Background: an optimization exercise with open tools, aiming at small area, a short achievable clock period and few clock cycles. Do not read the settings as production practice.
Only simulation tests tie the RTL to the original design; equivalence was not proved.

$ cat design/flow/design.v
module alu (
    input wire clk,
    input wire rst,
    input wire rdy,
    input wire flush,
    input wire                           rs_ready,
    input wire [  4 - 1 : 0] rs_op,
    input wire [          32 - 1 : 0] rs_val1,
    input wire [          32 - 1 : 0] rs_val2,
    input wire [4 - 1 : 0] rs_id,      
    output reg                           alu_ready,
    output reg [          32 - 1 : 0] alu_res,
    output reg [4 - 1 : 0] alu_id       
);
    function [32 - 1 : 0] calculate;
        input [4 - 1 : 0] rs_op;
        input [32 - 1 : 0] rs_val1;
        input [32 - 1 : 0] rs_val2;
        begin
            case (rs_op)
                4'd0:  calculate = rs_val1 + rs_val2;
                4'd1:  calculate = rs_val1 - rs_val2;
                4'd2:  calculate = rs_val1 & rs_val2;
                4'd3:   calculate = rs_val1 | rs_val2;
                4'd4:  calculate = rs_val1 ^ rs_val2;
                4'd5:  calculate = rs_val1 << rs_val2[4 : 0];
                4'd6:  calculate = rs_val1 >> rs_val2[4 : 0];
                4'd7: calculate = $signed(rs_val1) >>> rs_val2[4 : 0];
                4'd8:   calculate = (rs_val1 == rs_val2 ? 32'b1 : 32'b0);
                4'd9:  calculate = (rs_val1 != rs_val2 ? 32'b1 : 32'b0);
                4'd10:   calculate = ($signed(rs_val1) < $signed(rs_val2) ? 32'b1 : 32'b0);
                4'd11:  calculate = (rs_val1 < rs_val2 ? 32'b1 : 32'b0);
                4'd12:   calculate = ($signed(rs_val1) >= $signed(rs_val2) ? 32'b1 : 32'b0);
                4'd13:  calculate = (rs_val1 >= rs_val2 ? 32'b1 : 32'b0);
                default:   calculate = 32'b0;
            endcase
        end
    endfunction
    always @(posedge clk) begin
        if (rst) begin
            alu_ready <= 1'b0;
            alu_res   <= 32'b0;
            alu_id    <= 4'b0;
        end else if (rdy) begin
            if (flush || !rs_ready) begin
                alu_ready <= 1'b0;
            end else begin
                alu_ready <= 1'b1;
                alu_res   <= calculate(rs_op, rs_val1, rs_val2);
                alu_id    <= rs_id;
            end
        end
    end
endmodule
module branch_predictor (
    input wire clk,
    input wire rst,
    input wire rdy,
    input wire flush,
    input wire [32 - 1 : 0] fet_pc,
    input wire                 rob_bp_enable,
    input wire [32 - 1 : 0] rob_bp_inst_addr,
    input wire                 rob_bp_jump,
    input wire                 rob_bp_correct,
    output wire                 bp_pred,
    output wire [32 - 1 : 0] bp_corret_cnt,   
    output wire [32 - 1 : 0] bp_total_cnt     
);
    integer         i;
    reg     [1 : 0] predictor[256 - 1 : 0];
    reg [32 - 1 : 0] tmp_total_sum;
    reg [32 - 1 : 0] tmp_correct_sum;
    assign bp_pred       = predictor[fet_pc[8 : 1]][1];
    assign bp_corret_cnt = tmp_correct_sum;
    assign bp_total_cnt  = tmp_total_sum;
    always @(posedge clk) begin
        if (rst) begin
            for (i = 0; i < 256; i = i + 1) begin
                predictor[i] <= 2'b01;
            end
        end else if (rdy && !flush && rob_bp_enable) begin
            if (predictor[rob_bp_inst_addr[8 : 1]] != 2'b11 && rob_bp_jump) begin
                predictor[rob_bp_inst_addr[8 : 1]] <= predictor[rob_bp_inst_addr[8 : 1]] + 2'b01;
            end
            if (predictor[rob_bp_inst_addr[8 : 1]] != 2'b00 && !rob_bp_jump) begin
                predictor[rob_bp_inst_addr[8 : 1]] <= predictor[rob_bp_inst_addr[8 : 1]] - 2'b01;
            end
        end
    end
endmodule
module decoder (
    input wire clk,
    input wire rst,
    input wire rdy,
    input wire flush,
    input wire                 fet_ready,
    input wire [32 - 1 : 0] fet_inst,
    input wire [32 - 1 : 0] fet_inst_addr,
    input wire                 fet_jump_pred,
    input wire lsb_full,
    input wire rob_full,
    input wire rs_full,
    output wire                          dec_stall,
    output reg                           dec_ready,
    output reg  [6 - 1 : 0] dec_op,
    output reg                           dec_jump_pred,
    output reg  [5 - 1 : 0] dec_rd,
    output reg  [5 - 1 : 0] dec_rs1,
    output reg  [5 - 1 : 0] dec_rs2,
    output reg  [         32 - 1 : 0] dec_imm,
    output reg  [         32 - 1 : 0] dec_inst_addr,
    output reg                           dec_c_extension
);
    reg tmp_stall;
    assign dec_stall = tmp_stall;
    always @(*) begin
        if (!dec_ready) begin
            tmp_stall = 1'b0;
        end else begin
            case (dec_op)
                6'd0, 6'd1, 6'd2: tmp_stall = rob_full;
                6'd10, 6'd11, 6'd12, 6'd13, 6'd14, 6'd15, 6'd16, 6'd17: tmp_stall = rob_full || lsb_full;
                default: tmp_stall = rob_full || rs_full;
            endcase
        end
    end
    always @(posedge clk) begin
        if (rst) begin
            dec_ready       <= 1'b0;
            dec_op          <= 6'b0;
            dec_jump_pred   <= 1'b0;
            dec_rd          <= 5'b0;
            dec_rs1         <= 5'b0;
            dec_rs2         <= 5'b0;
            dec_imm         <= 32'b0;
            dec_inst_addr   <= 32'b0;
            dec_c_extension <= 1'b0;
        end else if (rdy) begin
            if (flush) begin
                dec_ready <= 1'b0;
            end else if (!tmp_stall) begin
                if (!fet_ready) begin
                    dec_ready <= 1'b0;
                end else begin
                    dec_ready       <= 1'b1;
                    dec_inst_addr   <= fet_inst_addr;
                    dec_jump_pred   <= fet_jump_pred;
                    dec_c_extension <= (fet_inst[1 : 0] != 2'b11);
                    case (fet_inst[1 : 0])
                        2'b00: begin
                            case (fet_inst[15 : 13])
                                3'b000: begin   
                                    dec_op  <= 6'd18;
                                    dec_rd  <= {2'b01, fet_inst[4 : 2]};
                                    dec_rs1 <= 5'd2;   
                                    dec_rs2 <= 5'b0;
                                    dec_imm <= {22'b0, fet_inst[10 : 7], fet_inst[12 : 11], fet_inst[5 : 5], fet_inst[6 : 6], 2'b00};
                                end
                                3'b010: begin   
                                    dec_op  <= 6'd12;
                                    dec_rd  <= {2'b01, fet_inst[4 : 2]};
                                    dec_rs1 <= {2'b01, fet_inst[9 : 7]};
                                    dec_rs2 <= 5'b0;
                                    dec_imm <= {25'b0, fet_inst[5 : 5], fet_inst[12 : 10], fet_inst[6 : 6], 2'b00};
                                end
                                3'b110: begin   
                                    dec_op  <= 6'd17;
                                    dec_rd  <= 5'b0;
                                    dec_rs1 <= {2'b01, fet_inst[9 : 7]};
                                    dec_rs2 <= {2'b01, fet_inst[4 : 2]};
                                    dec_imm <= {25'b0, fet_inst[5 : 5], fet_inst[12 : 10], fet_inst[6 : 6], 2'b00};
                                end
                                default: begin
                                    dec_op  <= 6'b0;
                                    dec_rd  <= 5'b0;
                                    dec_rs1 <= 5'b0;
                                    dec_rs2 <= 5'b0;
                                    dec_imm <= 32'b0;
                                end
                            endcase
                        end
                        2'b01: begin
                            case (fet_inst[15 : 13])
                                3'b000: begin   
                                    dec_op  <= 6'd18;
                                    dec_rd  <= fet_inst[11 : 7];
                                    dec_rs1 <= fet_inst[11 : 7];
                                    dec_rs2 <= 5'b0;
                                    dec_imm <= {{27{fet_inst[12]}}, fet_inst[6 : 2]};
                                end
                                3'b001: begin   
                                    dec_op  <= 6'd2;
                                    dec_rd  <= 5'd1;   
                                    dec_rs1 <= 5'b0;
                                    dec_rs2 <= 5'b0;
                                    dec_imm <= {{21{fet_inst[12]}}, fet_inst[8 : 8], fet_inst[10 : 9], fet_inst[6 : 6], fet_inst[7 : 7], fet_inst[2 : 2], fet_inst[11 : 11], fet_inst[5 : 3], 1'b0};
                                end
                                3'b010: begin   
                                    dec_op  <= 6'd18;
                                    dec_rd  <= fet_inst[11 : 7];
                                    dec_rs1 <= 5'd0;   
                                    dec_rs2 <= 5'b0;
                                    dec_imm <= {{27{fet_inst[12]}}, fet_inst[6 : 2]};
                                end
                                3'b011: begin
                                    if (fet_inst[11 : 7] == 5'd2) begin   
                                        dec_op  <= 6'd18;
                                        dec_rd  <= 5'd2;   
                                        dec_rs1 <= 5'd2;   
                                        dec_rs2 <= 5'b0;
                                        dec_imm <= {{23{fet_inst[12]}}, fet_inst[4 : 3], fet_inst[5 : 5], fet_inst[2 : 2], fet_inst[6 : 6], 4'b0};
                                    end else begin   
                                        dec_op  <= 6'd18;
                                        dec_rd  <= fet_inst[11 : 7];
                                        dec_rs1 <= 5'b0;
                                        dec_rs2 <= 5'b0;
                                        dec_imm <= {{15{fet_inst[12]}}, fet_inst[6 : 2], 12'b0};
                                    end
                                end
                                3'b100: begin
                                    case (fet_inst[11 : 10])
                                        2'b00: begin   
                                            dec_op  <= 6'd25;
                                            dec_rd  <= {2'b01, fet_inst[9 : 7]};
                                            dec_rs1 <= {2'b01, fet_inst[9 : 7]};
                                            dec_rs2 <= 5'b0;
                                            dec_imm <= {26'b0, fet_inst[12 : 12], fet_inst[6 : 2]};
                                        end
                                        2'b01: begin   
                                            dec_op  <= 6'd26;
                                            dec_rd  <= {2'b01, fet_inst[9 : 7]};
                                            dec_rs1 <= {2'b01, fet_inst[9 : 7]};
                                            dec_rs2 <= 5'b0;
                                            dec_imm <= {26'b0, fet_inst[12 : 12], fet_inst[6 : 2]};
                                        end
                                        2'b10: begin   
                                            dec_op  <= 6'd23;
                                            dec_rd  <= {2'b01, fet_inst[9 : 7]};
                                            dec_rs1 <= {2'b01, fet_inst[9 : 7]};
                                            dec_rs2 <= 5'b0;
                                            dec_imm <= {{27{fet_inst[12]}}, fet_inst[6 : 2]};
                                        end
                                        2'b11: begin
                                            case (fet_inst[6 : 5])
                                                2'b00: begin   
                                                    dec_op  <= 6'd28;
                                                    dec_rd  <= {2'b01, fet_inst[9 : 7]};
                                                    dec_rs1 <= {2'b01, fet_inst[9 : 7]};
                                                    dec_rs2 <= {2'b01, fet_inst[4 : 2]};
                                                    dec_imm <= 32'b0;
                                                end
                                                2'b01: begin   
                                                    dec_op  <= 6'd32;
                                                    dec_rd  <= {2'b01, fet_inst[9 : 7]};
                                                    dec_rs1 <= {2'b01, fet_inst[9 : 7]};
                                                    dec_rs2 <= {2'b01, fet_inst[4 : 2]};
                                                    dec_imm <= 32'b0;
                                                end
                                                2'b10: begin   
                                                    dec_op  <= 6'd35;
                                                    dec_rd  <= {2'b01, fet_inst[9 : 7]};
                                                    dec_rs1 <= {2'b01, fet_inst[9 : 7]};
                                                    dec_rs2 <= {2'b01, fet_inst[4 : 2]};
                                                    dec_imm <= 32'b0;
                                                end
                                                2'b11: begin   
                                                    dec_op  <= 6'd36;
                                                    dec_rd  <= {2'b01, fet_inst[9 : 7]};
                                                    dec_rs1 <= {2'b01, fet_inst[9 : 7]};
                                                    dec_rs2 <= {2'b01, fet_inst[4 : 2]};
                                                    dec_imm <= 32'b0;
                                                end
                                            endcase
                                        end
                                    endcase
                                end
                                3'b101: begin   
                                    dec_op  <= 6'd2;
                                    dec_rd  <= 5'd0;   
                                    dec_rs1 <= 5'b0;
                                    dec_rs2 <= 5'b0;
                                    dec_imm <= {{21{fet_inst[12]}}, fet_inst[8 : 8], fet_inst[10 : 9], fet_inst[6 : 6], fet_inst[7 : 7], fet_inst[2 : 2], fet_inst[11 : 11], fet_inst[5 : 3], 1'b0};
                                end
                                3'b110: begin   
                                    dec_op  <= 6'd4;
                                    dec_rd  <= 5'b0;
                                    dec_rs1 <= {2'b01, fet_inst[9 : 7]};
                                    dec_rs2 <= 5'd0;   
                                    dec_imm <= {{24{fet_inst[12]}}, fet_inst[6 : 5], fet_inst[2 : 2], fet_inst[11 : 10], fet_inst[4 : 3], 1'b0};
                                end
                                3'b111: begin   
                                    dec_op  <= 6'd5;
                                    dec_rd  <= 5'b0;
                                    dec_rs1 <= {2'b01, fet_inst[9 : 7]};
                                    dec_rs2 <= 5'd0;   
                                    dec_imm <= {{24{fet_inst[12]}}, fet_inst[6 : 5], fet_inst[2 : 2], fet_inst[11 : 10], fet_inst[4 : 3], 1'b0};
                                end
                            endcase
                        end
                        2'b10: begin
                            case (fet_inst[15 : 14])
                                2'b00: begin   
                                    dec_op  <= 6'd24;
                                    dec_rd  <= fet_inst[11 : 7];
                                    dec_rs1 <= fet_inst[11 : 7];
                                    dec_rs2 <= 5'b0;
                                    dec_imm <= {26'b0, fet_inst[12 : 12], fet_inst[6 : 2]};
                                end
                                2'b01: begin   
                                    dec_op  <= 6'd12;
                                    dec_rd  <= fet_inst[11 : 7];
                                    dec_rs1 <= 5'd2;   
                                    dec_rs2 <= 5'b0;
                                    dec_imm <= {24'b0, fet_inst[3 : 2], fet_inst[12 : 12], fet_inst[6 : 4], 2'b0};
                                end
                                2'b10: begin
                                    if (fet_inst[12]) begin
                                        if (fet_inst[6 : 2] == 5'b0) begin   
                                            dec_op  <= 6'd3;
                                            dec_rd  <= 5'd1;   
                                            dec_rs1 <= fet_inst[11 : 7];
                                            dec_rs2 <= 5'b0;
                                            dec_imm <= 32'b0;
                                        end else begin   
                                            dec_op  <= 6'd27;
                                            dec_rd  <= fet_inst[11 : 7];
                                            dec_rs1 <= fet_inst[11 : 7];
                                            dec_rs2 <= fet_inst[6 : 2];
                                            dec_imm <= 32'b0;
                                        end
                                    end else begin
                                        if (fet_inst[6 : 2] != 5'b0) begin   
                                            dec_op  <= 6'd27;
                                            dec_rd  <= fet_inst[11 : 7];
                                            dec_rs1 <= 5'd0;   
                                            dec_rs2 <= fet_inst[6 : 2];
                                            dec_imm <= 32'b0;
                                        end else begin   
                                            dec_op  <= 6'd3;
                                            dec_rd  <= 5'd0;   
                                            dec_rs1 <= fet_inst[11 : 7];
                                            dec_rs2 <= 5'b0;
                                            dec_imm <= 32'b0;
                                        end
                                    end
                                end
                                2'b11: begin   
                                    dec_op  <= 6'd17;
                                    dec_rd  <= 5'b0;
                                    dec_rs1 <= 5'd2;   
                                    dec_rs2 <= fet_inst[6 : 2];
                                    dec_imm <= {24'b0, fet_inst[8 : 7], fet_inst[12 : 9], 2'b0};
                                end
                            endcase
                        end
                        2'b11: begin
                            case (fet_inst[6 : 0])
                                7'b0110111, 7'b0010111: begin   
                                    dec_rd  <= fet_inst[11 : 7];
                                    dec_rs1 <= 5'b0;
                                    dec_rs2 <= 5'b0;
                                    dec_imm <= {fet_inst[31 : 12], 12'b0};
                                end
                                7'b1101111: begin   
                                    dec_rd  <= fet_inst[11 : 7];
                                    dec_rs1 <= 5'b0;
                                    dec_rs2 <= 5'b0;
                                    dec_imm <= {{13{fet_inst[31]}}, fet_inst[19 : 12], fet_inst[20 : 20], fet_inst[30 : 25], fet_inst[24 : 21]};
                                end
                                7'b1100011: begin   
                                    dec_rd  <= 5'b0;
                                    dec_rs1 <= fet_inst[19 : 15];
                                    dec_rs2 <= fet_inst[24 : 20];
                                    dec_imm <= {{21{fet_inst[31]}}, fet_inst[7 : 7], fet_inst[30 : 25], fet_inst[11 : 8], 1'b0};
                                end
                                7'b0100011: begin   
                                    dec_rd  <= 5'b0;
                                    dec_rs1 <= fet_inst[19 : 15];
                                    dec_rs2 <= fet_inst[24 : 20];
                                    dec_imm <= {{21{fet_inst[31]}}, fet_inst[30 : 25], fet_inst[11 : 7]};
                                end
                                7'b0110011: begin   
                                    dec_rd  <= fet_inst[11 : 7];
                                    dec_rs1 <= fet_inst[19 : 15];
                                    dec_rs2 <= fet_inst[24 : 20];
                                    dec_imm <= 32'b0;
                                end
                                7'b1100111, 7'b0010011, 7'b0000011: begin   
                                    dec_rd  <= fet_inst[11 : 7];
                                    dec_rs1 <= fet_inst[19 : 15];
                                    dec_rs2 <= 5'b0;
                                    dec_imm <= ((fet_inst[6 : 0] == 7'b0010011 && fet_inst[13 : 12] == 2'b01) ? {27'b0, fet_inst[24 : 20]} : {{21{fet_inst[31]}}, fet_inst[30 : 20]});
                                end
                                default: begin
                                    dec_rd  <= 5'b0;
                                    dec_rs1 <= 5'b0;
                                    dec_rs2 <= 5'b0;
                                    dec_imm <= 32'b0;
                                end
                            endcase
                            case (fet_inst[6 : 0])
                                7'b0110111: dec_op <= 6'd0;
                                7'b0010111: dec_op <= 6'd1;
                                7'b1101111: dec_op <= 6'd2;
                                7'b1100111: dec_op <= 6'd3;
                                7'b1100011: begin
                                    case (fet_inst[14 : 12])
                                        3'b000:  dec_op <= 6'd4;
                                        3'b001:  dec_op <= 6'd5;
                                        3'b100:  dec_op <= 6'd6;
                                        3'b101:  dec_op <= 6'd7;
                                        3'b110:  dec_op <= 6'd8;
                                        3'b111:  dec_op <= 6'd9;
                                        default: dec_op <= 6'b0;
                                    endcase
                                end
                                7'b0100011: begin
                                    case (fet_inst[14 : 12])
                                        3'b000:  dec_op <= 6'd15;
                                        3'b001:  dec_op <= 6'd16;
                                        3'b010:  dec_op <= 6'd17;
                                        default: dec_op <= 6'b0;
                                    endcase
                                end
                                7'b0110011: begin
                                    case (fet_inst[14 : 12])
                                        3'b000: dec_op <= (fet_inst[30] ? 6'd28 : 6'd27);
                                        3'b001: dec_op <= 6'd29;
                                        3'b010: dec_op <= 6'd30;
                                        3'b011: dec_op <= 6'd31;
                                        3'b100: dec_op <= 6'd32;
                                        3'b101: dec_op <= (fet_inst[30] ? 6'd34 : 6'd33);
                                        3'b110: dec_op <= 6'd35;
                                        3'b111: dec_op <= 6'd36;
                                    endcase
                                end
                                7'b0010011: begin
                                    case (fet_inst[14 : 12])
                                        3'b000: dec_op <= 6'd18;
                                        3'b001: dec_op <= 6'd24;
                                        3'b010: dec_op <= 6'd19;
                                        3'b011: dec_op <= 6'd20;
                                        3'b100: dec_op <= 6'd21;
                                        3'b101: dec_op <= (fet_inst[30] ? 6'd26 : 6'd25);
                                        3'b110: dec_op <= 6'd22;
                                        3'b111: dec_op <= 6'd23;
                                    endcase
                                end
                                7'b0000011: begin
                                    case (fet_inst[14 : 12])
                                        3'b000:  dec_op <= 6'd10;
                                        3'b001:  dec_op <= 6'd11;
                                        3'b010:  dec_op <= 6'd12;
                                        3'b100:  dec_op <= 6'd13;
                                        3'b101:  dec_op <= 6'd14;
                                        default: dec_op <= 6'b0;
                                    endcase
                                end
                                default: dec_op <= 6'b0;
                            endcase
                        end
                    endcase
                end
            end
        end
    end
endmodule
module fetcher (
    input wire clk,
    input wire rst,
    input wire rdy,
    input wire flush,
    input wire stall,
    input wire bp_pred,
    input wire                 icache_ready,
    input wire [32 - 1 : 0] icache_inst,
    input wire                 mem_fet_busy,
    input wire                 mem_inst_ready,
    input wire [32 - 1 : 0] mem_inst,
    input wire [32 - 1 : 0] rob_correct_pc,
    output wire                 fet_mem_enable,      
    output reg                  fet_ready,           
    output reg  [32 - 1 : 0] fet_inst,            
    output reg  [32 - 1 : 0] fet_inst_addr,       
    output reg                  fet_jump_pred,       
    output reg                  fet_icache_enable,   
    output reg  [32 - 1 : 0] fet_pc               
);
    wire [32 - 1 : 0] tmp_inst;
    wire                 tmp_mem_idle;
    reg                  tmp_work;
    reg                  tmp_delay_mem_enable;
    reg                  tmp_last_inst_ready;
    assign tmp_inst       = (icache_ready ? icache_inst : mem_inst);
    assign tmp_mem_idle   = (!mem_fet_busy && !(mem_inst_ready && stall));
    assign fet_mem_enable = (((tmp_last_inst_ready && !icache_ready) || tmp_delay_mem_enable) && tmp_mem_idle);
    always @(posedge clk) begin
        if (rst == 1'b1) begin   
            fet_ready            <= 1'b0;
            fet_inst             <= 32'b0;
            fet_inst_addr        <= 32'b0;
            fet_jump_pred        <= 1'b0;
            fet_icache_enable    <= 1'b0;
            fet_pc               <= 32'b0;
            tmp_work             <= 1'b0;
            tmp_delay_mem_enable <= 1'b0;
            tmp_last_inst_ready  <= 1'b0;
        end else if (rdy) begin
            if (!tmp_work) begin
                fet_icache_enable   <= 1'b1;
                tmp_work            <= 1'b1;
                tmp_last_inst_ready <= 1'b1;
            end else if (flush) begin
                fet_ready            <= 1'b0;
                fet_pc               <= rob_correct_pc;
                fet_icache_enable    <= 1'b1;
                tmp_delay_mem_enable <= 1'b0;
                tmp_last_inst_ready  <= 1'b1;
            end else begin
                if (tmp_last_inst_ready && !icache_ready && !tmp_mem_idle) begin
                    tmp_delay_mem_enable <= 1'b1;
                end
                if (tmp_mem_idle) begin
                    tmp_delay_mem_enable <= 1'b0;
                end
                tmp_last_inst_ready <= (!stall && (icache_ready || mem_inst_ready));
                if (!stall) begin
                    if (icache_ready || mem_inst_ready) begin
                        fet_ready         <= 1'b1;
                        fet_inst          <= tmp_inst;
                        fet_inst_addr     <= fet_pc;
                        fet_jump_pred     <= bp_pred;
                        fet_icache_enable <= 1'b1;
                        if (tmp_inst[1 : 0] == 2'b11) begin
                            if (tmp_inst[6 : 0] == 7'b1101111) begin   
                                fet_pc <= fet_pc + {{12{tmp_inst[31]}}, tmp_inst[19 : 12], tmp_inst[20 : 20], tmp_inst[30 : 25], tmp_inst[24 : 21], 1'b0};
                            end else if (tmp_inst[6 : 0] == 7'b1100011 && bp_pred) begin   
                                fet_pc <= fet_pc + {{20{tmp_inst[31]}}, tmp_inst[7 : 7], tmp_inst[30 : 25], tmp_inst[11 : 8], 1'b0};
                            end else begin
                                fet_pc <= fet_pc + 32'd4;
                            end
                        end else begin   
                            if (tmp_inst[1 : 0] == 2'b01 && tmp_inst[14 : 13] == 2'b01) begin   
                                fet_pc <= fet_pc + {{21{tmp_inst[12]}}, tmp_inst[8 : 8], tmp_inst[10 : 9], tmp_inst[6 : 6], tmp_inst[7 : 7], tmp_inst[2 : 2], tmp_inst[11 : 11], tmp_inst[5 : 3], 1'b0};
                            end else if (tmp_inst[1 : 0] == 2'b01 && tmp_inst[15 : 14] == 2'b11 && bp_pred) begin   
                                fet_pc <= fet_pc + {{24{tmp_inst[12]}}, tmp_inst[6 : 5], tmp_inst[2 : 2], tmp_inst[11 : 10], tmp_inst[4 : 3], 1'b0};
                            end else begin
                                fet_pc <= fet_pc + 32'd2;
                            end
                        end
                    end else begin
                        fet_ready         <= 1'b0;
                        fet_icache_enable <= 1'b0;
                    end
                end
            end
        end
    end
endmodule
module icache (
    input wire clk,
    input wire rst,
    input wire rdy,
    input wire flush,
    input wire stall,
    input wire                 fet_icache_enable,
    input wire [32 - 1 : 0] fet_pc,
    input wire                 mem_inst_ready,
    input wire [32 - 1 : 0] mem_inst,
    input wire [32 - 1 : 0] mem_inst_addr,
    output wire                 icache_ready,   
    output wire [32 - 1 : 0] icache_inst     
);
    integer                    i;
    reg                        valid             [128 - 1 : 0];
    reg     [9 - 1 : 0] tag               [128 - 1 : 0];
    reg     [          15 : 0] data              [128 - 1 : 0];
    wire                       tmp_hit_16;
    wire    [   32 - 1 : 0] tmp_fet_pc;
    wire                       tmp_hit_32;
    wire                       tmp_c_extension;
    wire                       tmp_hit_ic;
    wire                       tmp_hit_i;
    wire    [   32 - 1 : 0] tmp_mem_inst_addr;
    assign tmp_hit_16        = ((fet_icache_enable && valid[fet_pc[7:1]]) && tag[fet_pc[7:1]] == fet_pc[16:8]);
    assign tmp_fet_pc        = fet_pc + 32'd2;
    assign tmp_hit_32        = (tmp_hit_16 && (valid[tmp_fet_pc[7:1]] && tag[tmp_fet_pc[7:1]] == tmp_fet_pc[16:8]));
    assign tmp_c_extension   = (data[fet_pc[7:1]][1 : 0] != 2'b11);
    assign tmp_hit_ic        = tmp_hit_16 && tmp_c_extension;
    assign tmp_hit_i         = tmp_hit_32 && !tmp_c_extension;
    assign tmp_mem_inst_addr = mem_inst_addr + 32'd2;
    assign icache_ready      = (tmp_hit_ic || tmp_hit_i);
    assign icache_inst       = (tmp_hit_ic ? {16'b0, data[fet_pc[7:1]]} : (tmp_hit_i ? {data[tmp_fet_pc[7:1]], data[fet_pc[7:1]]} : 32'b0));
    always @(posedge clk) begin
        if (rst) begin
            for (i = 0; i < 128; i = i + 1) begin
                valid[i] <= 1'b0;
                tag[i]   <= 9'b0;
                data[i]  <= 16'b0;
            end
        end else if (rdy && !flush && !stall) begin
            if (mem_inst_ready) begin
                valid[mem_inst_addr[7:1]] <= 1'b1;
                tag[mem_inst_addr[7:1]]   <= mem_inst_addr[16:8];
                data[mem_inst_addr[7:1]]  <= mem_inst[15 : 0];
                if (mem_inst[1 : 0] == 2'b11) begin
                    valid[tmp_mem_inst_addr[7:1]] <= 1'b1;
                    tag[tmp_mem_inst_addr[7:1]]   <= tmp_mem_inst_addr[16:8];
                    data[tmp_mem_inst_addr[7:1]]  <= mem_inst[31 : 16];
                end
            end
        end
    end
endmodule
module load_store_buffer (
    input wire clk,
    input wire rst,
    input wire rdy,
    input wire flush,
    input wire stall,
    input wire                           alu_ready,
    input wire [          32 - 1 : 0] alu_res,
    input wire [4 - 1 : 0] alu_id,      
    input wire                          dec_ready,
    input wire [6 - 1 : 0] dec_op,
    input wire [         32 - 1 : 0] dec_imm,
    input wire                           mem_busy,
    input wire                           mem_data_ready,
    input wire [          32 - 1 : 0] mem_data,
    input wire [4 - 1 : 0] mem_id,
    input wire [            32 - 1 : 0] rf_val1,   
    input wire [5 - 1 : 0] rf_dep1,   
    input wire [            32 - 1 : 0] rf_val2,   
    input wire [5 - 1 : 0] rf_dep2,   
    input wire                           rob_lsb_store_ready,
    input wire [3 - 1 : 0] rob_lsb_store_id,
    input wire                           rob_Q1_ready,
    input wire [          32 - 1 : 0] rob_Q1_val,
    input wire                           rob_Q2_ready,
    input wire [          32 - 1 : 0] rob_Q2_val,
    input wire [4 - 1 : 0] rob_head_id,
    input wire [4 - 1 : 0] rob_tail_id,
    output wire                             lsb_full,
    output wire [  3 - 1 : 0] lsb_tail_id,
    output wire                             lsb_cur_empty,      
    output wire [   6 - 1 : 0] lsb_cur_front_op,   
    output wire [5 - 1 : 0] lsb_cur_front_Q1,   
    output wire [            32 - 1 : 0] lsb_cur_front_V1,   
    output wire [5 - 1 : 0] lsb_cur_front_Q2,   
    output wire [            32 - 1 : 0] lsb_cur_front_V2,   
    output wire [  4 - 1 : 0] lsb_cur_front_id,   
    output reg                              lsb_mem_enable,     
    output reg  [   6 - 1 : 0] lsb_mem_op,         
    output reg  [            32 - 1 : 0] lsb_mem_addr,       
    output reg  [            32 - 1 : 0] lsb_mem_data,
    output reg  [  4 - 1 : 0] lsb_mem_id          
);
    integer                             i;
    reg                                 busy               [8 - 1 : 0];
    reg     [   6 - 1 : 0] op                 [8 - 1 : 0];
    reg     [5 - 1 : 0] Q1                 [8 - 1 : 0];
    reg     [            32 - 1 : 0] V1                 [8 - 1 : 0];
    reg     [5 - 1 : 0] Q2                 [8 - 1 : 0];
    reg     [            32 - 1 : 0] V2                 [8 - 1 : 0];
    reg     [  4 - 1 : 0] id                 [8 - 1 : 0];
    reg                                 store_ready        [8 - 1 : 0];
    reg     [  3 - 1 : 0] head_id;
    reg     [  3 - 1 : 0] tail_id;
    wire                                tmp_lsb_empty;
    wire                                tmp_front_load;
    wire                                tmp_front_store;
    wire                                tmp_new_load;
    wire                                tmp_new_store;
    wire                                tmp_dequeue_load;
    wire                                tmp_dequeue_store;
    reg     [5 - 1 : 0] tmp_new_Q1;
    reg     [            32 - 1 : 0] tmp_new_V1;
    reg     [5 - 1 : 0] tmp_new_Q2;
    reg     [            32 - 1 : 0] tmp_new_V2;
    reg     [5 - 1 : 0] tmp_new_updated_Q1;
    reg     [            32 - 1 : 0] tmp_new_updated_V1;
    reg     [5 - 1 : 0] tmp_new_updated_Q2;
    reg     [            32 - 1 : 0] tmp_new_updated_V2;
    reg     [  3 - 1 : 0] tmp_cur_head_id;
    assign lsb_full          = (head_id == tail_id + 3'b1);
    assign lsb_tail_id       = tail_id;
    assign lsb_cur_empty     = (tmp_cur_head_id == tail_id);
    assign lsb_cur_front_op  = op[tmp_cur_head_id];
    assign lsb_cur_front_Q1  = Q1[tmp_cur_head_id];
    assign lsb_cur_front_V1  = V1[tmp_cur_head_id];
    assign lsb_cur_front_Q2  = Q2[tmp_cur_head_id];
    assign lsb_cur_front_V2  = V2[tmp_cur_head_id];
    assign lsb_cur_front_id  = id[tmp_cur_head_id];
    assign tmp_lsb_empty     = (head_id == tail_id);
    assign tmp_front_load    = (!tmp_lsb_empty && (op[head_id] == 6'd10 || op[head_id] == 6'd11 || op[head_id] == 6'd12 || op[head_id] == 6'd13 || op[head_id] == 6'd14));
    assign tmp_front_store   = (!tmp_lsb_empty && (op[head_id] == 6'd15 || op[head_id] == 6'd16 || op[head_id] == 6'd17));
    assign tmp_new_load      = (dec_op == 6'd10 || dec_op == 6'd11 || dec_op == 6'd12 || dec_op == 6'd13 || dec_op == 6'd14);
    assign tmp_new_store     = (dec_op == 6'd15 || dec_op == 6'd16 || dec_op == 6'd17);
    assign tmp_dequeue_load  = (tmp_front_load && !mem_busy && &Q1[head_id] && !((V1[head_id] == 32'h30000 || V1[head_id] == 32'h30004) && id[head_id] != rob_head_id));   
    assign tmp_dequeue_store = (tmp_front_store && !mem_busy && store_ready[head_id]);
    always @(*) begin
        if (&rf_dep1) begin   
            tmp_new_Q1 = -5'b1;
            tmp_new_V1 = rf_val1 + dec_imm;
        end else if (rob_Q1_ready) begin
            tmp_new_Q1 = -5'b1;
            tmp_new_V1 = rob_Q1_val + dec_imm;
        end else begin
            tmp_new_Q1 = rf_dep1;
            tmp_new_V1 = dec_imm;
        end
        if (mem_data_ready && tmp_new_Q1 == {1'b0, mem_id}) begin
            tmp_new_updated_Q1 = -5'b1;
            tmp_new_updated_V1 = tmp_new_V1 + mem_data;
        end else if (alu_ready && tmp_new_Q1 == {1'b0, alu_id}) begin
            tmp_new_updated_Q1 = -5'b1;
            tmp_new_updated_V1 = tmp_new_V1 + alu_res;
        end else begin
            tmp_new_updated_Q1 = tmp_new_Q1;
            tmp_new_updated_V1 = tmp_new_V1;
        end
    end
    always @(*) begin
        if (tmp_new_load) begin
            tmp_new_Q2 = -5'b1;
            tmp_new_V2 = 32'b0;
        end else if (&rf_dep2) begin   
            tmp_new_Q2 = -5'b1;
            tmp_new_V2 = rf_val2;
        end else begin
            if (rob_Q2_ready) begin
                tmp_new_Q2 = -5'b1;
                tmp_new_V2 = rob_Q2_val;
            end else begin
                tmp_new_Q2 = rf_dep2;
                tmp_new_V2 = 32'b0;
            end
        end
        if (mem_data_ready && tmp_new_Q2 == {1'b0, mem_id}) begin
            tmp_new_updated_Q2 = -5'b1;
            tmp_new_updated_V2 = mem_data;
        end else if (alu_ready && tmp_new_Q2 == {1'b0, alu_id}) begin
            tmp_new_updated_Q2 = -5'b1;
            tmp_new_updated_V2 = alu_res;
        end else begin
            tmp_new_updated_Q2 = tmp_new_Q2;
            tmp_new_updated_V2 = tmp_new_V2;
        end
    end
    always @(*) begin
        tmp_cur_head_id = head_id;
        for (i = 0; i < 8; i = i + 1) begin
            if (store_ready[i] && !store_ready[(i+3'd1)&{3{1'b1}}]) begin
                tmp_cur_head_id = (i + 3'd1) & {3{1'b1}};
            end
        end
    end
    always @(posedge clk) begin
        if (rst) begin
            lsb_mem_enable <= 1'b0;
            lsb_mem_op     <= 6'b0;
            lsb_mem_addr   <= 32'b0;
            lsb_mem_id     <= 4'b0;
            for (i = 0; i < 8; i = i + 1) begin
                busy[i]        <= 1'b0;
                op[i]          <= 6'b0;
                Q1[i]          <= -5'b1;
                V1[i]          <= 32'b0;
                Q2[i]          <= -5'b1;
                V2[i]          <= 32'b0;
                id[i]          <= 4'b0;
                store_ready[i] <= 1'b0;
            end
            head_id <= 3'b0;
            tail_id <= 3'b0;
        end else if (rdy) begin
            if (flush) begin   
                lsb_mem_enable <= 1'b0;
                for (i = 0; i < 8; i = i + 1) begin
                    busy[i] <= store_ready[i];
                end
                tail_id <= tmp_cur_head_id;
            end else begin
                if (rob_lsb_store_ready) begin
                    store_ready[rob_lsb_store_id] <= 1'b1;
                end
                if (!stall && dec_ready && (tmp_new_store || tmp_new_load)) begin
                    busy[tail_id] <= 1'b1;
                    op[tail_id]   <= dec_op;
                    id[tail_id]   <= rob_tail_id;
                    Q1[tail_id]   <= tmp_new_updated_Q1;
                    V1[tail_id]   <= tmp_new_updated_V1;
                    Q2[tail_id]   <= tmp_new_updated_Q2;
                    V2[tail_id]   <= tmp_new_updated_V2;
                    tail_id       <= tail_id + 3'b1;
                end
                if (mem_data_ready) begin
                    for (i = 0; i < 8; i = i + 1) begin
                        if (busy[i]) begin
                            if (Q1[i] == {1'b0, mem_id}) begin
                                Q1[i] <= -5'b1;
                                V1[i] <= V1[i] + mem_data;
                            end
                            if (Q2[i] == {1'b0, mem_id}) begin
                                Q2[i] <= -5'b1;
                                V2[i] <= mem_data;
                            end
                        end
                    end
                end
                if (alu_ready) begin
                    for (i = 0; i < 8; i = i + 1) begin
                        if (busy[i]) begin
                            if (Q1[i] == {1'b0, alu_id}) begin
                                Q1[i] <= -5'b1;
                                V1[i] <= V1[i] + alu_res;
                            end
                            if (Q2[i] == {1'b0, alu_id}) begin
                                Q2[i] <= -5'b1;
                                V2[i] <= alu_res;
                            end
                        end
                    end
                end
                if (tmp_dequeue_load || tmp_dequeue_store) begin
                    lsb_mem_enable       <= 1'b1;
                    lsb_mem_op           <= op[head_id];
                    lsb_mem_addr         <= V1[head_id];
                    lsb_mem_data         <= V2[head_id];
                    lsb_mem_id           <= id[head_id];
                    busy[head_id]        <= 1'b0;
                    store_ready[head_id] <= 1'b0;
                    head_id              <= head_id + 3'b1;
                end else begin
                    lsb_mem_enable <= 1'b0;
                    lsb_mem_op     <= 6'b0;
                    lsb_mem_addr   <= 32'b0;
                    lsb_mem_data   <= 32'b0;
                    lsb_mem_id     <= 4'b0;
                end
            end
        end
    end
endmodule
module memory_controller (
    input wire clk,
    input wire rst,
    input wire rdy,
    input wire flush,
    input wire stall,
    input wire io_buffer_full,
    input wire                 fet_mem_enable,
    input wire [32 - 1 : 0] fet_pc,
    input wire                           lsb_mem_enable,
    input wire [ 6 - 1 : 0] lsb_mem_op,
    input wire [          32 - 1 : 0] lsb_mem_addr,
    input wire [          32 - 1 : 0] lsb_mem_data,
    input wire [4 - 1 : 0] lsb_mem_id,
    input wire [7 : 0] ram_data,
    output wire                           mem_busy,
    output wire                           mem_fet_busy,     
    output wire [          32 - 1 : 0] mem_inst,         
    output wire [          32 - 1 : 0] mem_data,         
    output reg                            mem_inst_ready,   
    output reg  [          32 - 1 : 0] mem_inst_addr,    
    output reg                            mem_data_ready,   
    output reg  [4 - 1 : 0] mem_id,           
    output reg  [                  7 : 0] mem_ram_data,     
    output reg  [          32 - 1 : 0] mem_ram_addr,     
    output reg                            mem_ram_wr        
);
    localparam STATE_WORD = 2'b11;
    localparam STATE_HALF = 2'b01;
    localparam STATE_BYTE = 2'b00;
    wire                           tmp_io;
    wire                           tmp_lsb_load_enable;
    wire                           tmp_lsb_store_enable;
    wire                           tmp_mem_inst_ready;
    wire [          32 - 1 : 0] tmp_cur_load_res;
    reg                            tmp_busy;
    reg  [          32 - 1 : 0] tmp_mem_inst;
    reg                            tmp_load_inst;
    reg  [          32 - 1 : 0] tmp_inst_addr;
    reg                            tmp_load_data;
    reg                            tmp_store_data;
    reg  [          32 - 1 : 0] tmp_addr;
    reg  [          32 - 1 : 0] tmp_data;
    reg  [4 - 1 : 0] tmp_id;
    reg                            tmp_unsigned;
    reg  [                  1 : 0] tmp_state;
    reg  [                  1 : 0] tmp_offset;
    reg  [                 23 : 0] tmp_load_res;
    reg  [                  1 : 0] tmp_last_offset;
    reg                            tmp_last_mem_inst_ready;
    reg                            tmp_io_delay;
    assign tmp_io               = (lsb_mem_enable && (lsb_mem_addr == 32'h30000 || lsb_mem_addr == 32'h30004));
    assign tmp_lsb_store_enable = (lsb_mem_enable && (lsb_mem_op == 6'd15 || lsb_mem_op == 6'd16 || lsb_mem_op == 6'd17));
    assign tmp_lsb_load_enable  = (lsb_mem_enable && !tmp_lsb_store_enable);
    assign tmp_mem_inst_ready   = (!tmp_load_data && !tmp_store_data && (((tmp_offset == STATE_HALF && ram_data[1 : 0] != 2'b11) || (tmp_offset == STATE_WORD && tmp_load_res[1 : 0] == 2'b11))));
    assign tmp_cur_load_res     = (tmp_last_offset == STATE_BYTE ? {tmp_unsigned ? 24'b0 : {24{ram_data[7]}}, ram_data} : (tmp_last_offset == STATE_HALF ? {tmp_unsigned ? 16'b0 : {16{ram_data[7]}}, ram_data, tmp_load_res[7 : 0]} : {ram_data, tmp_load_res}));
    assign mem_busy             = (fet_mem_enable || lsb_mem_enable || tmp_busy);
    assign mem_fet_busy         = tmp_busy;
    assign mem_inst             = (mem_inst_ready ? tmp_mem_inst : 32'b0);
    assign mem_data             = (mem_data_ready ? tmp_cur_load_res : 32'b0);
    reg  [          32 - 1 : 0] tmp_mem_inst_hold;
    always @(*) begin
        tmp_mem_inst = (tmp_last_mem_inst_ready ? tmp_cur_load_res : tmp_mem_inst_hold);
    end
    always @(posedge clk) begin
        if (tmp_last_mem_inst_ready) begin
            tmp_mem_inst_hold <= tmp_cur_load_res;
        end
    end
    always @(posedge clk) begin
        if (rdy) begin
            tmp_last_mem_inst_ready <= (rst ? 1'b0 : tmp_mem_inst_ready);
        end
    end
    always @(posedge clk) begin
        if (rst) begin
            mem_inst_ready  <= 1'b0;
            mem_inst_addr   <= 32'b0;
            mem_data_ready  <= 1'b0;
            mem_id          <= 4'b0;
            mem_ram_data    <= 8'b0;
            mem_ram_addr    <= 32'b0;
            mem_ram_wr      <= 1'b0;
            tmp_busy        <= 1'b0;
            tmp_load_inst   <= 1'b0;
            tmp_inst_addr   <= 32'b0;
            tmp_load_data   <= 1'b0;
            tmp_store_data  <= 1'b0;
            tmp_addr        <= 32'b0;
            tmp_data        <= 32'b0;
            tmp_id          <= 4'b0;
            tmp_unsigned    <= 1'b0;
            tmp_state       <= 2'b0;
            tmp_offset      <= 2'b0;
            tmp_load_res    <= 24'b0;
            tmp_last_offset <= 2'b0;
            tmp_io_delay    <= 1'b0;
        end else if (rdy) begin
            if (flush) begin   
                tmp_load_inst  <= 1'b0;
                tmp_load_data  <= 1'b0;
                mem_inst_ready <= 1'b0;
                mem_data_ready <= 1'b0;
                if (!tmp_store_data && !tmp_lsb_store_enable) begin
                    mem_ram_data <= 8'b0;
                    mem_ram_addr <= 32'b0;
                    mem_ram_wr   <= 1'b0;
                    tmp_busy     <= 1'b0;
                    tmp_offset   <= 2'b0;
                end
            end
            if (!tmp_io_delay) begin
                if (!flush) begin
                    mem_data_ready <= (tmp_load_data && tmp_offset == tmp_state && !(tmp_io && io_buffer_full));
                    if (tmp_mem_inst_ready) begin
                        mem_inst_ready <= 1'b1;
                    end else if (!stall) begin
                        mem_inst_ready <= 1'b0;
                    end
                end
                if (!tmp_load_inst && !tmp_load_data && !tmp_store_data) begin
                    if ((!flush && (fet_mem_enable || tmp_lsb_load_enable)) || tmp_lsb_store_enable) begin
                        tmp_busy     <= 1'b1;
                        tmp_offset   <= 2'd0;
                        tmp_load_res <= 24'b0;
                    end
                    if (!flush && fet_mem_enable) begin
                        tmp_load_inst <= 1'b1;
                        tmp_inst_addr <= fet_pc;
                    end
                    if (!flush && tmp_lsb_load_enable) begin
                        tmp_load_data <= 1'b1;
                        tmp_addr      <= lsb_mem_addr;
                        tmp_id        <= lsb_mem_id;
                        tmp_unsigned  <= (lsb_mem_op == 6'd13 || lsb_mem_op == 6'd14);
                        tmp_state     <= (lsb_mem_op == 6'd12 ? STATE_WORD : (lsb_mem_op == 6'd11 || lsb_mem_op == 6'd14 ? STATE_HALF : STATE_BYTE));
                    end else if (tmp_lsb_store_enable) begin
                        tmp_store_data <= 1'b1;
                        tmp_addr       <= lsb_mem_addr;
                        tmp_data       <= lsb_mem_data;
                        tmp_state      <= (lsb_mem_op == 6'd17 ? STATE_WORD : (lsb_mem_op == 6'd16 ? STATE_HALF : STATE_BYTE));
                    end
                    if (!flush && tmp_lsb_load_enable) begin
                        if (tmp_io && io_buffer_full) begin
                            tmp_io_delay <= 1'b1;
                        end else begin
                            mem_ram_addr <= lsb_mem_addr;
                            mem_ram_wr   <= 1'b0;
                        end
                    end else if (tmp_lsb_store_enable) begin
                        if (tmp_io && io_buffer_full) begin
                            tmp_io_delay <= 1'b1;
                        end else begin
                            mem_ram_data <= lsb_mem_data[7 : 0];
                            mem_ram_addr <= lsb_mem_addr;
                            mem_ram_wr   <= 1'b1;
                        end
                    end else if (!flush && fet_mem_enable) begin
                        mem_ram_addr <= fet_pc;
                        mem_ram_wr   <= 1'b0;
                    end
                end else begin
                    if (!flush && (tmp_load_data || tmp_load_inst) && tmp_offset != 2'd0) begin
                        case (tmp_offset)
                            2'd0: ;
                            2'd1: tmp_load_res[7 : 0] <= ram_data;
                            2'd2: tmp_load_res[15 : 8] <= ram_data;
                            2'd3: tmp_load_res[23 : 16] <= ram_data;
                        endcase
                    end
                    if (!flush && tmp_load_data) begin
                        if (tmp_offset == tmp_state) begin
                            mem_id <= tmp_id;
                            if (tmp_load_inst) begin
                                mem_ram_addr <= tmp_inst_addr;
                            end else begin
                                mem_ram_addr <= 32'b0;
                                tmp_busy     <= 1'b0;
                            end
                            tmp_load_data   <= 1'b0;
                            tmp_offset      <= 2'd0;
                            tmp_last_offset <= tmp_offset;
                        end else begin
                            mem_ram_addr <= tmp_addr + tmp_offset + 32'd1;
                            tmp_offset   <= tmp_offset + 2'd1;
                        end
                    end else if (tmp_store_data) begin
                        if (tmp_offset == tmp_state) begin
                            mem_ram_wr <= 1'b0;
                            if (!flush && tmp_load_inst) begin
                                mem_ram_addr <= tmp_inst_addr;
                            end else begin
                                mem_ram_addr <= 32'b0;
                                tmp_busy     <= 1'b0;
                            end
                            tmp_store_data <= 1'b0;
                            tmp_offset     <= 2'd0;
                        end else begin
                            case (tmp_offset)
                                2'd0: mem_ram_data <= tmp_data[15 : 8];
                                2'd1: mem_ram_data <= tmp_data[23 : 16];
                                2'd2: mem_ram_data <= tmp_data[31 : 24];
                                2'd3: ;
                            endcase
                            mem_ram_addr <= tmp_addr + tmp_offset + 32'd1;
                            tmp_offset   <= tmp_offset + 2'd1;
                        end
                    end else if (!flush && tmp_load_inst) begin
                        if (tmp_mem_inst_ready) begin
                            mem_inst_addr   <= tmp_inst_addr;
                            mem_ram_addr    <= 32'b0;
                            tmp_busy        <= 1'b0;
                            tmp_load_inst   <= 1'b0;
                            tmp_offset      <= 2'b0;
                            tmp_last_offset <= tmp_offset;
                        end else begin
                            mem_ram_addr <= tmp_inst_addr + tmp_offset + 32'd1;
                            tmp_offset   <= tmp_offset + 2'd1;
                        end
                    end
                end
            end else if (!io_buffer_full) begin
                tmp_io_delay <= 1'b0;
                if (tmp_load_data) begin
                    mem_data_ready <= 1'b1;
                    mem_ram_addr   <= tmp_addr;
                    mem_ram_wr     <= 1'b0;
                end
                if (tmp_store_data) begin
                    mem_ram_data <= tmp_data[7 : 0];
                    mem_ram_addr <= tmp_addr;
                    mem_ram_wr   <= 1'b1;
                end
            end
        end else begin
            if (tmp_io && io_buffer_full) begin
                mem_ram_data <= 8'b0;
                mem_ram_addr <= 32'b0;
                mem_ram_wr   <= 1'b0;
            end
        end
    end
endmodule
module register_file (
    input wire clk,
    input wire rst,
    input wire rdy,
    input wire flush,
    input wire stall,
    input wire                          dec_ready,
    input wire [6 - 1 : 0] dec_op,
    input wire [5 - 1 : 0] dec_rd,
    input wire [5 - 1 : 0] dec_rs1,
    input wire [5 - 1 : 0] dec_rs2,
    input wire                           rob_rf_enable,
    input wire [ 5 - 1 : 0] rob_rf_rd,
    input wire [          32 - 1 : 0] rob_rf_val,
    input wire [4 - 1 : 0] rob_head_id,
    input wire [4 - 1 : 0] rob_tail_id,
    output wire [            32 - 1 : 0] rf_val1,   
    output wire [5 - 1 : 0] rf_dep1,   
    output wire [            32 - 1 : 0] rf_val2,   
    output wire [5 - 1 : 0] rf_dep2    
);
    integer                             i;
    reg     [            32 - 1 : 0] val[32 - 1 : 0];
    reg     [5 - 1 : 0] dep[32 - 1 : 0];
    assign rf_val1 = (dec_rs1 == 5'b0 ? 32'b0 : (rob_rf_enable && rob_rf_rd == dec_rs1 ? rob_rf_val : val[dec_rs1]));
    assign rf_val2 = (dec_rs2 == 5'b0 ? 32'b0 : (rob_rf_enable && rob_rf_rd == dec_rs2 ? rob_rf_val : val[dec_rs2]));
    assign rf_dep1 = (dec_rs1 == 5'b0 || (rob_rf_enable && rob_rf_rd == dec_rs1 && rob_head_id - 4'b1 == dep[dec_rs1][4-1 : 0]) ? -5'b1 : dep[dec_rs1]);
    assign rf_dep2 = (dec_rs2 == 5'b0 || (rob_rf_enable && rob_rf_rd == dec_rs2 && rob_head_id - 4'b1 == dep[dec_rs2][4-1 : 0]) ? -5'b1 : dep[dec_rs2]);
    always @(posedge clk) begin
        if (rst) begin
            for (i = 0; i < 32; i = i + 1) begin
                val[i] <= 32'b0;
                dep[i] <= -5'b1;
            end
        end else if (rdy) begin
            if (flush) begin
                for (i = 0; i < 32; i = i + 1) begin
                    dep[i] <= -5'b1;
                end
            end else begin
                if (rob_rf_enable && rob_rf_rd != 5'b0) begin
                    val[rob_rf_rd] <= rob_rf_val;
                    if (rob_head_id - 4'b1 == dep[rob_rf_rd][4-1 : 0]) begin
                        dep[rob_rf_rd] <= -5'b1;
                    end
                end
                if (!stall && dec_ready && dec_rd != 0) begin
                    case (dec_op)
                        6'd4, 6'd5, 6'd6, 6'd7, 6'd8, 6'd15, 6'd16, 6'd17: ;
                        default: dep[dec_rd] <= {1'b0, rob_tail_id};
                    endcase
                end
            end
        end
    end
endmodule
module reorder_buffer (
    input wire clk,
    input wire rst,
    input wire rdy,
    input wire flush,
    input wire stall,
    input wire                           alu_ready,
    input wire [          32 - 1 : 0] alu_res,
    input wire [4 - 1 : 0] alu_id,      
    input wire                          dec_ready,
    input wire [6 - 1 : 0] dec_op,
    input wire                          dec_jump_pred,
    input wire [5 - 1 : 0] dec_rd,
    input wire [         32 - 1 : 0] dec_imm,
    input wire [         32 - 1 : 0] dec_inst_addr,
    input wire                          dec_c_extension,
    input wire [  3 - 1 : 0] lsb_tail_id,
    input wire                             lsb_cur_empty,
    input wire [   6 - 1 : 0] lsb_cur_front_op,
    input wire [  4 - 1 : 0] lsb_cur_front_id,
    input wire [5 - 1 : 0] lsb_cur_front_Q1,
    input wire [            32 - 1 : 0] lsb_cur_front_V1,
    input wire [5 - 1 : 0] lsb_cur_front_Q2,
    input wire [            32 - 1 : 0] lsb_cur_front_V2,
    input wire                           mem_data_ready,
    input wire [          32 - 1 : 0] mem_data,
    input wire [4 - 1 : 0] mem_id,
    input wire [5 - 1 : 0] rf_dep1,   
    input wire [5 - 1 : 0] rf_dep2,   
    input wire [4 - 1 : 0] rs_remove_id,   
    output wire                           rob_full,
    output wire                           rob_Q1_ready,          
    output wire [          32 - 1 : 0] rob_Q1_val,            
    output wire                           rob_Q2_ready,          
    output wire [          32 - 1 : 0] rob_Q2_val,            
    output wire [ 6 - 1 : 0] rob_rs_remove_op,      
    output reg  [4 - 1 : 0] rob_head_id,           
    output reg  [4 - 1 : 0] rob_tail_id,
    output reg                            rob_flush,
    output reg  [          32 - 1 : 0] rob_correct_pc,        
    output reg                            rob_bp_enable,         
    output reg  [          32 - 1 : 0] rob_bp_inst_addr,      
    output reg                            rob_bp_jump,           
    output reg                            rob_bp_correct,        
    output reg                            rob_lsb_store_ready,   
    output reg  [3 - 1 : 0] rob_lsb_store_id,      
    output reg                            rob_rf_enable,         
    output reg  [ 5 - 1 : 0] rob_rf_rd,             
    output reg  [          32 - 1 : 0] rob_rf_val             
);
    integer                           i;
    reg     [ 6 - 1 : 0] op                      [16 - 1 : 0];
    reg     [ 5 - 1 : 0] rd                      [16 - 1 : 0];
    reg     [          32 - 1 : 0] val                     [16 - 1 : 0];
    reg     [          32 - 1 : 0] addr                    [16 - 1 : 0];   
    reg                               ready                   [16 - 1 : 0];
    reg                               jump_pred               [16 - 1 : 0];
    reg     [          32 - 1 : 0] inst_addr               [16 - 1 : 0];
    reg                               c_extension             [16 - 1 : 0];
    reg     [3 - 1 : 0] lsb_id                  [16 - 1 : 0];
    wire                              tmp_rob_empty;
    wire                              tmp_lsb_cur_front_store;
    wire                              tmp_rob_front_store;
    wire                              tmp_rob_front_branch;
    wire                              tmp_commit;
    wire                              tmp_flush;
    wire    [          32 - 1 : 0] tmp_correct_pc;
    assign rob_full                = (rob_head_id == rob_tail_id + 4'b1);
    assign rob_Q1_ready            = (&rf_dep1 ? 1'b0 : ready[rf_dep1[4-1 : 0]]);
    assign rob_Q1_val              = (&rf_dep1 ? 32'b0 : val[rf_dep1[4-1 : 0]]);
    assign rob_Q2_ready            = (&rf_dep2 ? 1'b0 : ready[rf_dep2[4-1 : 0]]);
    assign rob_Q2_val              = (&rf_dep2 ? 32'b0 : val[rf_dep2[4-1 : 0]]);
    assign rob_rs_remove_op        = op[rs_remove_id];
    assign tmp_rob_empty           = (rob_head_id == rob_tail_id);
    assign tmp_lsb_cur_front_store = (!lsb_cur_empty && (lsb_cur_front_op == 6'd15 || lsb_cur_front_op == 6'd16 || lsb_cur_front_op == 6'd17));
    assign tmp_rob_front_store     = (!tmp_rob_empty && (op[rob_head_id] == 6'd15 || op[rob_head_id] == 6'd16 || op[rob_head_id] == 6'd17));
    assign tmp_rob_front_branch    = (!tmp_rob_empty && (op[rob_head_id] == 6'd4 || op[rob_head_id] == 6'd5 || op[rob_head_id] == 6'd6 || op[rob_head_id] == 6'd8 || op[rob_head_id] == 6'd7 || op[rob_head_id] == 6'd9));
    assign tmp_commit              = (!tmp_rob_empty && ready[rob_head_id]);
    assign tmp_flush               = (tmp_rob_front_branch ? jump_pred[rob_head_id] != val[rob_head_id][0 : 0] : op[rob_head_id] == 6'd3);
    assign tmp_correct_pc          = (tmp_rob_front_branch ? (val[rob_head_id] ? addr[rob_head_id] : inst_addr[rob_head_id] + (c_extension[rob_head_id] ? 32'd2 : 32'd4)) : addr[rob_head_id]);
    always @(posedge clk) begin
        if (rst) begin
            rob_head_id         <= 4'b0;
            rob_tail_id         <= 4'b0;
            rob_flush           <= 1'b0;
            rob_correct_pc      <= 32'b0;
            rob_bp_enable       <= 1'b0;
            rob_bp_inst_addr    <= 32'b0;
            rob_bp_jump         <= 1'b0;
            rob_bp_correct      <= 1'b0;
            rob_lsb_store_ready <= 1'b0;
            rob_lsb_store_id    <= 3'b0;
            rob_rf_enable       <= 1'b0;
            rob_rf_rd           <= 5'b0;
            rob_rf_val          <= 32'b0;
            for (i = 0; i < 16; i = i + 1) begin
                op[i]          <= 6'b0;
                rd[i]          <= 5'b0;
                val[i]         <= 32'b0;
                addr[i]        <= 32'b0;
                ready[i]       <= 1'b0;
                jump_pred[i]   <= 1'b0;
                inst_addr[i]   <= 32'b0;
                c_extension[i] <= 1'b0;
            end
        end else if (rdy) begin
            if (flush) begin
                rob_tail_id   <= rob_head_id;
                rob_rf_enable <= 1'b0;
                rob_flush     <= 1'b0;
            end else begin
                if (!stall && dec_ready) begin
                    op[rob_tail_id]          <= dec_op;
                    jump_pred[rob_tail_id]   <= dec_jump_pred;
                    rd[rob_tail_id]          <= dec_rd;
                    inst_addr[rob_tail_id]   <= dec_inst_addr;
                    c_extension[rob_tail_id] <= dec_c_extension;
                    lsb_id[rob_tail_id]      <= lsb_tail_id;
                    case (dec_op)
                        6'd0: begin
                            ready[rob_tail_id] <= 1'b1;
                            val[rob_tail_id]   <= dec_imm;
                            addr[rob_tail_id]  <= 32'b0;
                        end
                        6'd1: begin
                            ready[rob_tail_id] <= 1'b1;
                            val[rob_tail_id]   <= dec_inst_addr + dec_imm;
                            addr[rob_tail_id]  <= 32'b0;
                        end
                        6'd2: begin
                            ready[rob_tail_id] <= 1'b1;
                            val[rob_tail_id]   <= dec_inst_addr + (dec_c_extension ? 32'd2 : 32'd4);
                            addr[rob_tail_id]  <= 32'b0;
                        end
                        6'd3: begin
                            ready[rob_tail_id] <= 1'b0;
                            val[rob_tail_id]   <= dec_inst_addr + (dec_c_extension ? 32'd2 : 32'd4);
                            addr[rob_tail_id]  <= 32'b0;
                        end
                        6'd4, 6'd5, 6'd6, 6'd8, 6'd7, 6'd9: begin
                            ready[rob_tail_id] <= 1'b0;
                            val[rob_tail_id]   <= 32'b0;
                            addr[rob_tail_id]  <= dec_inst_addr + dec_imm;
                        end
                        default: begin
                            ready[rob_tail_id] <= 1'b0;
                            val[rob_tail_id]   <= 32'b0;
                            addr[rob_tail_id]  <= 32'b0;
                        end
                    endcase
                    rob_tail_id <= rob_tail_id + 4'b1;
                end
                if (mem_data_ready) begin
                    val[mem_id]   <= mem_data;
                    ready[mem_id] <= 1'b1;
                end
                if (alu_ready) begin
                    if (op[alu_id] == 6'd3) begin
                        addr[alu_id] <= alu_res;
                    end else begin
                        val[alu_id] <= alu_res;
                    end
                    ready[alu_id] <= 1'b1;
                end
                if (tmp_lsb_cur_front_store && &lsb_cur_front_Q1 && &lsb_cur_front_Q2) begin   
                    addr[lsb_cur_front_id]  <= lsb_cur_front_V1;
                    val[lsb_cur_front_id]   <= lsb_cur_front_V2;
                    ready[lsb_cur_front_id] <= 1'b1;
                end
                if (!tmp_commit || tmp_rob_front_branch || tmp_rob_front_store) begin
                    rob_rf_enable <= 1'b0;
                end else begin
                    rob_rf_enable <= 1'b1;
                    rob_rf_rd     <= rd[rob_head_id];
                    rob_rf_val    <= val[rob_head_id];
                end
                if (tmp_commit && tmp_rob_front_store) begin
                    rob_lsb_store_ready <= 1'b1;
                    rob_lsb_store_id    <= lsb_id[rob_head_id];
                end else begin
                    rob_lsb_store_ready <= 1'b0;
                end
                if (tmp_commit) begin
                    rob_flush      <= tmp_flush;
                    rob_correct_pc <= tmp_correct_pc;
                    rob_head_id    <= rob_head_id + 4'b1;
                end else begin
                    rob_flush <= 1'b0;
                end
                if (tmp_commit && tmp_rob_front_branch) begin
                    rob_bp_enable    <= 1'b1;
                    rob_bp_inst_addr <= inst_addr[rob_head_id];
                    rob_bp_jump      <= val[rob_head_id][0];
                    rob_bp_correct   <= !tmp_flush;
                end else begin
                    rob_bp_enable <= 1'b0;
                end
            end
        end
    end
endmodule
module reservation_station (
    input wire clk,
    input wire rst,
    input wire rdy,
    input wire flush,
    input wire stall,
    input wire                           alu_ready,
    input wire [          32 - 1 : 0] alu_res,
    input wire [4 - 1 : 0] alu_id,      
    input wire                          dec_ready,
    input wire [6 - 1 : 0] dec_op,
    input wire [         32 - 1 : 0] dec_imm,
    input wire                           mem_data_ready,
    input wire [          32 - 1 : 0] mem_data,
    input wire [4 - 1 : 0] mem_id,           
    input wire [            32 - 1 : 0] rf_val1,   
    input wire [5 - 1 : 0] rf_dep1,   
    input wire [            32 - 1 : 0] rf_val2,   
    input wire [5 - 1 : 0] rf_dep2,   
    input wire                           rob_Q1_ready,
    input wire [          32 - 1 : 0] rob_Q1_val,
    input wire                           rob_Q2_ready,
    input wire [          32 - 1 : 0] rob_Q2_val,
    input wire [ 6 - 1 : 0] rob_rs_remove_op,
    input wire [4 - 1 : 0] rob_tail_id,
    output wire [4 - 1 : 0] rs_remove_id,   
    output reg                            rs_full,
    output reg                            rs_ready,       
    output reg  [  4 - 1 : 0] rs_op,          
    output reg  [          32 - 1 : 0] rs_val1,        
    output reg  [          32 - 1 : 0] rs_val2,        
    output reg  [4 - 1 : 0] rs_id           
);
    integer                             i;
    reg                                 busy                  [8 - 1 : 0];
    reg     [5 - 1 : 0] Q1                    [8 - 1 : 0];
    reg     [            32 - 1 : 0] V1                    [8 - 1 : 0];
    reg     [5 - 1 : 0] Q2                    [8 - 1 : 0];
    reg     [            32 - 1 : 0] V2                    [8 - 1 : 0];
    reg     [  4 - 1 : 0] id                    [8 - 1 : 0];   
    wire                                tmp_inst_should_enter;
    wire                                tmp_two_op;
    reg                                 tmp_insert_break_flag;
    reg     [   3 - 1 : 0] tmp_insert_id;
    reg                                 tmp_remove_break_flag;
    reg     [   3 - 1 : 0] tmp_remove_id;
    reg                                 tmp_should_remove;
    reg     [5 - 1 : 0] tmp_new_Q1;
    reg     [            32 - 1 : 0] tmp_new_V1;
    reg     [5 - 1 : 0] tmp_new_Q2;
    reg     [            32 - 1 : 0] tmp_new_V2;
    reg     [5 - 1 : 0] tmp_new_updated_Q1;
    reg     [            32 - 1 : 0] tmp_new_updated_V1;
    reg     [5 - 1 : 0] tmp_new_updated_Q2;
    reg     [            32 - 1 : 0] tmp_new_updated_V2;
    assign rs_remove_id          = id[tmp_remove_id];
    assign tmp_inst_should_enter = (dec_op != 6'd0 && dec_op != 6'd1 && dec_op != 6'd2 && dec_op != 6'd10 && dec_op != 6'd11 && dec_op != 6'd12 && dec_op != 6'd13 && dec_op != 6'd14 && dec_op != 6'd15 && dec_op != 6'd16 && dec_op != 6'd17);
    assign tmp_two_op            = (dec_op != 6'd3 && dec_op != 6'd18 && dec_op != 6'd19 && dec_op != 6'd20 && dec_op != 6'd21 && dec_op != 6'd22 && dec_op != 6'd23 && dec_op != 6'd24 && dec_op != 6'd25 && dec_op != 6'd26);
    always @(*) begin
        tmp_insert_id         = 3'b0;
        tmp_insert_break_flag = 1'b0;
        for (i = 8 - 1; i >= 0; i = i - 1) begin   
            if (!busy[i]) begin
                tmp_insert_id         = i;
                tmp_insert_break_flag = 1'b1;
            end
        end
        rs_full = (tmp_insert_id == 3'b0 && tmp_insert_break_flag == 1'b0);   
    end
    always @(*) begin
        tmp_remove_id         = 3'b0;
        tmp_should_remove     = 1'b0;
        tmp_remove_break_flag = 1'b0;
        for (i = 8 - 1; i >= 0; i = i - 1) begin   
            if (busy[i] && &Q1[i] && &Q2[i]) begin   
                tmp_remove_id         = i;
                tmp_should_remove     = 1'b1;
                tmp_remove_break_flag = 1'b1;
            end
        end
    end
    always @(*) begin
        if (&rf_dep1) begin   
            tmp_new_Q1 = -5'b1;
            tmp_new_V1 = rf_val1;
        end else if (rob_Q1_ready) begin
            tmp_new_Q1 = -5'b1;
            tmp_new_V1 = rob_Q1_val;
        end else begin
            tmp_new_Q1 = rf_dep1;
            tmp_new_V1 = 32'b0;
        end
        if (mem_data_ready && tmp_new_Q1 == {1'b0, mem_id}) begin
            tmp_new_updated_Q1 = -5'b1;
            tmp_new_updated_V1 = mem_data;
        end else if (alu_ready && tmp_new_Q1 == {1'b0, alu_id}) begin
            tmp_new_updated_Q1 = -5'b1;
            tmp_new_updated_V1 = alu_res;
        end else begin
            tmp_new_updated_Q1 = tmp_new_Q1;
            tmp_new_updated_V1 = tmp_new_V1;
        end
    end
    always @(*) begin
        if (tmp_two_op) begin
            if (&rf_dep2) begin   
                tmp_new_Q2 = -5'b1;
                tmp_new_V2 = rf_val2;
            end else if (rob_Q2_ready) begin
                tmp_new_Q2 = -5'b1;
                tmp_new_V2 = rob_Q2_val;
            end else begin
                tmp_new_Q2 = rf_dep2;
                tmp_new_V2 = 32'b0;
            end
        end else begin
            tmp_new_Q2 = -5'b1;
            tmp_new_V2 = dec_imm;
        end
        if (mem_data_ready && tmp_new_Q2 == {1'b0, mem_id}) begin
            tmp_new_updated_Q2 = -5'b1;
            tmp_new_updated_V2 = mem_data;
        end else if (alu_ready && tmp_new_Q2 == {1'b0, alu_id}) begin
            tmp_new_updated_Q2 = -5'b1;
            tmp_new_updated_V2 = alu_res;
        end else begin
            tmp_new_updated_Q2 = tmp_new_Q2;
            tmp_new_updated_V2 = tmp_new_V2;
        end
    end
    always @(posedge clk) begin
        if (rst) begin
            rs_ready <= 1'b0;
            rs_op    <= 4'b0;
            rs_val1  <= 32'b0;
            rs_val2  <= 32'b0;
            rs_id    <= 4'b0;
            for (i = 0; i < 8; i = i + 1) begin
                busy[i] <= 1'b0;
                Q1[i]   <= -5'b1;
                V1[i]   <= 32'b0;
                Q2[i]   <= -5'b1;
                V2[i]   <= 32'b0;
                id[i]   <= 4'b0;
            end
        end else if (rdy) begin
            if (flush) begin
                rs_ready <= 1'b0;
                for (i = 0; i < 8; i = i + 1) begin
                    busy[i] <= 1'b0;
                end
            end else begin
                if (!stall && dec_ready && tmp_inst_should_enter) begin
                    busy[tmp_insert_id] <= 1'b1;
                    id[tmp_insert_id]   <= rob_tail_id;
                    Q1[tmp_insert_id]   <= tmp_new_updated_Q1;
                    V1[tmp_insert_id]   <= tmp_new_updated_V1;
                    Q2[tmp_insert_id]   <= tmp_new_updated_Q2;
                    V2[tmp_insert_id]   <= tmp_new_updated_V2;
                end
                if (mem_data_ready) begin
                    for (i = 0; i < 8; i = i + 1) begin
                        if (busy[i]) begin
                            if (Q1[i] == {1'b0, mem_id}) begin
                                Q1[i] <= -5'b1;
                                V1[i] <= mem_data;
                            end
                            if (Q2[i] == {1'b0, mem_id}) begin
                                Q2[i] <= -5'b1;
                                V2[i] <= mem_data;
                            end
                        end
                    end
                end
                if (alu_ready) begin
                    for (i = 0; i < 8; i = i + 1) begin
                        if (busy[i]) begin
                            if (Q1[i] == {1'b0, alu_id}) begin
                                Q1[i] <= -5'b1;
                                V1[i] <= alu_res;
                            end
                            if (Q2[i] == {1'b0, alu_id}) begin
                                Q2[i] <= -5'b1;
                                V2[i] <= alu_res;
                            end
                        end
                    end
                end
                if (tmp_should_remove) begin
                    rs_ready <= 1'b1;
                    rs_val1  <= V1[tmp_remove_id];
                    rs_val2  <= V2[tmp_remove_id];
                    rs_id    <= id[tmp_remove_id];
                    case (rob_rs_remove_op)
                        6'd3, 6'd27, 6'd18: rs_op <= 4'd0;
                        6'd28: rs_op <= 4'd1;
                        6'd36, 6'd23: rs_op <= 4'd2;
                        6'd35, 6'd22: rs_op <= 4'd3;
                        6'd32, 6'd21: rs_op <= 4'd4;
                        6'd29, 6'd24: rs_op <= 4'd5;
                        6'd33, 6'd25: rs_op <= 4'd6;
                        6'd34, 6'd26: rs_op <= 4'd7;
                        6'd4: rs_op <= 4'd8;
                        6'd5: rs_op <= 4'd9;
                        6'd30, 6'd19, 6'd6: rs_op <= 4'd10;
                        6'd31, 6'd20, 6'd8: rs_op <= 4'd11;
                        6'd7: rs_op <= 4'd12;
                        6'd9: rs_op <= 4'd13;
                        default: rs_op <= 4'b0;
                    endcase
                    busy[tmp_remove_id] <= 1'b0;
                end else begin
                    rs_ready <= 1'b0;
                end
            end
        end
    end
endmodule
module cpu (
    input wire clk_in,   
    input wire rst_in,   
    input wire rdy_in,   
    input  wire [ 7 : 0] mem_din,    
    output wire [ 7 : 0] mem_dout,   
    output wire [31 : 0] mem_a,      
    output wire          mem_wr,     
    input wire io_buffer_full,   
    output wire [31 : 0] dbgreg_dout   
);
    wire                             flush;
    wire                             stall;
    wire                             alu_ready;
    wire [            32 - 1 : 0] alu_res;
    wire [  4 - 1 : 0] alu_id;
    wire                             bp_pred;
    wire [            32 - 1 : 0] bp_corret_cnt;
    wire [            32 - 1 : 0] bp_total_cnt;
    wire                             dec_stall;
    wire                             dec_ready;
    wire [   6 - 1 : 0] dec_op;
    wire                             dec_jump_pred;
    wire [   5 - 1 : 0] dec_rd;
    wire [   5 - 1 : 0] dec_rs1;
    wire [   5 - 1 : 0] dec_rs2;
    wire [            32 - 1 : 0] dec_imm;
    wire [            32 - 1 : 0] dec_inst_addr;
    wire                             dec_c_extension;
    wire                             fet_mem_enable;
    wire                             fet_ready;
    wire [            32 - 1 : 0] fet_inst;
    wire [            32 - 1 : 0] fet_inst_addr;
    wire                             fet_jump_pred;
    wire                             fet_icache_enable;
    wire [            32 - 1 : 0] fet_pc;
    wire                             icache_ready;
    wire [            32 - 1 : 0] icache_inst;
    wire                             lsb_full;
    wire [  3 - 1 : 0] lsb_tail_id;
    wire                             lsb_cur_empty;
    wire [   6 - 1 : 0] lsb_cur_front_op;
    wire [5 - 1 : 0] lsb_cur_front_Q1;
    wire [            32 - 1 : 0] lsb_cur_front_V1;
    wire [5 - 1 : 0] lsb_cur_front_Q2;
    wire [            32 - 1 : 0] lsb_cur_front_V2;
    wire [  4 - 1 : 0] lsb_cur_front_id;
    wire                             lsb_mem_enable;
    wire [   6 - 1 : 0] lsb_mem_op;
    wire [            32 - 1 : 0] lsb_mem_addr;
    wire [            32 - 1 : 0] lsb_mem_data;
    wire [  4 - 1 : 0] lsb_mem_id;
    wire                             mem_busy;
    wire                             mem_fet_busy;
    wire [            32 - 1 : 0] mem_inst;
    wire [            32 - 1 : 0] mem_data;
    wire                             mem_inst_ready;
    wire [            32 - 1 : 0] mem_inst_addr;
    wire                             mem_data_ready;
    wire [  4 - 1 : 0] mem_id;
    wire [            32 - 1 : 0] rf_val1;
    wire [5 - 1 : 0] rf_dep1;
    wire [            32 - 1 : 0] rf_val2;
    wire [5 - 1 : 0] rf_dep2;
    wire                             rob_full;
    wire                             rob_Q1_ready;
    wire [            32 - 1 : 0] rob_Q1_val;
    wire                             rob_Q2_ready;
    wire [            32 - 1 : 0] rob_Q2_val;
    wire [   6 - 1 : 0] rob_rs_remove_op;
    wire [  4 - 1 : 0] rob_head_id;
    wire [  4 - 1 : 0] rob_tail_id;
    wire                             rob_flush;
    wire [            32 - 1 : 0] rob_correct_pc;
    wire                             rob_bp_enable;
    wire [            32 - 1 : 0] rob_bp_inst_addr;
    wire                             rob_bp_jump;
    wire                             rob_bp_correct;
    wire                             rob_lsb_store_ready;
    wire [  3 - 1 : 0] rob_lsb_store_id;
    wire                             rob_rf_enable;
    wire [   5 - 1 : 0] rob_rf_rd;
    wire [            32 - 1 : 0] rob_rf_val;
    wire [  4 - 1 : 0] rs_remove_id;
    wire                             rs_full;
    wire                             rs_ready;
    wire [    4 - 1 : 0] rs_op;
    wire [            32 - 1 : 0] rs_val1;
    wire [            32 - 1 : 0] rs_val2;
    wire [  4 - 1 : 0] rs_id;
    assign flush = rob_flush;
    assign stall = dec_stall;
    alu my_alu (
        .clk      (clk_in),
        .rst      (rst_in),
        .rdy      (rdy_in),
        .flush    (flush),
        .rs_ready (rs_ready),
        .rs_op    (rs_op),
        .rs_val1  (rs_val1),
        .rs_val2  (rs_val2),
        .rs_id    (rs_id),
        .alu_ready(alu_ready),
        .alu_res  (alu_res),
        .alu_id   (alu_id)
    );
    branch_predictor my_bp (
        .clk             (clk_in),
        .rst             (rst_in),
        .rdy             (rdy_in),
        .flush           (flush),
        .fet_pc          (fet_pc),
        .rob_bp_enable   (rob_bp_enable),
        .rob_bp_inst_addr(rob_bp_inst_addr),
        .rob_bp_jump     (rob_bp_jump),
        .rob_bp_correct  (rob_bp_correct),
        .bp_pred         (bp_pred),
        .bp_corret_cnt   (bp_corret_cnt),
        .bp_total_cnt    (bp_total_cnt)
    );
    decoder my_dec (
        .clk            (clk_in),
        .rst            (rst_in),
        .rdy            (rdy_in),
        .flush          (flush),
        .fet_ready      (fet_ready),
        .fet_inst       (fet_inst),
        .fet_inst_addr  (fet_inst_addr),
        .fet_jump_pred  (fet_jump_pred),
        .lsb_full       (lsb_full),
        .rob_full       (rob_full),
        .rs_full        (rs_full),
        .dec_stall      (dec_stall),
        .dec_ready      (dec_ready),
        .dec_op         (dec_op),
        .dec_jump_pred  (dec_jump_pred),
        .dec_rd         (dec_rd),
        .dec_rs1        (dec_rs1),
        .dec_rs2        (dec_rs2),
        .dec_imm        (dec_imm),
        .dec_inst_addr  (dec_inst_addr),
        .dec_c_extension(dec_c_extension)
    );
    fetcher my_fet (
        .clk              (clk_in),
        .rst              (rst_in),
        .rdy              (rdy_in),
        .flush            (flush),
        .stall            (stall),
        .bp_pred          (bp_pred),
        .icache_ready     (icache_ready),
        .icache_inst      (icache_inst),
        .mem_fet_busy     (mem_fet_busy),
        .mem_inst_ready   (mem_inst_ready),
        .mem_inst         (mem_inst),
        .rob_correct_pc   (rob_correct_pc),
        .fet_mem_enable   (fet_mem_enable),
        .fet_ready        (fet_ready),
        .fet_inst         (fet_inst),
        .fet_inst_addr    (fet_inst_addr),
        .fet_jump_pred    (fet_jump_pred),
        .fet_icache_enable(fet_icache_enable),
        .fet_pc           (fet_pc)
    );
    icache my_icache (
        .clk              (clk_in),
        .rst              (rst_in),
        .rdy              (rdy_in),
        .flush            (flush),
        .stall            (stall),
        .fet_icache_enable(fet_icache_enable),
        .fet_pc           (fet_pc),
        .mem_inst_ready   (mem_inst_ready),
        .mem_inst         (mem_inst),
        .mem_inst_addr    (mem_inst_addr),
        .icache_ready     (icache_ready),
        .icache_inst      (icache_inst)
    );
    load_store_buffer my_lsb (
        .clk                (clk_in),
        .rst                (rst_in),
        .rdy                (rdy_in),
        .flush              (flush),
        .stall              (stall),
        .alu_ready          (alu_ready),
        .alu_res            (alu_res),
        .alu_id             (alu_id),
        .dec_ready          (dec_ready),
        .dec_op             (dec_op),
        .dec_imm            (dec_imm),
        .mem_busy           (mem_busy),
        .mem_data_ready     (mem_data_ready),
        .mem_data           (mem_data),
        .mem_id             (mem_id),
        .rf_val1            (rf_val1),
        .rf_dep1            (rf_dep1),
        .rf_val2            (rf_val2),
        .rf_dep2            (rf_dep2),
        .rob_lsb_store_ready(rob_lsb_store_ready),
        .rob_lsb_store_id   (rob_lsb_store_id),
        .rob_Q1_ready       (rob_Q1_ready),
        .rob_Q1_val         (rob_Q1_val),
        .rob_Q2_ready       (rob_Q2_ready),
        .rob_Q2_val         (rob_Q2_val),
        .rob_head_id        (rob_head_id),
        .rob_tail_id        (rob_tail_id),
        .lsb_full           (lsb_full),
        .lsb_tail_id        (lsb_tail_id),
        .lsb_cur_empty      (lsb_cur_empty),
        .lsb_cur_front_op   (lsb_cur_front_op),
        .lsb_cur_front_Q1   (lsb_cur_front_Q1),
        .lsb_cur_front_V1   (lsb_cur_front_V1),
        .lsb_cur_front_Q2   (lsb_cur_front_Q2),
        .lsb_cur_front_V2   (lsb_cur_front_V2),
        .lsb_cur_front_id   (lsb_cur_front_id),
        .lsb_mem_enable     (lsb_mem_enable),
        .lsb_mem_op         (lsb_mem_op),
        .lsb_mem_addr       (lsb_mem_addr),
        .lsb_mem_data       (lsb_mem_data),
        .lsb_mem_id         (lsb_mem_id)
    );
    memory_controller my_mem (
        .clk           (clk_in),
        .rst           (rst_in),
        .rdy           (rdy_in),
        .flush         (flush),
        .stall         (stall),
        .io_buffer_full(io_buffer_full),
        .fet_mem_enable(fet_mem_enable),
        .fet_pc        (fet_pc),
        .lsb_mem_enable(lsb_mem_enable),
        .lsb_mem_op    (lsb_mem_op),
        .lsb_mem_addr  (lsb_mem_addr),
        .lsb_mem_data  (lsb_mem_data),
        .lsb_mem_id    (lsb_mem_id),
        .ram_data      (mem_din),
        .mem_busy      (mem_busy),
        .mem_fet_busy  (mem_fet_busy),
        .mem_inst      (mem_inst),
        .mem_data      (mem_data),
        .mem_inst_ready(mem_inst_ready),
        .mem_inst_addr (mem_inst_addr),
        .mem_data_ready(mem_data_ready),
        .mem_id        (mem_id),
        .mem_ram_data  (mem_dout),
        .mem_ram_addr  (mem_a),
        .mem_ram_wr    (mem_wr)
    );
    register_file my_rf (
        .clk          (clk_in),
        .rst          (rst_in),
        .rdy          (rdy_in),
        .flush        (flush),
        .stall        (stall),
        .dec_ready    (dec_ready),
        .dec_op       (dec_op),
        .dec_rd       (dec_rd),
        .dec_rs1      (dec_rs1),
        .dec_rs2      (dec_rs2),
        .rob_rf_enable(rob_rf_enable),
        .rob_rf_rd    (rob_rf_rd),
        .rob_rf_val   (rob_rf_val),
        .rob_head_id  (rob_head_id),
        .rob_tail_id  (rob_tail_id),
        .rf_val1      (rf_val1),
        .rf_dep1      (rf_dep1),
        .rf_val2      (rf_val2),
        .rf_dep2      (rf_dep2)
    );
    reorder_buffer my_rob (
        .clk                (clk_in),
        .rst                (rst_in),
        .rdy                (rdy_in),
        .flush              (flush),
        .stall              (stall),
        .alu_ready          (alu_ready),
        .alu_res            (alu_res),
        .alu_id             (alu_id),
        .dec_ready          (dec_ready),
        .dec_op             (dec_op),
        .dec_jump_pred      (dec_jump_pred),
        .dec_rd             (dec_rd),
        .dec_imm            (dec_imm),
        .dec_inst_addr      (dec_inst_addr),
        .dec_c_extension    (dec_c_extension),
        .lsb_tail_id        (lsb_tail_id),
        .lsb_cur_empty      (lsb_cur_empty),
        .lsb_cur_front_op   (lsb_cur_front_op),
        .lsb_cur_front_id   (lsb_cur_front_id),
        .lsb_cur_front_Q1   (lsb_cur_front_Q1),
        .lsb_cur_front_V1   (lsb_cur_front_V1),
        .lsb_cur_front_Q2   (lsb_cur_front_Q2),
        .lsb_cur_front_V2   (lsb_cur_front_V2),
        .mem_data_ready     (mem_data_ready),
        .mem_data           (mem_data),
        .mem_id             (mem_id),
        .rf_dep1            (rf_dep1),
        .rf_dep2            (rf_dep2),
        .rs_remove_id       (rs_remove_id),
        .rob_full           (rob_full),
        .rob_Q1_ready       (rob_Q1_ready),
        .rob_Q1_val         (rob_Q1_val),
        .rob_Q2_ready       (rob_Q2_ready),
        .rob_Q2_val         (rob_Q2_val),
        .rob_rs_remove_op   (rob_rs_remove_op),
        .rob_head_id        (rob_head_id),
        .rob_tail_id        (rob_tail_id),
        .rob_flush          (rob_flush),
        .rob_correct_pc     (rob_correct_pc),
        .rob_bp_enable      (rob_bp_enable),
        .rob_bp_inst_addr   (rob_bp_inst_addr),
        .rob_bp_jump        (rob_bp_jump),
        .rob_bp_correct     (rob_bp_correct),
        .rob_lsb_store_ready(rob_lsb_store_ready),
        .rob_lsb_store_id   (rob_lsb_store_id),
        .rob_rf_enable      (rob_rf_enable),
        .rob_rf_rd          (rob_rf_rd),
        .rob_rf_val         (rob_rf_val)
    );
    reservation_station my_rs (
        .clk             (clk_in),
        .rst             (rst_in),
        .rdy             (rdy_in),
        .flush           (flush),
        .stall           (stall),
        .alu_ready       (alu_ready),
        .alu_res         (alu_res),
        .alu_id          (alu_id),
        .dec_ready       (dec_ready),
        .dec_op          (dec_op),
        .dec_imm         (dec_imm),
        .mem_data_ready  (mem_data_ready),
        .mem_data        (mem_data),
        .mem_id          (mem_id),
        .rf_val1         (rf_val1),
        .rf_dep1         (rf_dep1),
        .rf_val2         (rf_val2),
        .rf_dep2         (rf_dep2),
        .rob_Q1_ready    (rob_Q1_ready),
        .rob_Q1_val      (rob_Q1_val),
        .rob_Q2_ready    (rob_Q2_ready),
        .rob_Q2_val      (rob_Q2_val),
        .rob_rs_remove_op(rob_rs_remove_op),
        .rob_tail_id     (rob_tail_id),
        .rs_remove_id    (rs_remove_id),
        .rs_full         (rs_full),
        .rs_ready        (rs_ready),
        .rs_op           (rs_op),
        .rs_val1         (rs_val1),
        .rs_val2         (rs_val2),
        .rs_id           (rs_id)
    );
    assign dbgreg_dout = fet_pc;
endmodule
$ cat design/flow/run.sh
#!/bin/bash
# synth_recipe.tcl (not shown) runs the flow's synth.tcl, then flattens the netlist and writes it again
# the make line also repeats each setting of config.mk as NAME=value (left out here)
make -C /OpenROAD-flow-scripts/flow DESIGN_CONFIG=/design/flow/config.mk WORK_HOME=/design/flow/orfs CLKGATE_MAP_FILE= SYNTH_SCRIPT=/design/flow/synth_recipe.tcl finish
$ cat design/flow/config.mk
export PLATFORM = sky130hd
export DESIGN_NAME = cpu
export DESIGN_NICKNAME = cpu
export VERILOG_FILES = /design/flow/design.v
export SDC_FILE = /design/flow/constraint.sdc
export NUM_CORES = 8
export LEC_CHECK = 0
export CAP_MARGIN = 20
export CORE_MARGIN = 2
export CORE_UTILIZATION = 40
export PLACE_DENSITY = 0.6
export SETUP_SLACK_MARGIN = 0.2
export SLEW_MARGIN = 20
$ cat design/flow/constraint.sdc
create_clock -name core_clock -period 12.0 [get_ports {clk_in}]
set_input_delay 2.4000 -clock core_clock [delete_from_list [all_inputs] [get_ports {clk_in}]]
set_output_delay 2.4000 -clock core_clock [all_outputs]
set_load 0.01 [all_outputs]
The metal 1 layer:
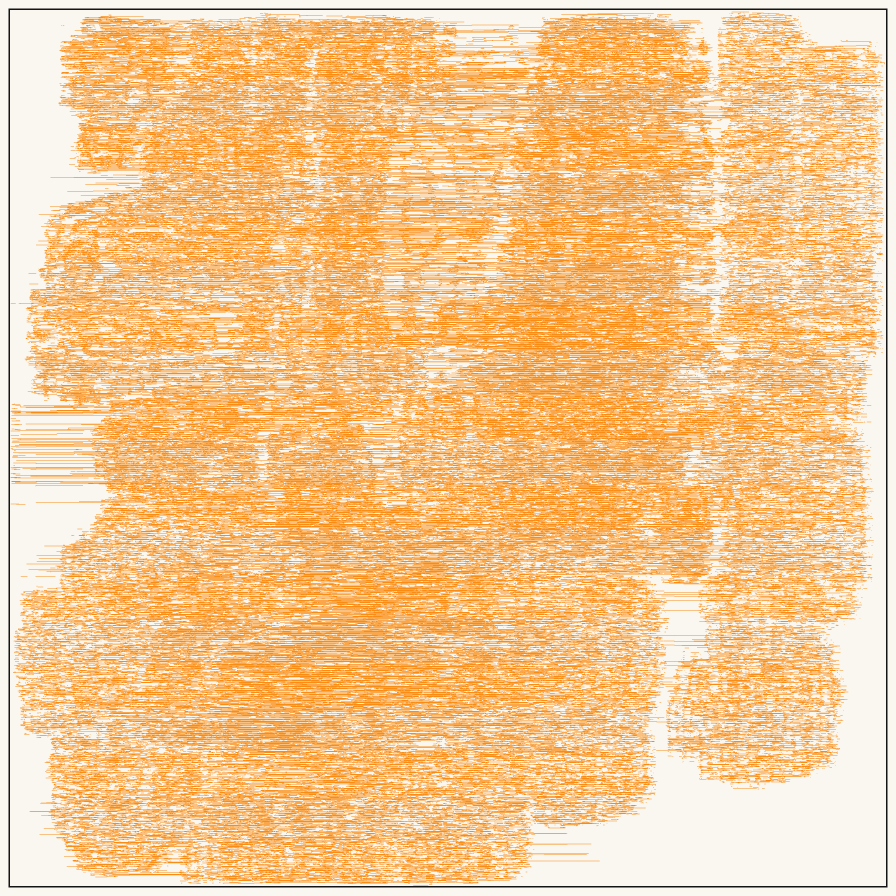
- wire length on this layer: 1070 mm
- nets with wire on the layer: 45687
- longest straight run: 184 um
met1 Resource Use GR: 53.5%
vias: 488147
Post-Route WL: 3060000 um

The metal 2 layer:
Scale bar: 200 um.
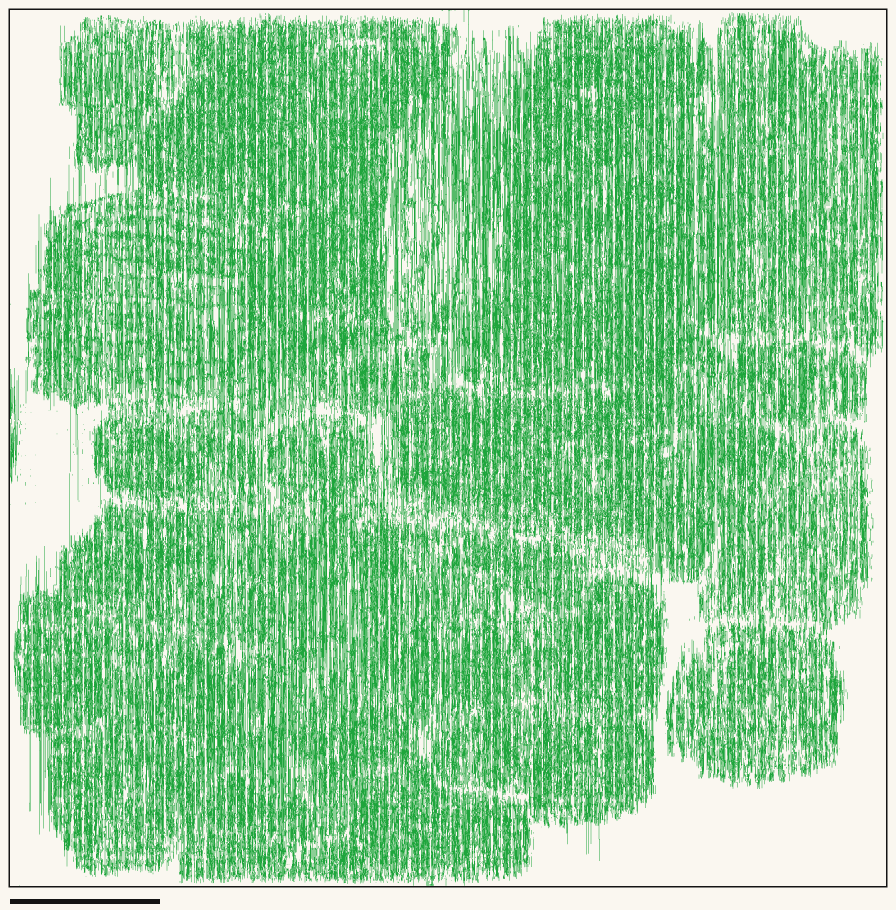
- wire length on this layer: 1200 mm
- nets with wire on the layer: 39963
- main direction: vertical
grt met2 use: 58.2%

Signal wires on met3:
Cells faint in the background.
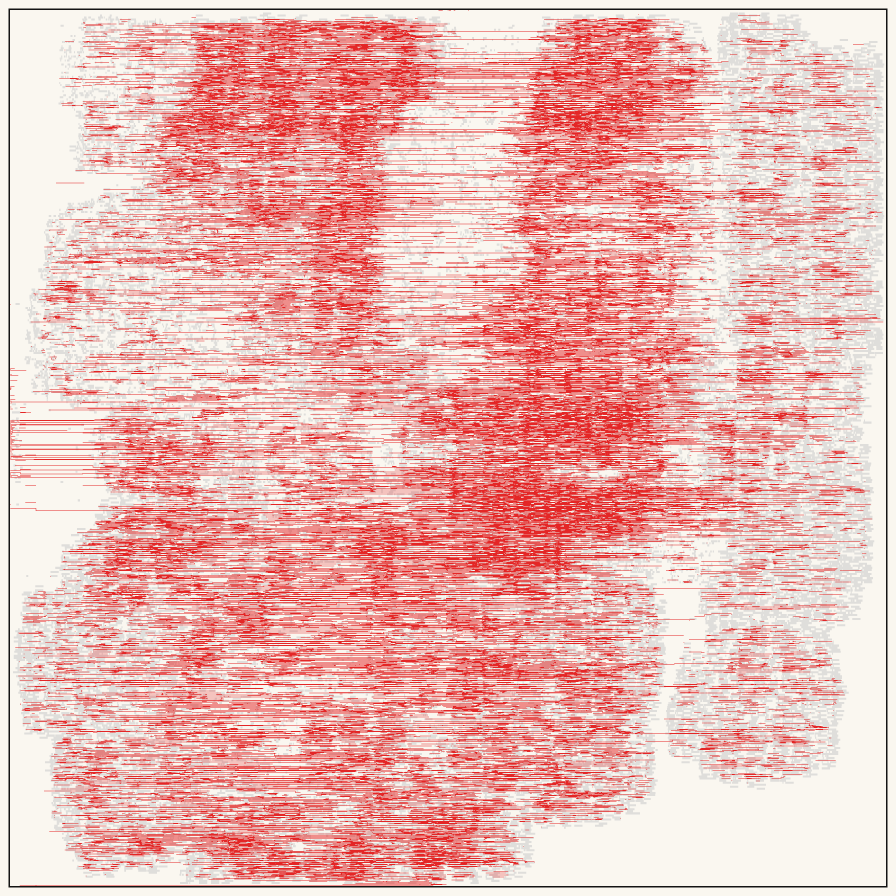
- longest straight run: 528 um
- share of all routed wire: 18%
- nets with wire on the layer: 8083
global-route met3 utilization: 24.2%

Metal 4:
Cells faint in the background.
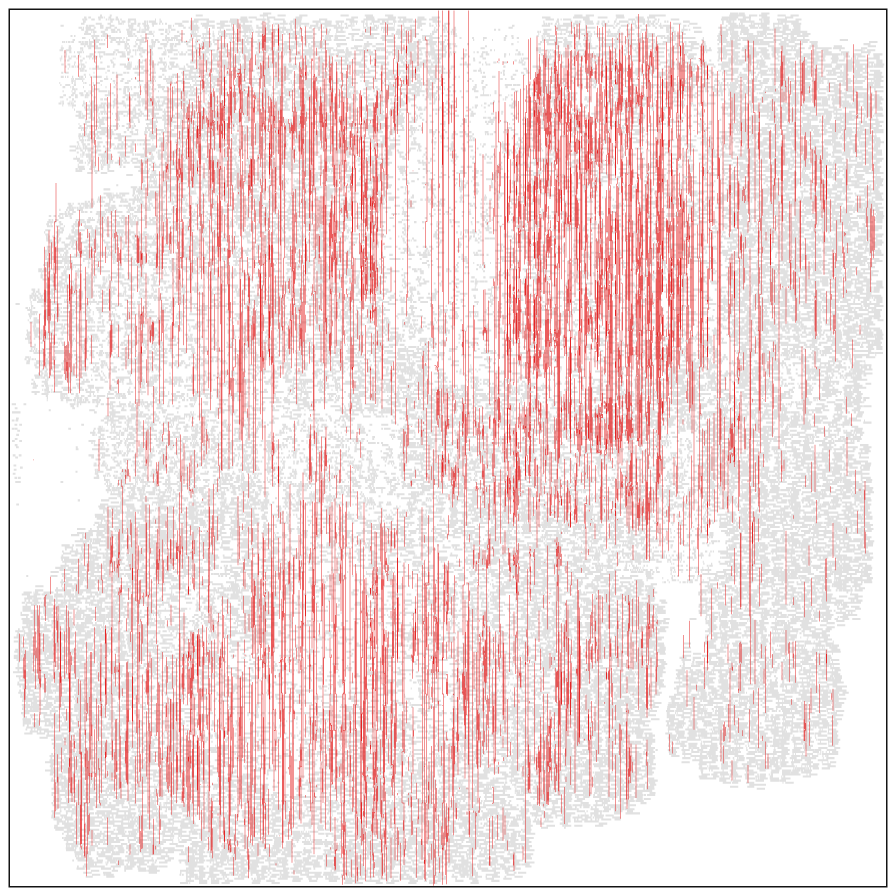
- share of all routed wire: 7.8%
- wire length on this layer: 237 mm
- main direction: vertical
- nets with wire on the layer: 2605

Cell outlines without signal wires:
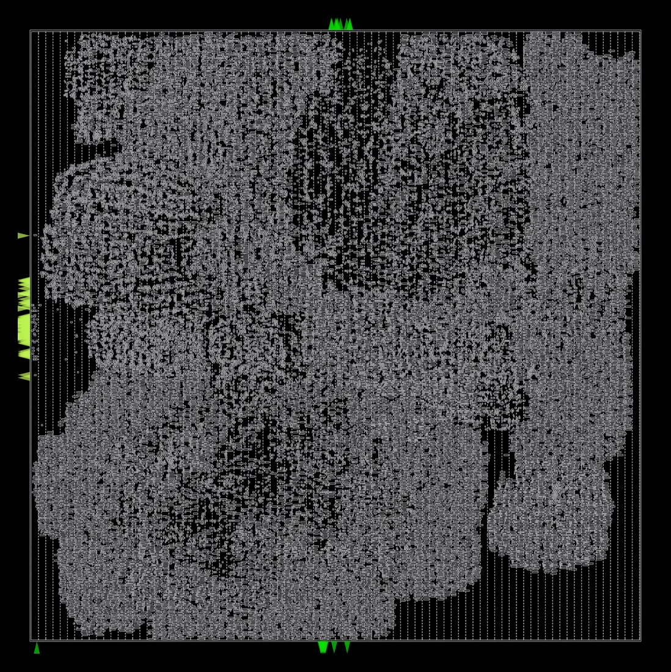
# fillers: 122750
total number of sequential cells: 8895
fraction of area in registers: 42.6%

==> impl_metrics.json <==
{
  "status": "complete, no violations",
  "grt_setup_unrepaired": "true",
  "slowest_delay_ns": 0.58,
  "yosysSeqAreaShare_pct": 47.9,
  "path_class": "reg2reg",
  "die_h_um": 1160,
  "grt_pass1_vias": 447550,
  "rrSetupSlack_ns": 0.42,
  "fin_crit_sh_pct": 96.5,
  "grt_pass1_wl_um": 4030000,
  "h-tree-depth": 7,
  "min_to": "my_dec.dec_inst_addr[22]",
  "largest_cell_class": "multi-input combinational cells",
  "die-area_sq_um": 1360000,
  "multi_input_area_sq_um": 264000,
  "num-multi-input-gates": 33448,
  "synth_edf_count": 7985,
  "syn_inst": 48034,
  "cts_tree": "done",
  "grt-ovfl-total": 0,
  "wire_per_inst_um": 46.4,
  "power_clock_mw": 34.5,
  "utilization_pct": 45.1,
  "clock_path_buffers": 6,
  "viasPerCell": 7.40,
  "required_ns": 13.01,
  "layout_common_cells": "7985 x edfxtp_1, 6147 x nand2_1, 3607 x mux4_2, 3346 x o21ai_0, 2507 x buf_4",
  "p_per_area_nw_per_um2": 122,
  "clockNetworkAreaShare_pct": 5.89
}
[cells in the mapped netlist, types with 108 or more instances]
| master | count | area (sq um) |
|---|---|---|
| nor3_1 | 802 | 4010 |
| mux2_2 | 165 | 1860 |
| a31oi_1 | 316 | 1980 |
| nor2_1 | 2288 | 8590 |
| or3_1 | 164 | 1030 |
| o211ai_1 | 534 | 4010 |
| a21oi_1 | 2135 | 10700 |
| nand2b_1 | 219 | 1370 |
| nor4_1 | 160 | 1000 |
| and2_1 | 1661 | 10400 |
| xor2_1 | 449 | 3930 |
| mux4_2 | 3607 | 81200 |
| nor2b_1 | 231 | 1450 |
| buf_2 | 311 | 1560 |
| a22oi_1 | 842 | 6320 |
| a221o_1 | 190 | 1900 |
| ha_1 | 768 | 9610 |
| inv_1 | 438 | 1640 |
| o22ai_1 | 2244 | 14000 |
| edfxtp_1 | 7985 | 240000 |
| or2_2 | 149 | 932 |
| xnor2_1 | 625 | 5470 |
| nand4_1 | 199 | 1240 |
| a21o_1 | 338 | 2540 |
| buf_4 | 108 | 811 |
| buf_1 | 463 | 1740 |
| a211oi_1 | 385 | 2890 |
| o221ai_1 | 405 | 3550 |
| a311oi_1 | 128 | 1120 |
| a221oi_1 | 356 | 3120 |
| clkbuf_1 | 4317 | 16200 |
| mux2i_1 | 870 | 8710 |
| nand3_1 | 1150 | 5760 |
| and3_1 | 773 | 4840 |
| o21ai_0 | 3396 | 17000 |
| o21a_1 | 124 | 931 |
| a222oi_1 | 210 | 2100 |
| nand2_1 | 6274 | 23600 |
| dfxtp_1 | 910 | 18200 |
[registers in the layout (all words and copies together), names as in the netlist, 160 cells and up, named ones only]
name	cells
my_icache.tag	1152
my_rf.val	1024
my_rs.V1	256
my_rs.V2	256
my_rob.inst_addr	512
my_rob.val	512
my_lsb.V1	256
my_rf.dep	160
my_rob.addr	512
my_icache.data	2048
my_bp.predictor	512
my_lsb.V2	256
[cells by family after synthesis]
group / after synthesis / synth area share (%)
buffers and inverters: 5733 / 4.24
DFF: 8895 / 47.9
xor gates and xnor gates: 1081 / 1.77
muxes: 4644 / 17.0
AOI/OAI and AO/OA: 12555 / 14.9
and+or+nand+nor: 14329 / 12.3
adders and majority gates: 795 / 1.88
other: 2 / 0.00139
[metal layers]
layer	track usage, %	wire (um)
met1	53.5	1070000
met2	58.2	1200000
met3	24.2	552000
met4	26.8	237000
met5	2.52	5190

## static timing again, ports no longer ideal
Ports are ideal in the flow. The routed layout listed here was re-timed in OpenROAD.
Step 1 assumes that a clkbuf_16 drives the clock port and a buf_2 every other input.
Step 2 times the ports against the registers' clock, not the clock port: input delays grow and output delays shrink by t, the midpoint of the rising clock arrivals with the driver on.
Three values: ideal ports, drivers, drivers and shift; two values: the first two.
t (ns): 1.491
setup WS [ns]: 0.417 / 0.417 / 0.417
worst hold slack (ns): 0.440 / 0.440 / 0.440
worst register clock-pin slew, ns: 0.08 / 0.08
After both steps this run still meets setup and hold. The setup slack of this run moves by 0.000 ns with the drivers and by 0.000 ns with both steps.
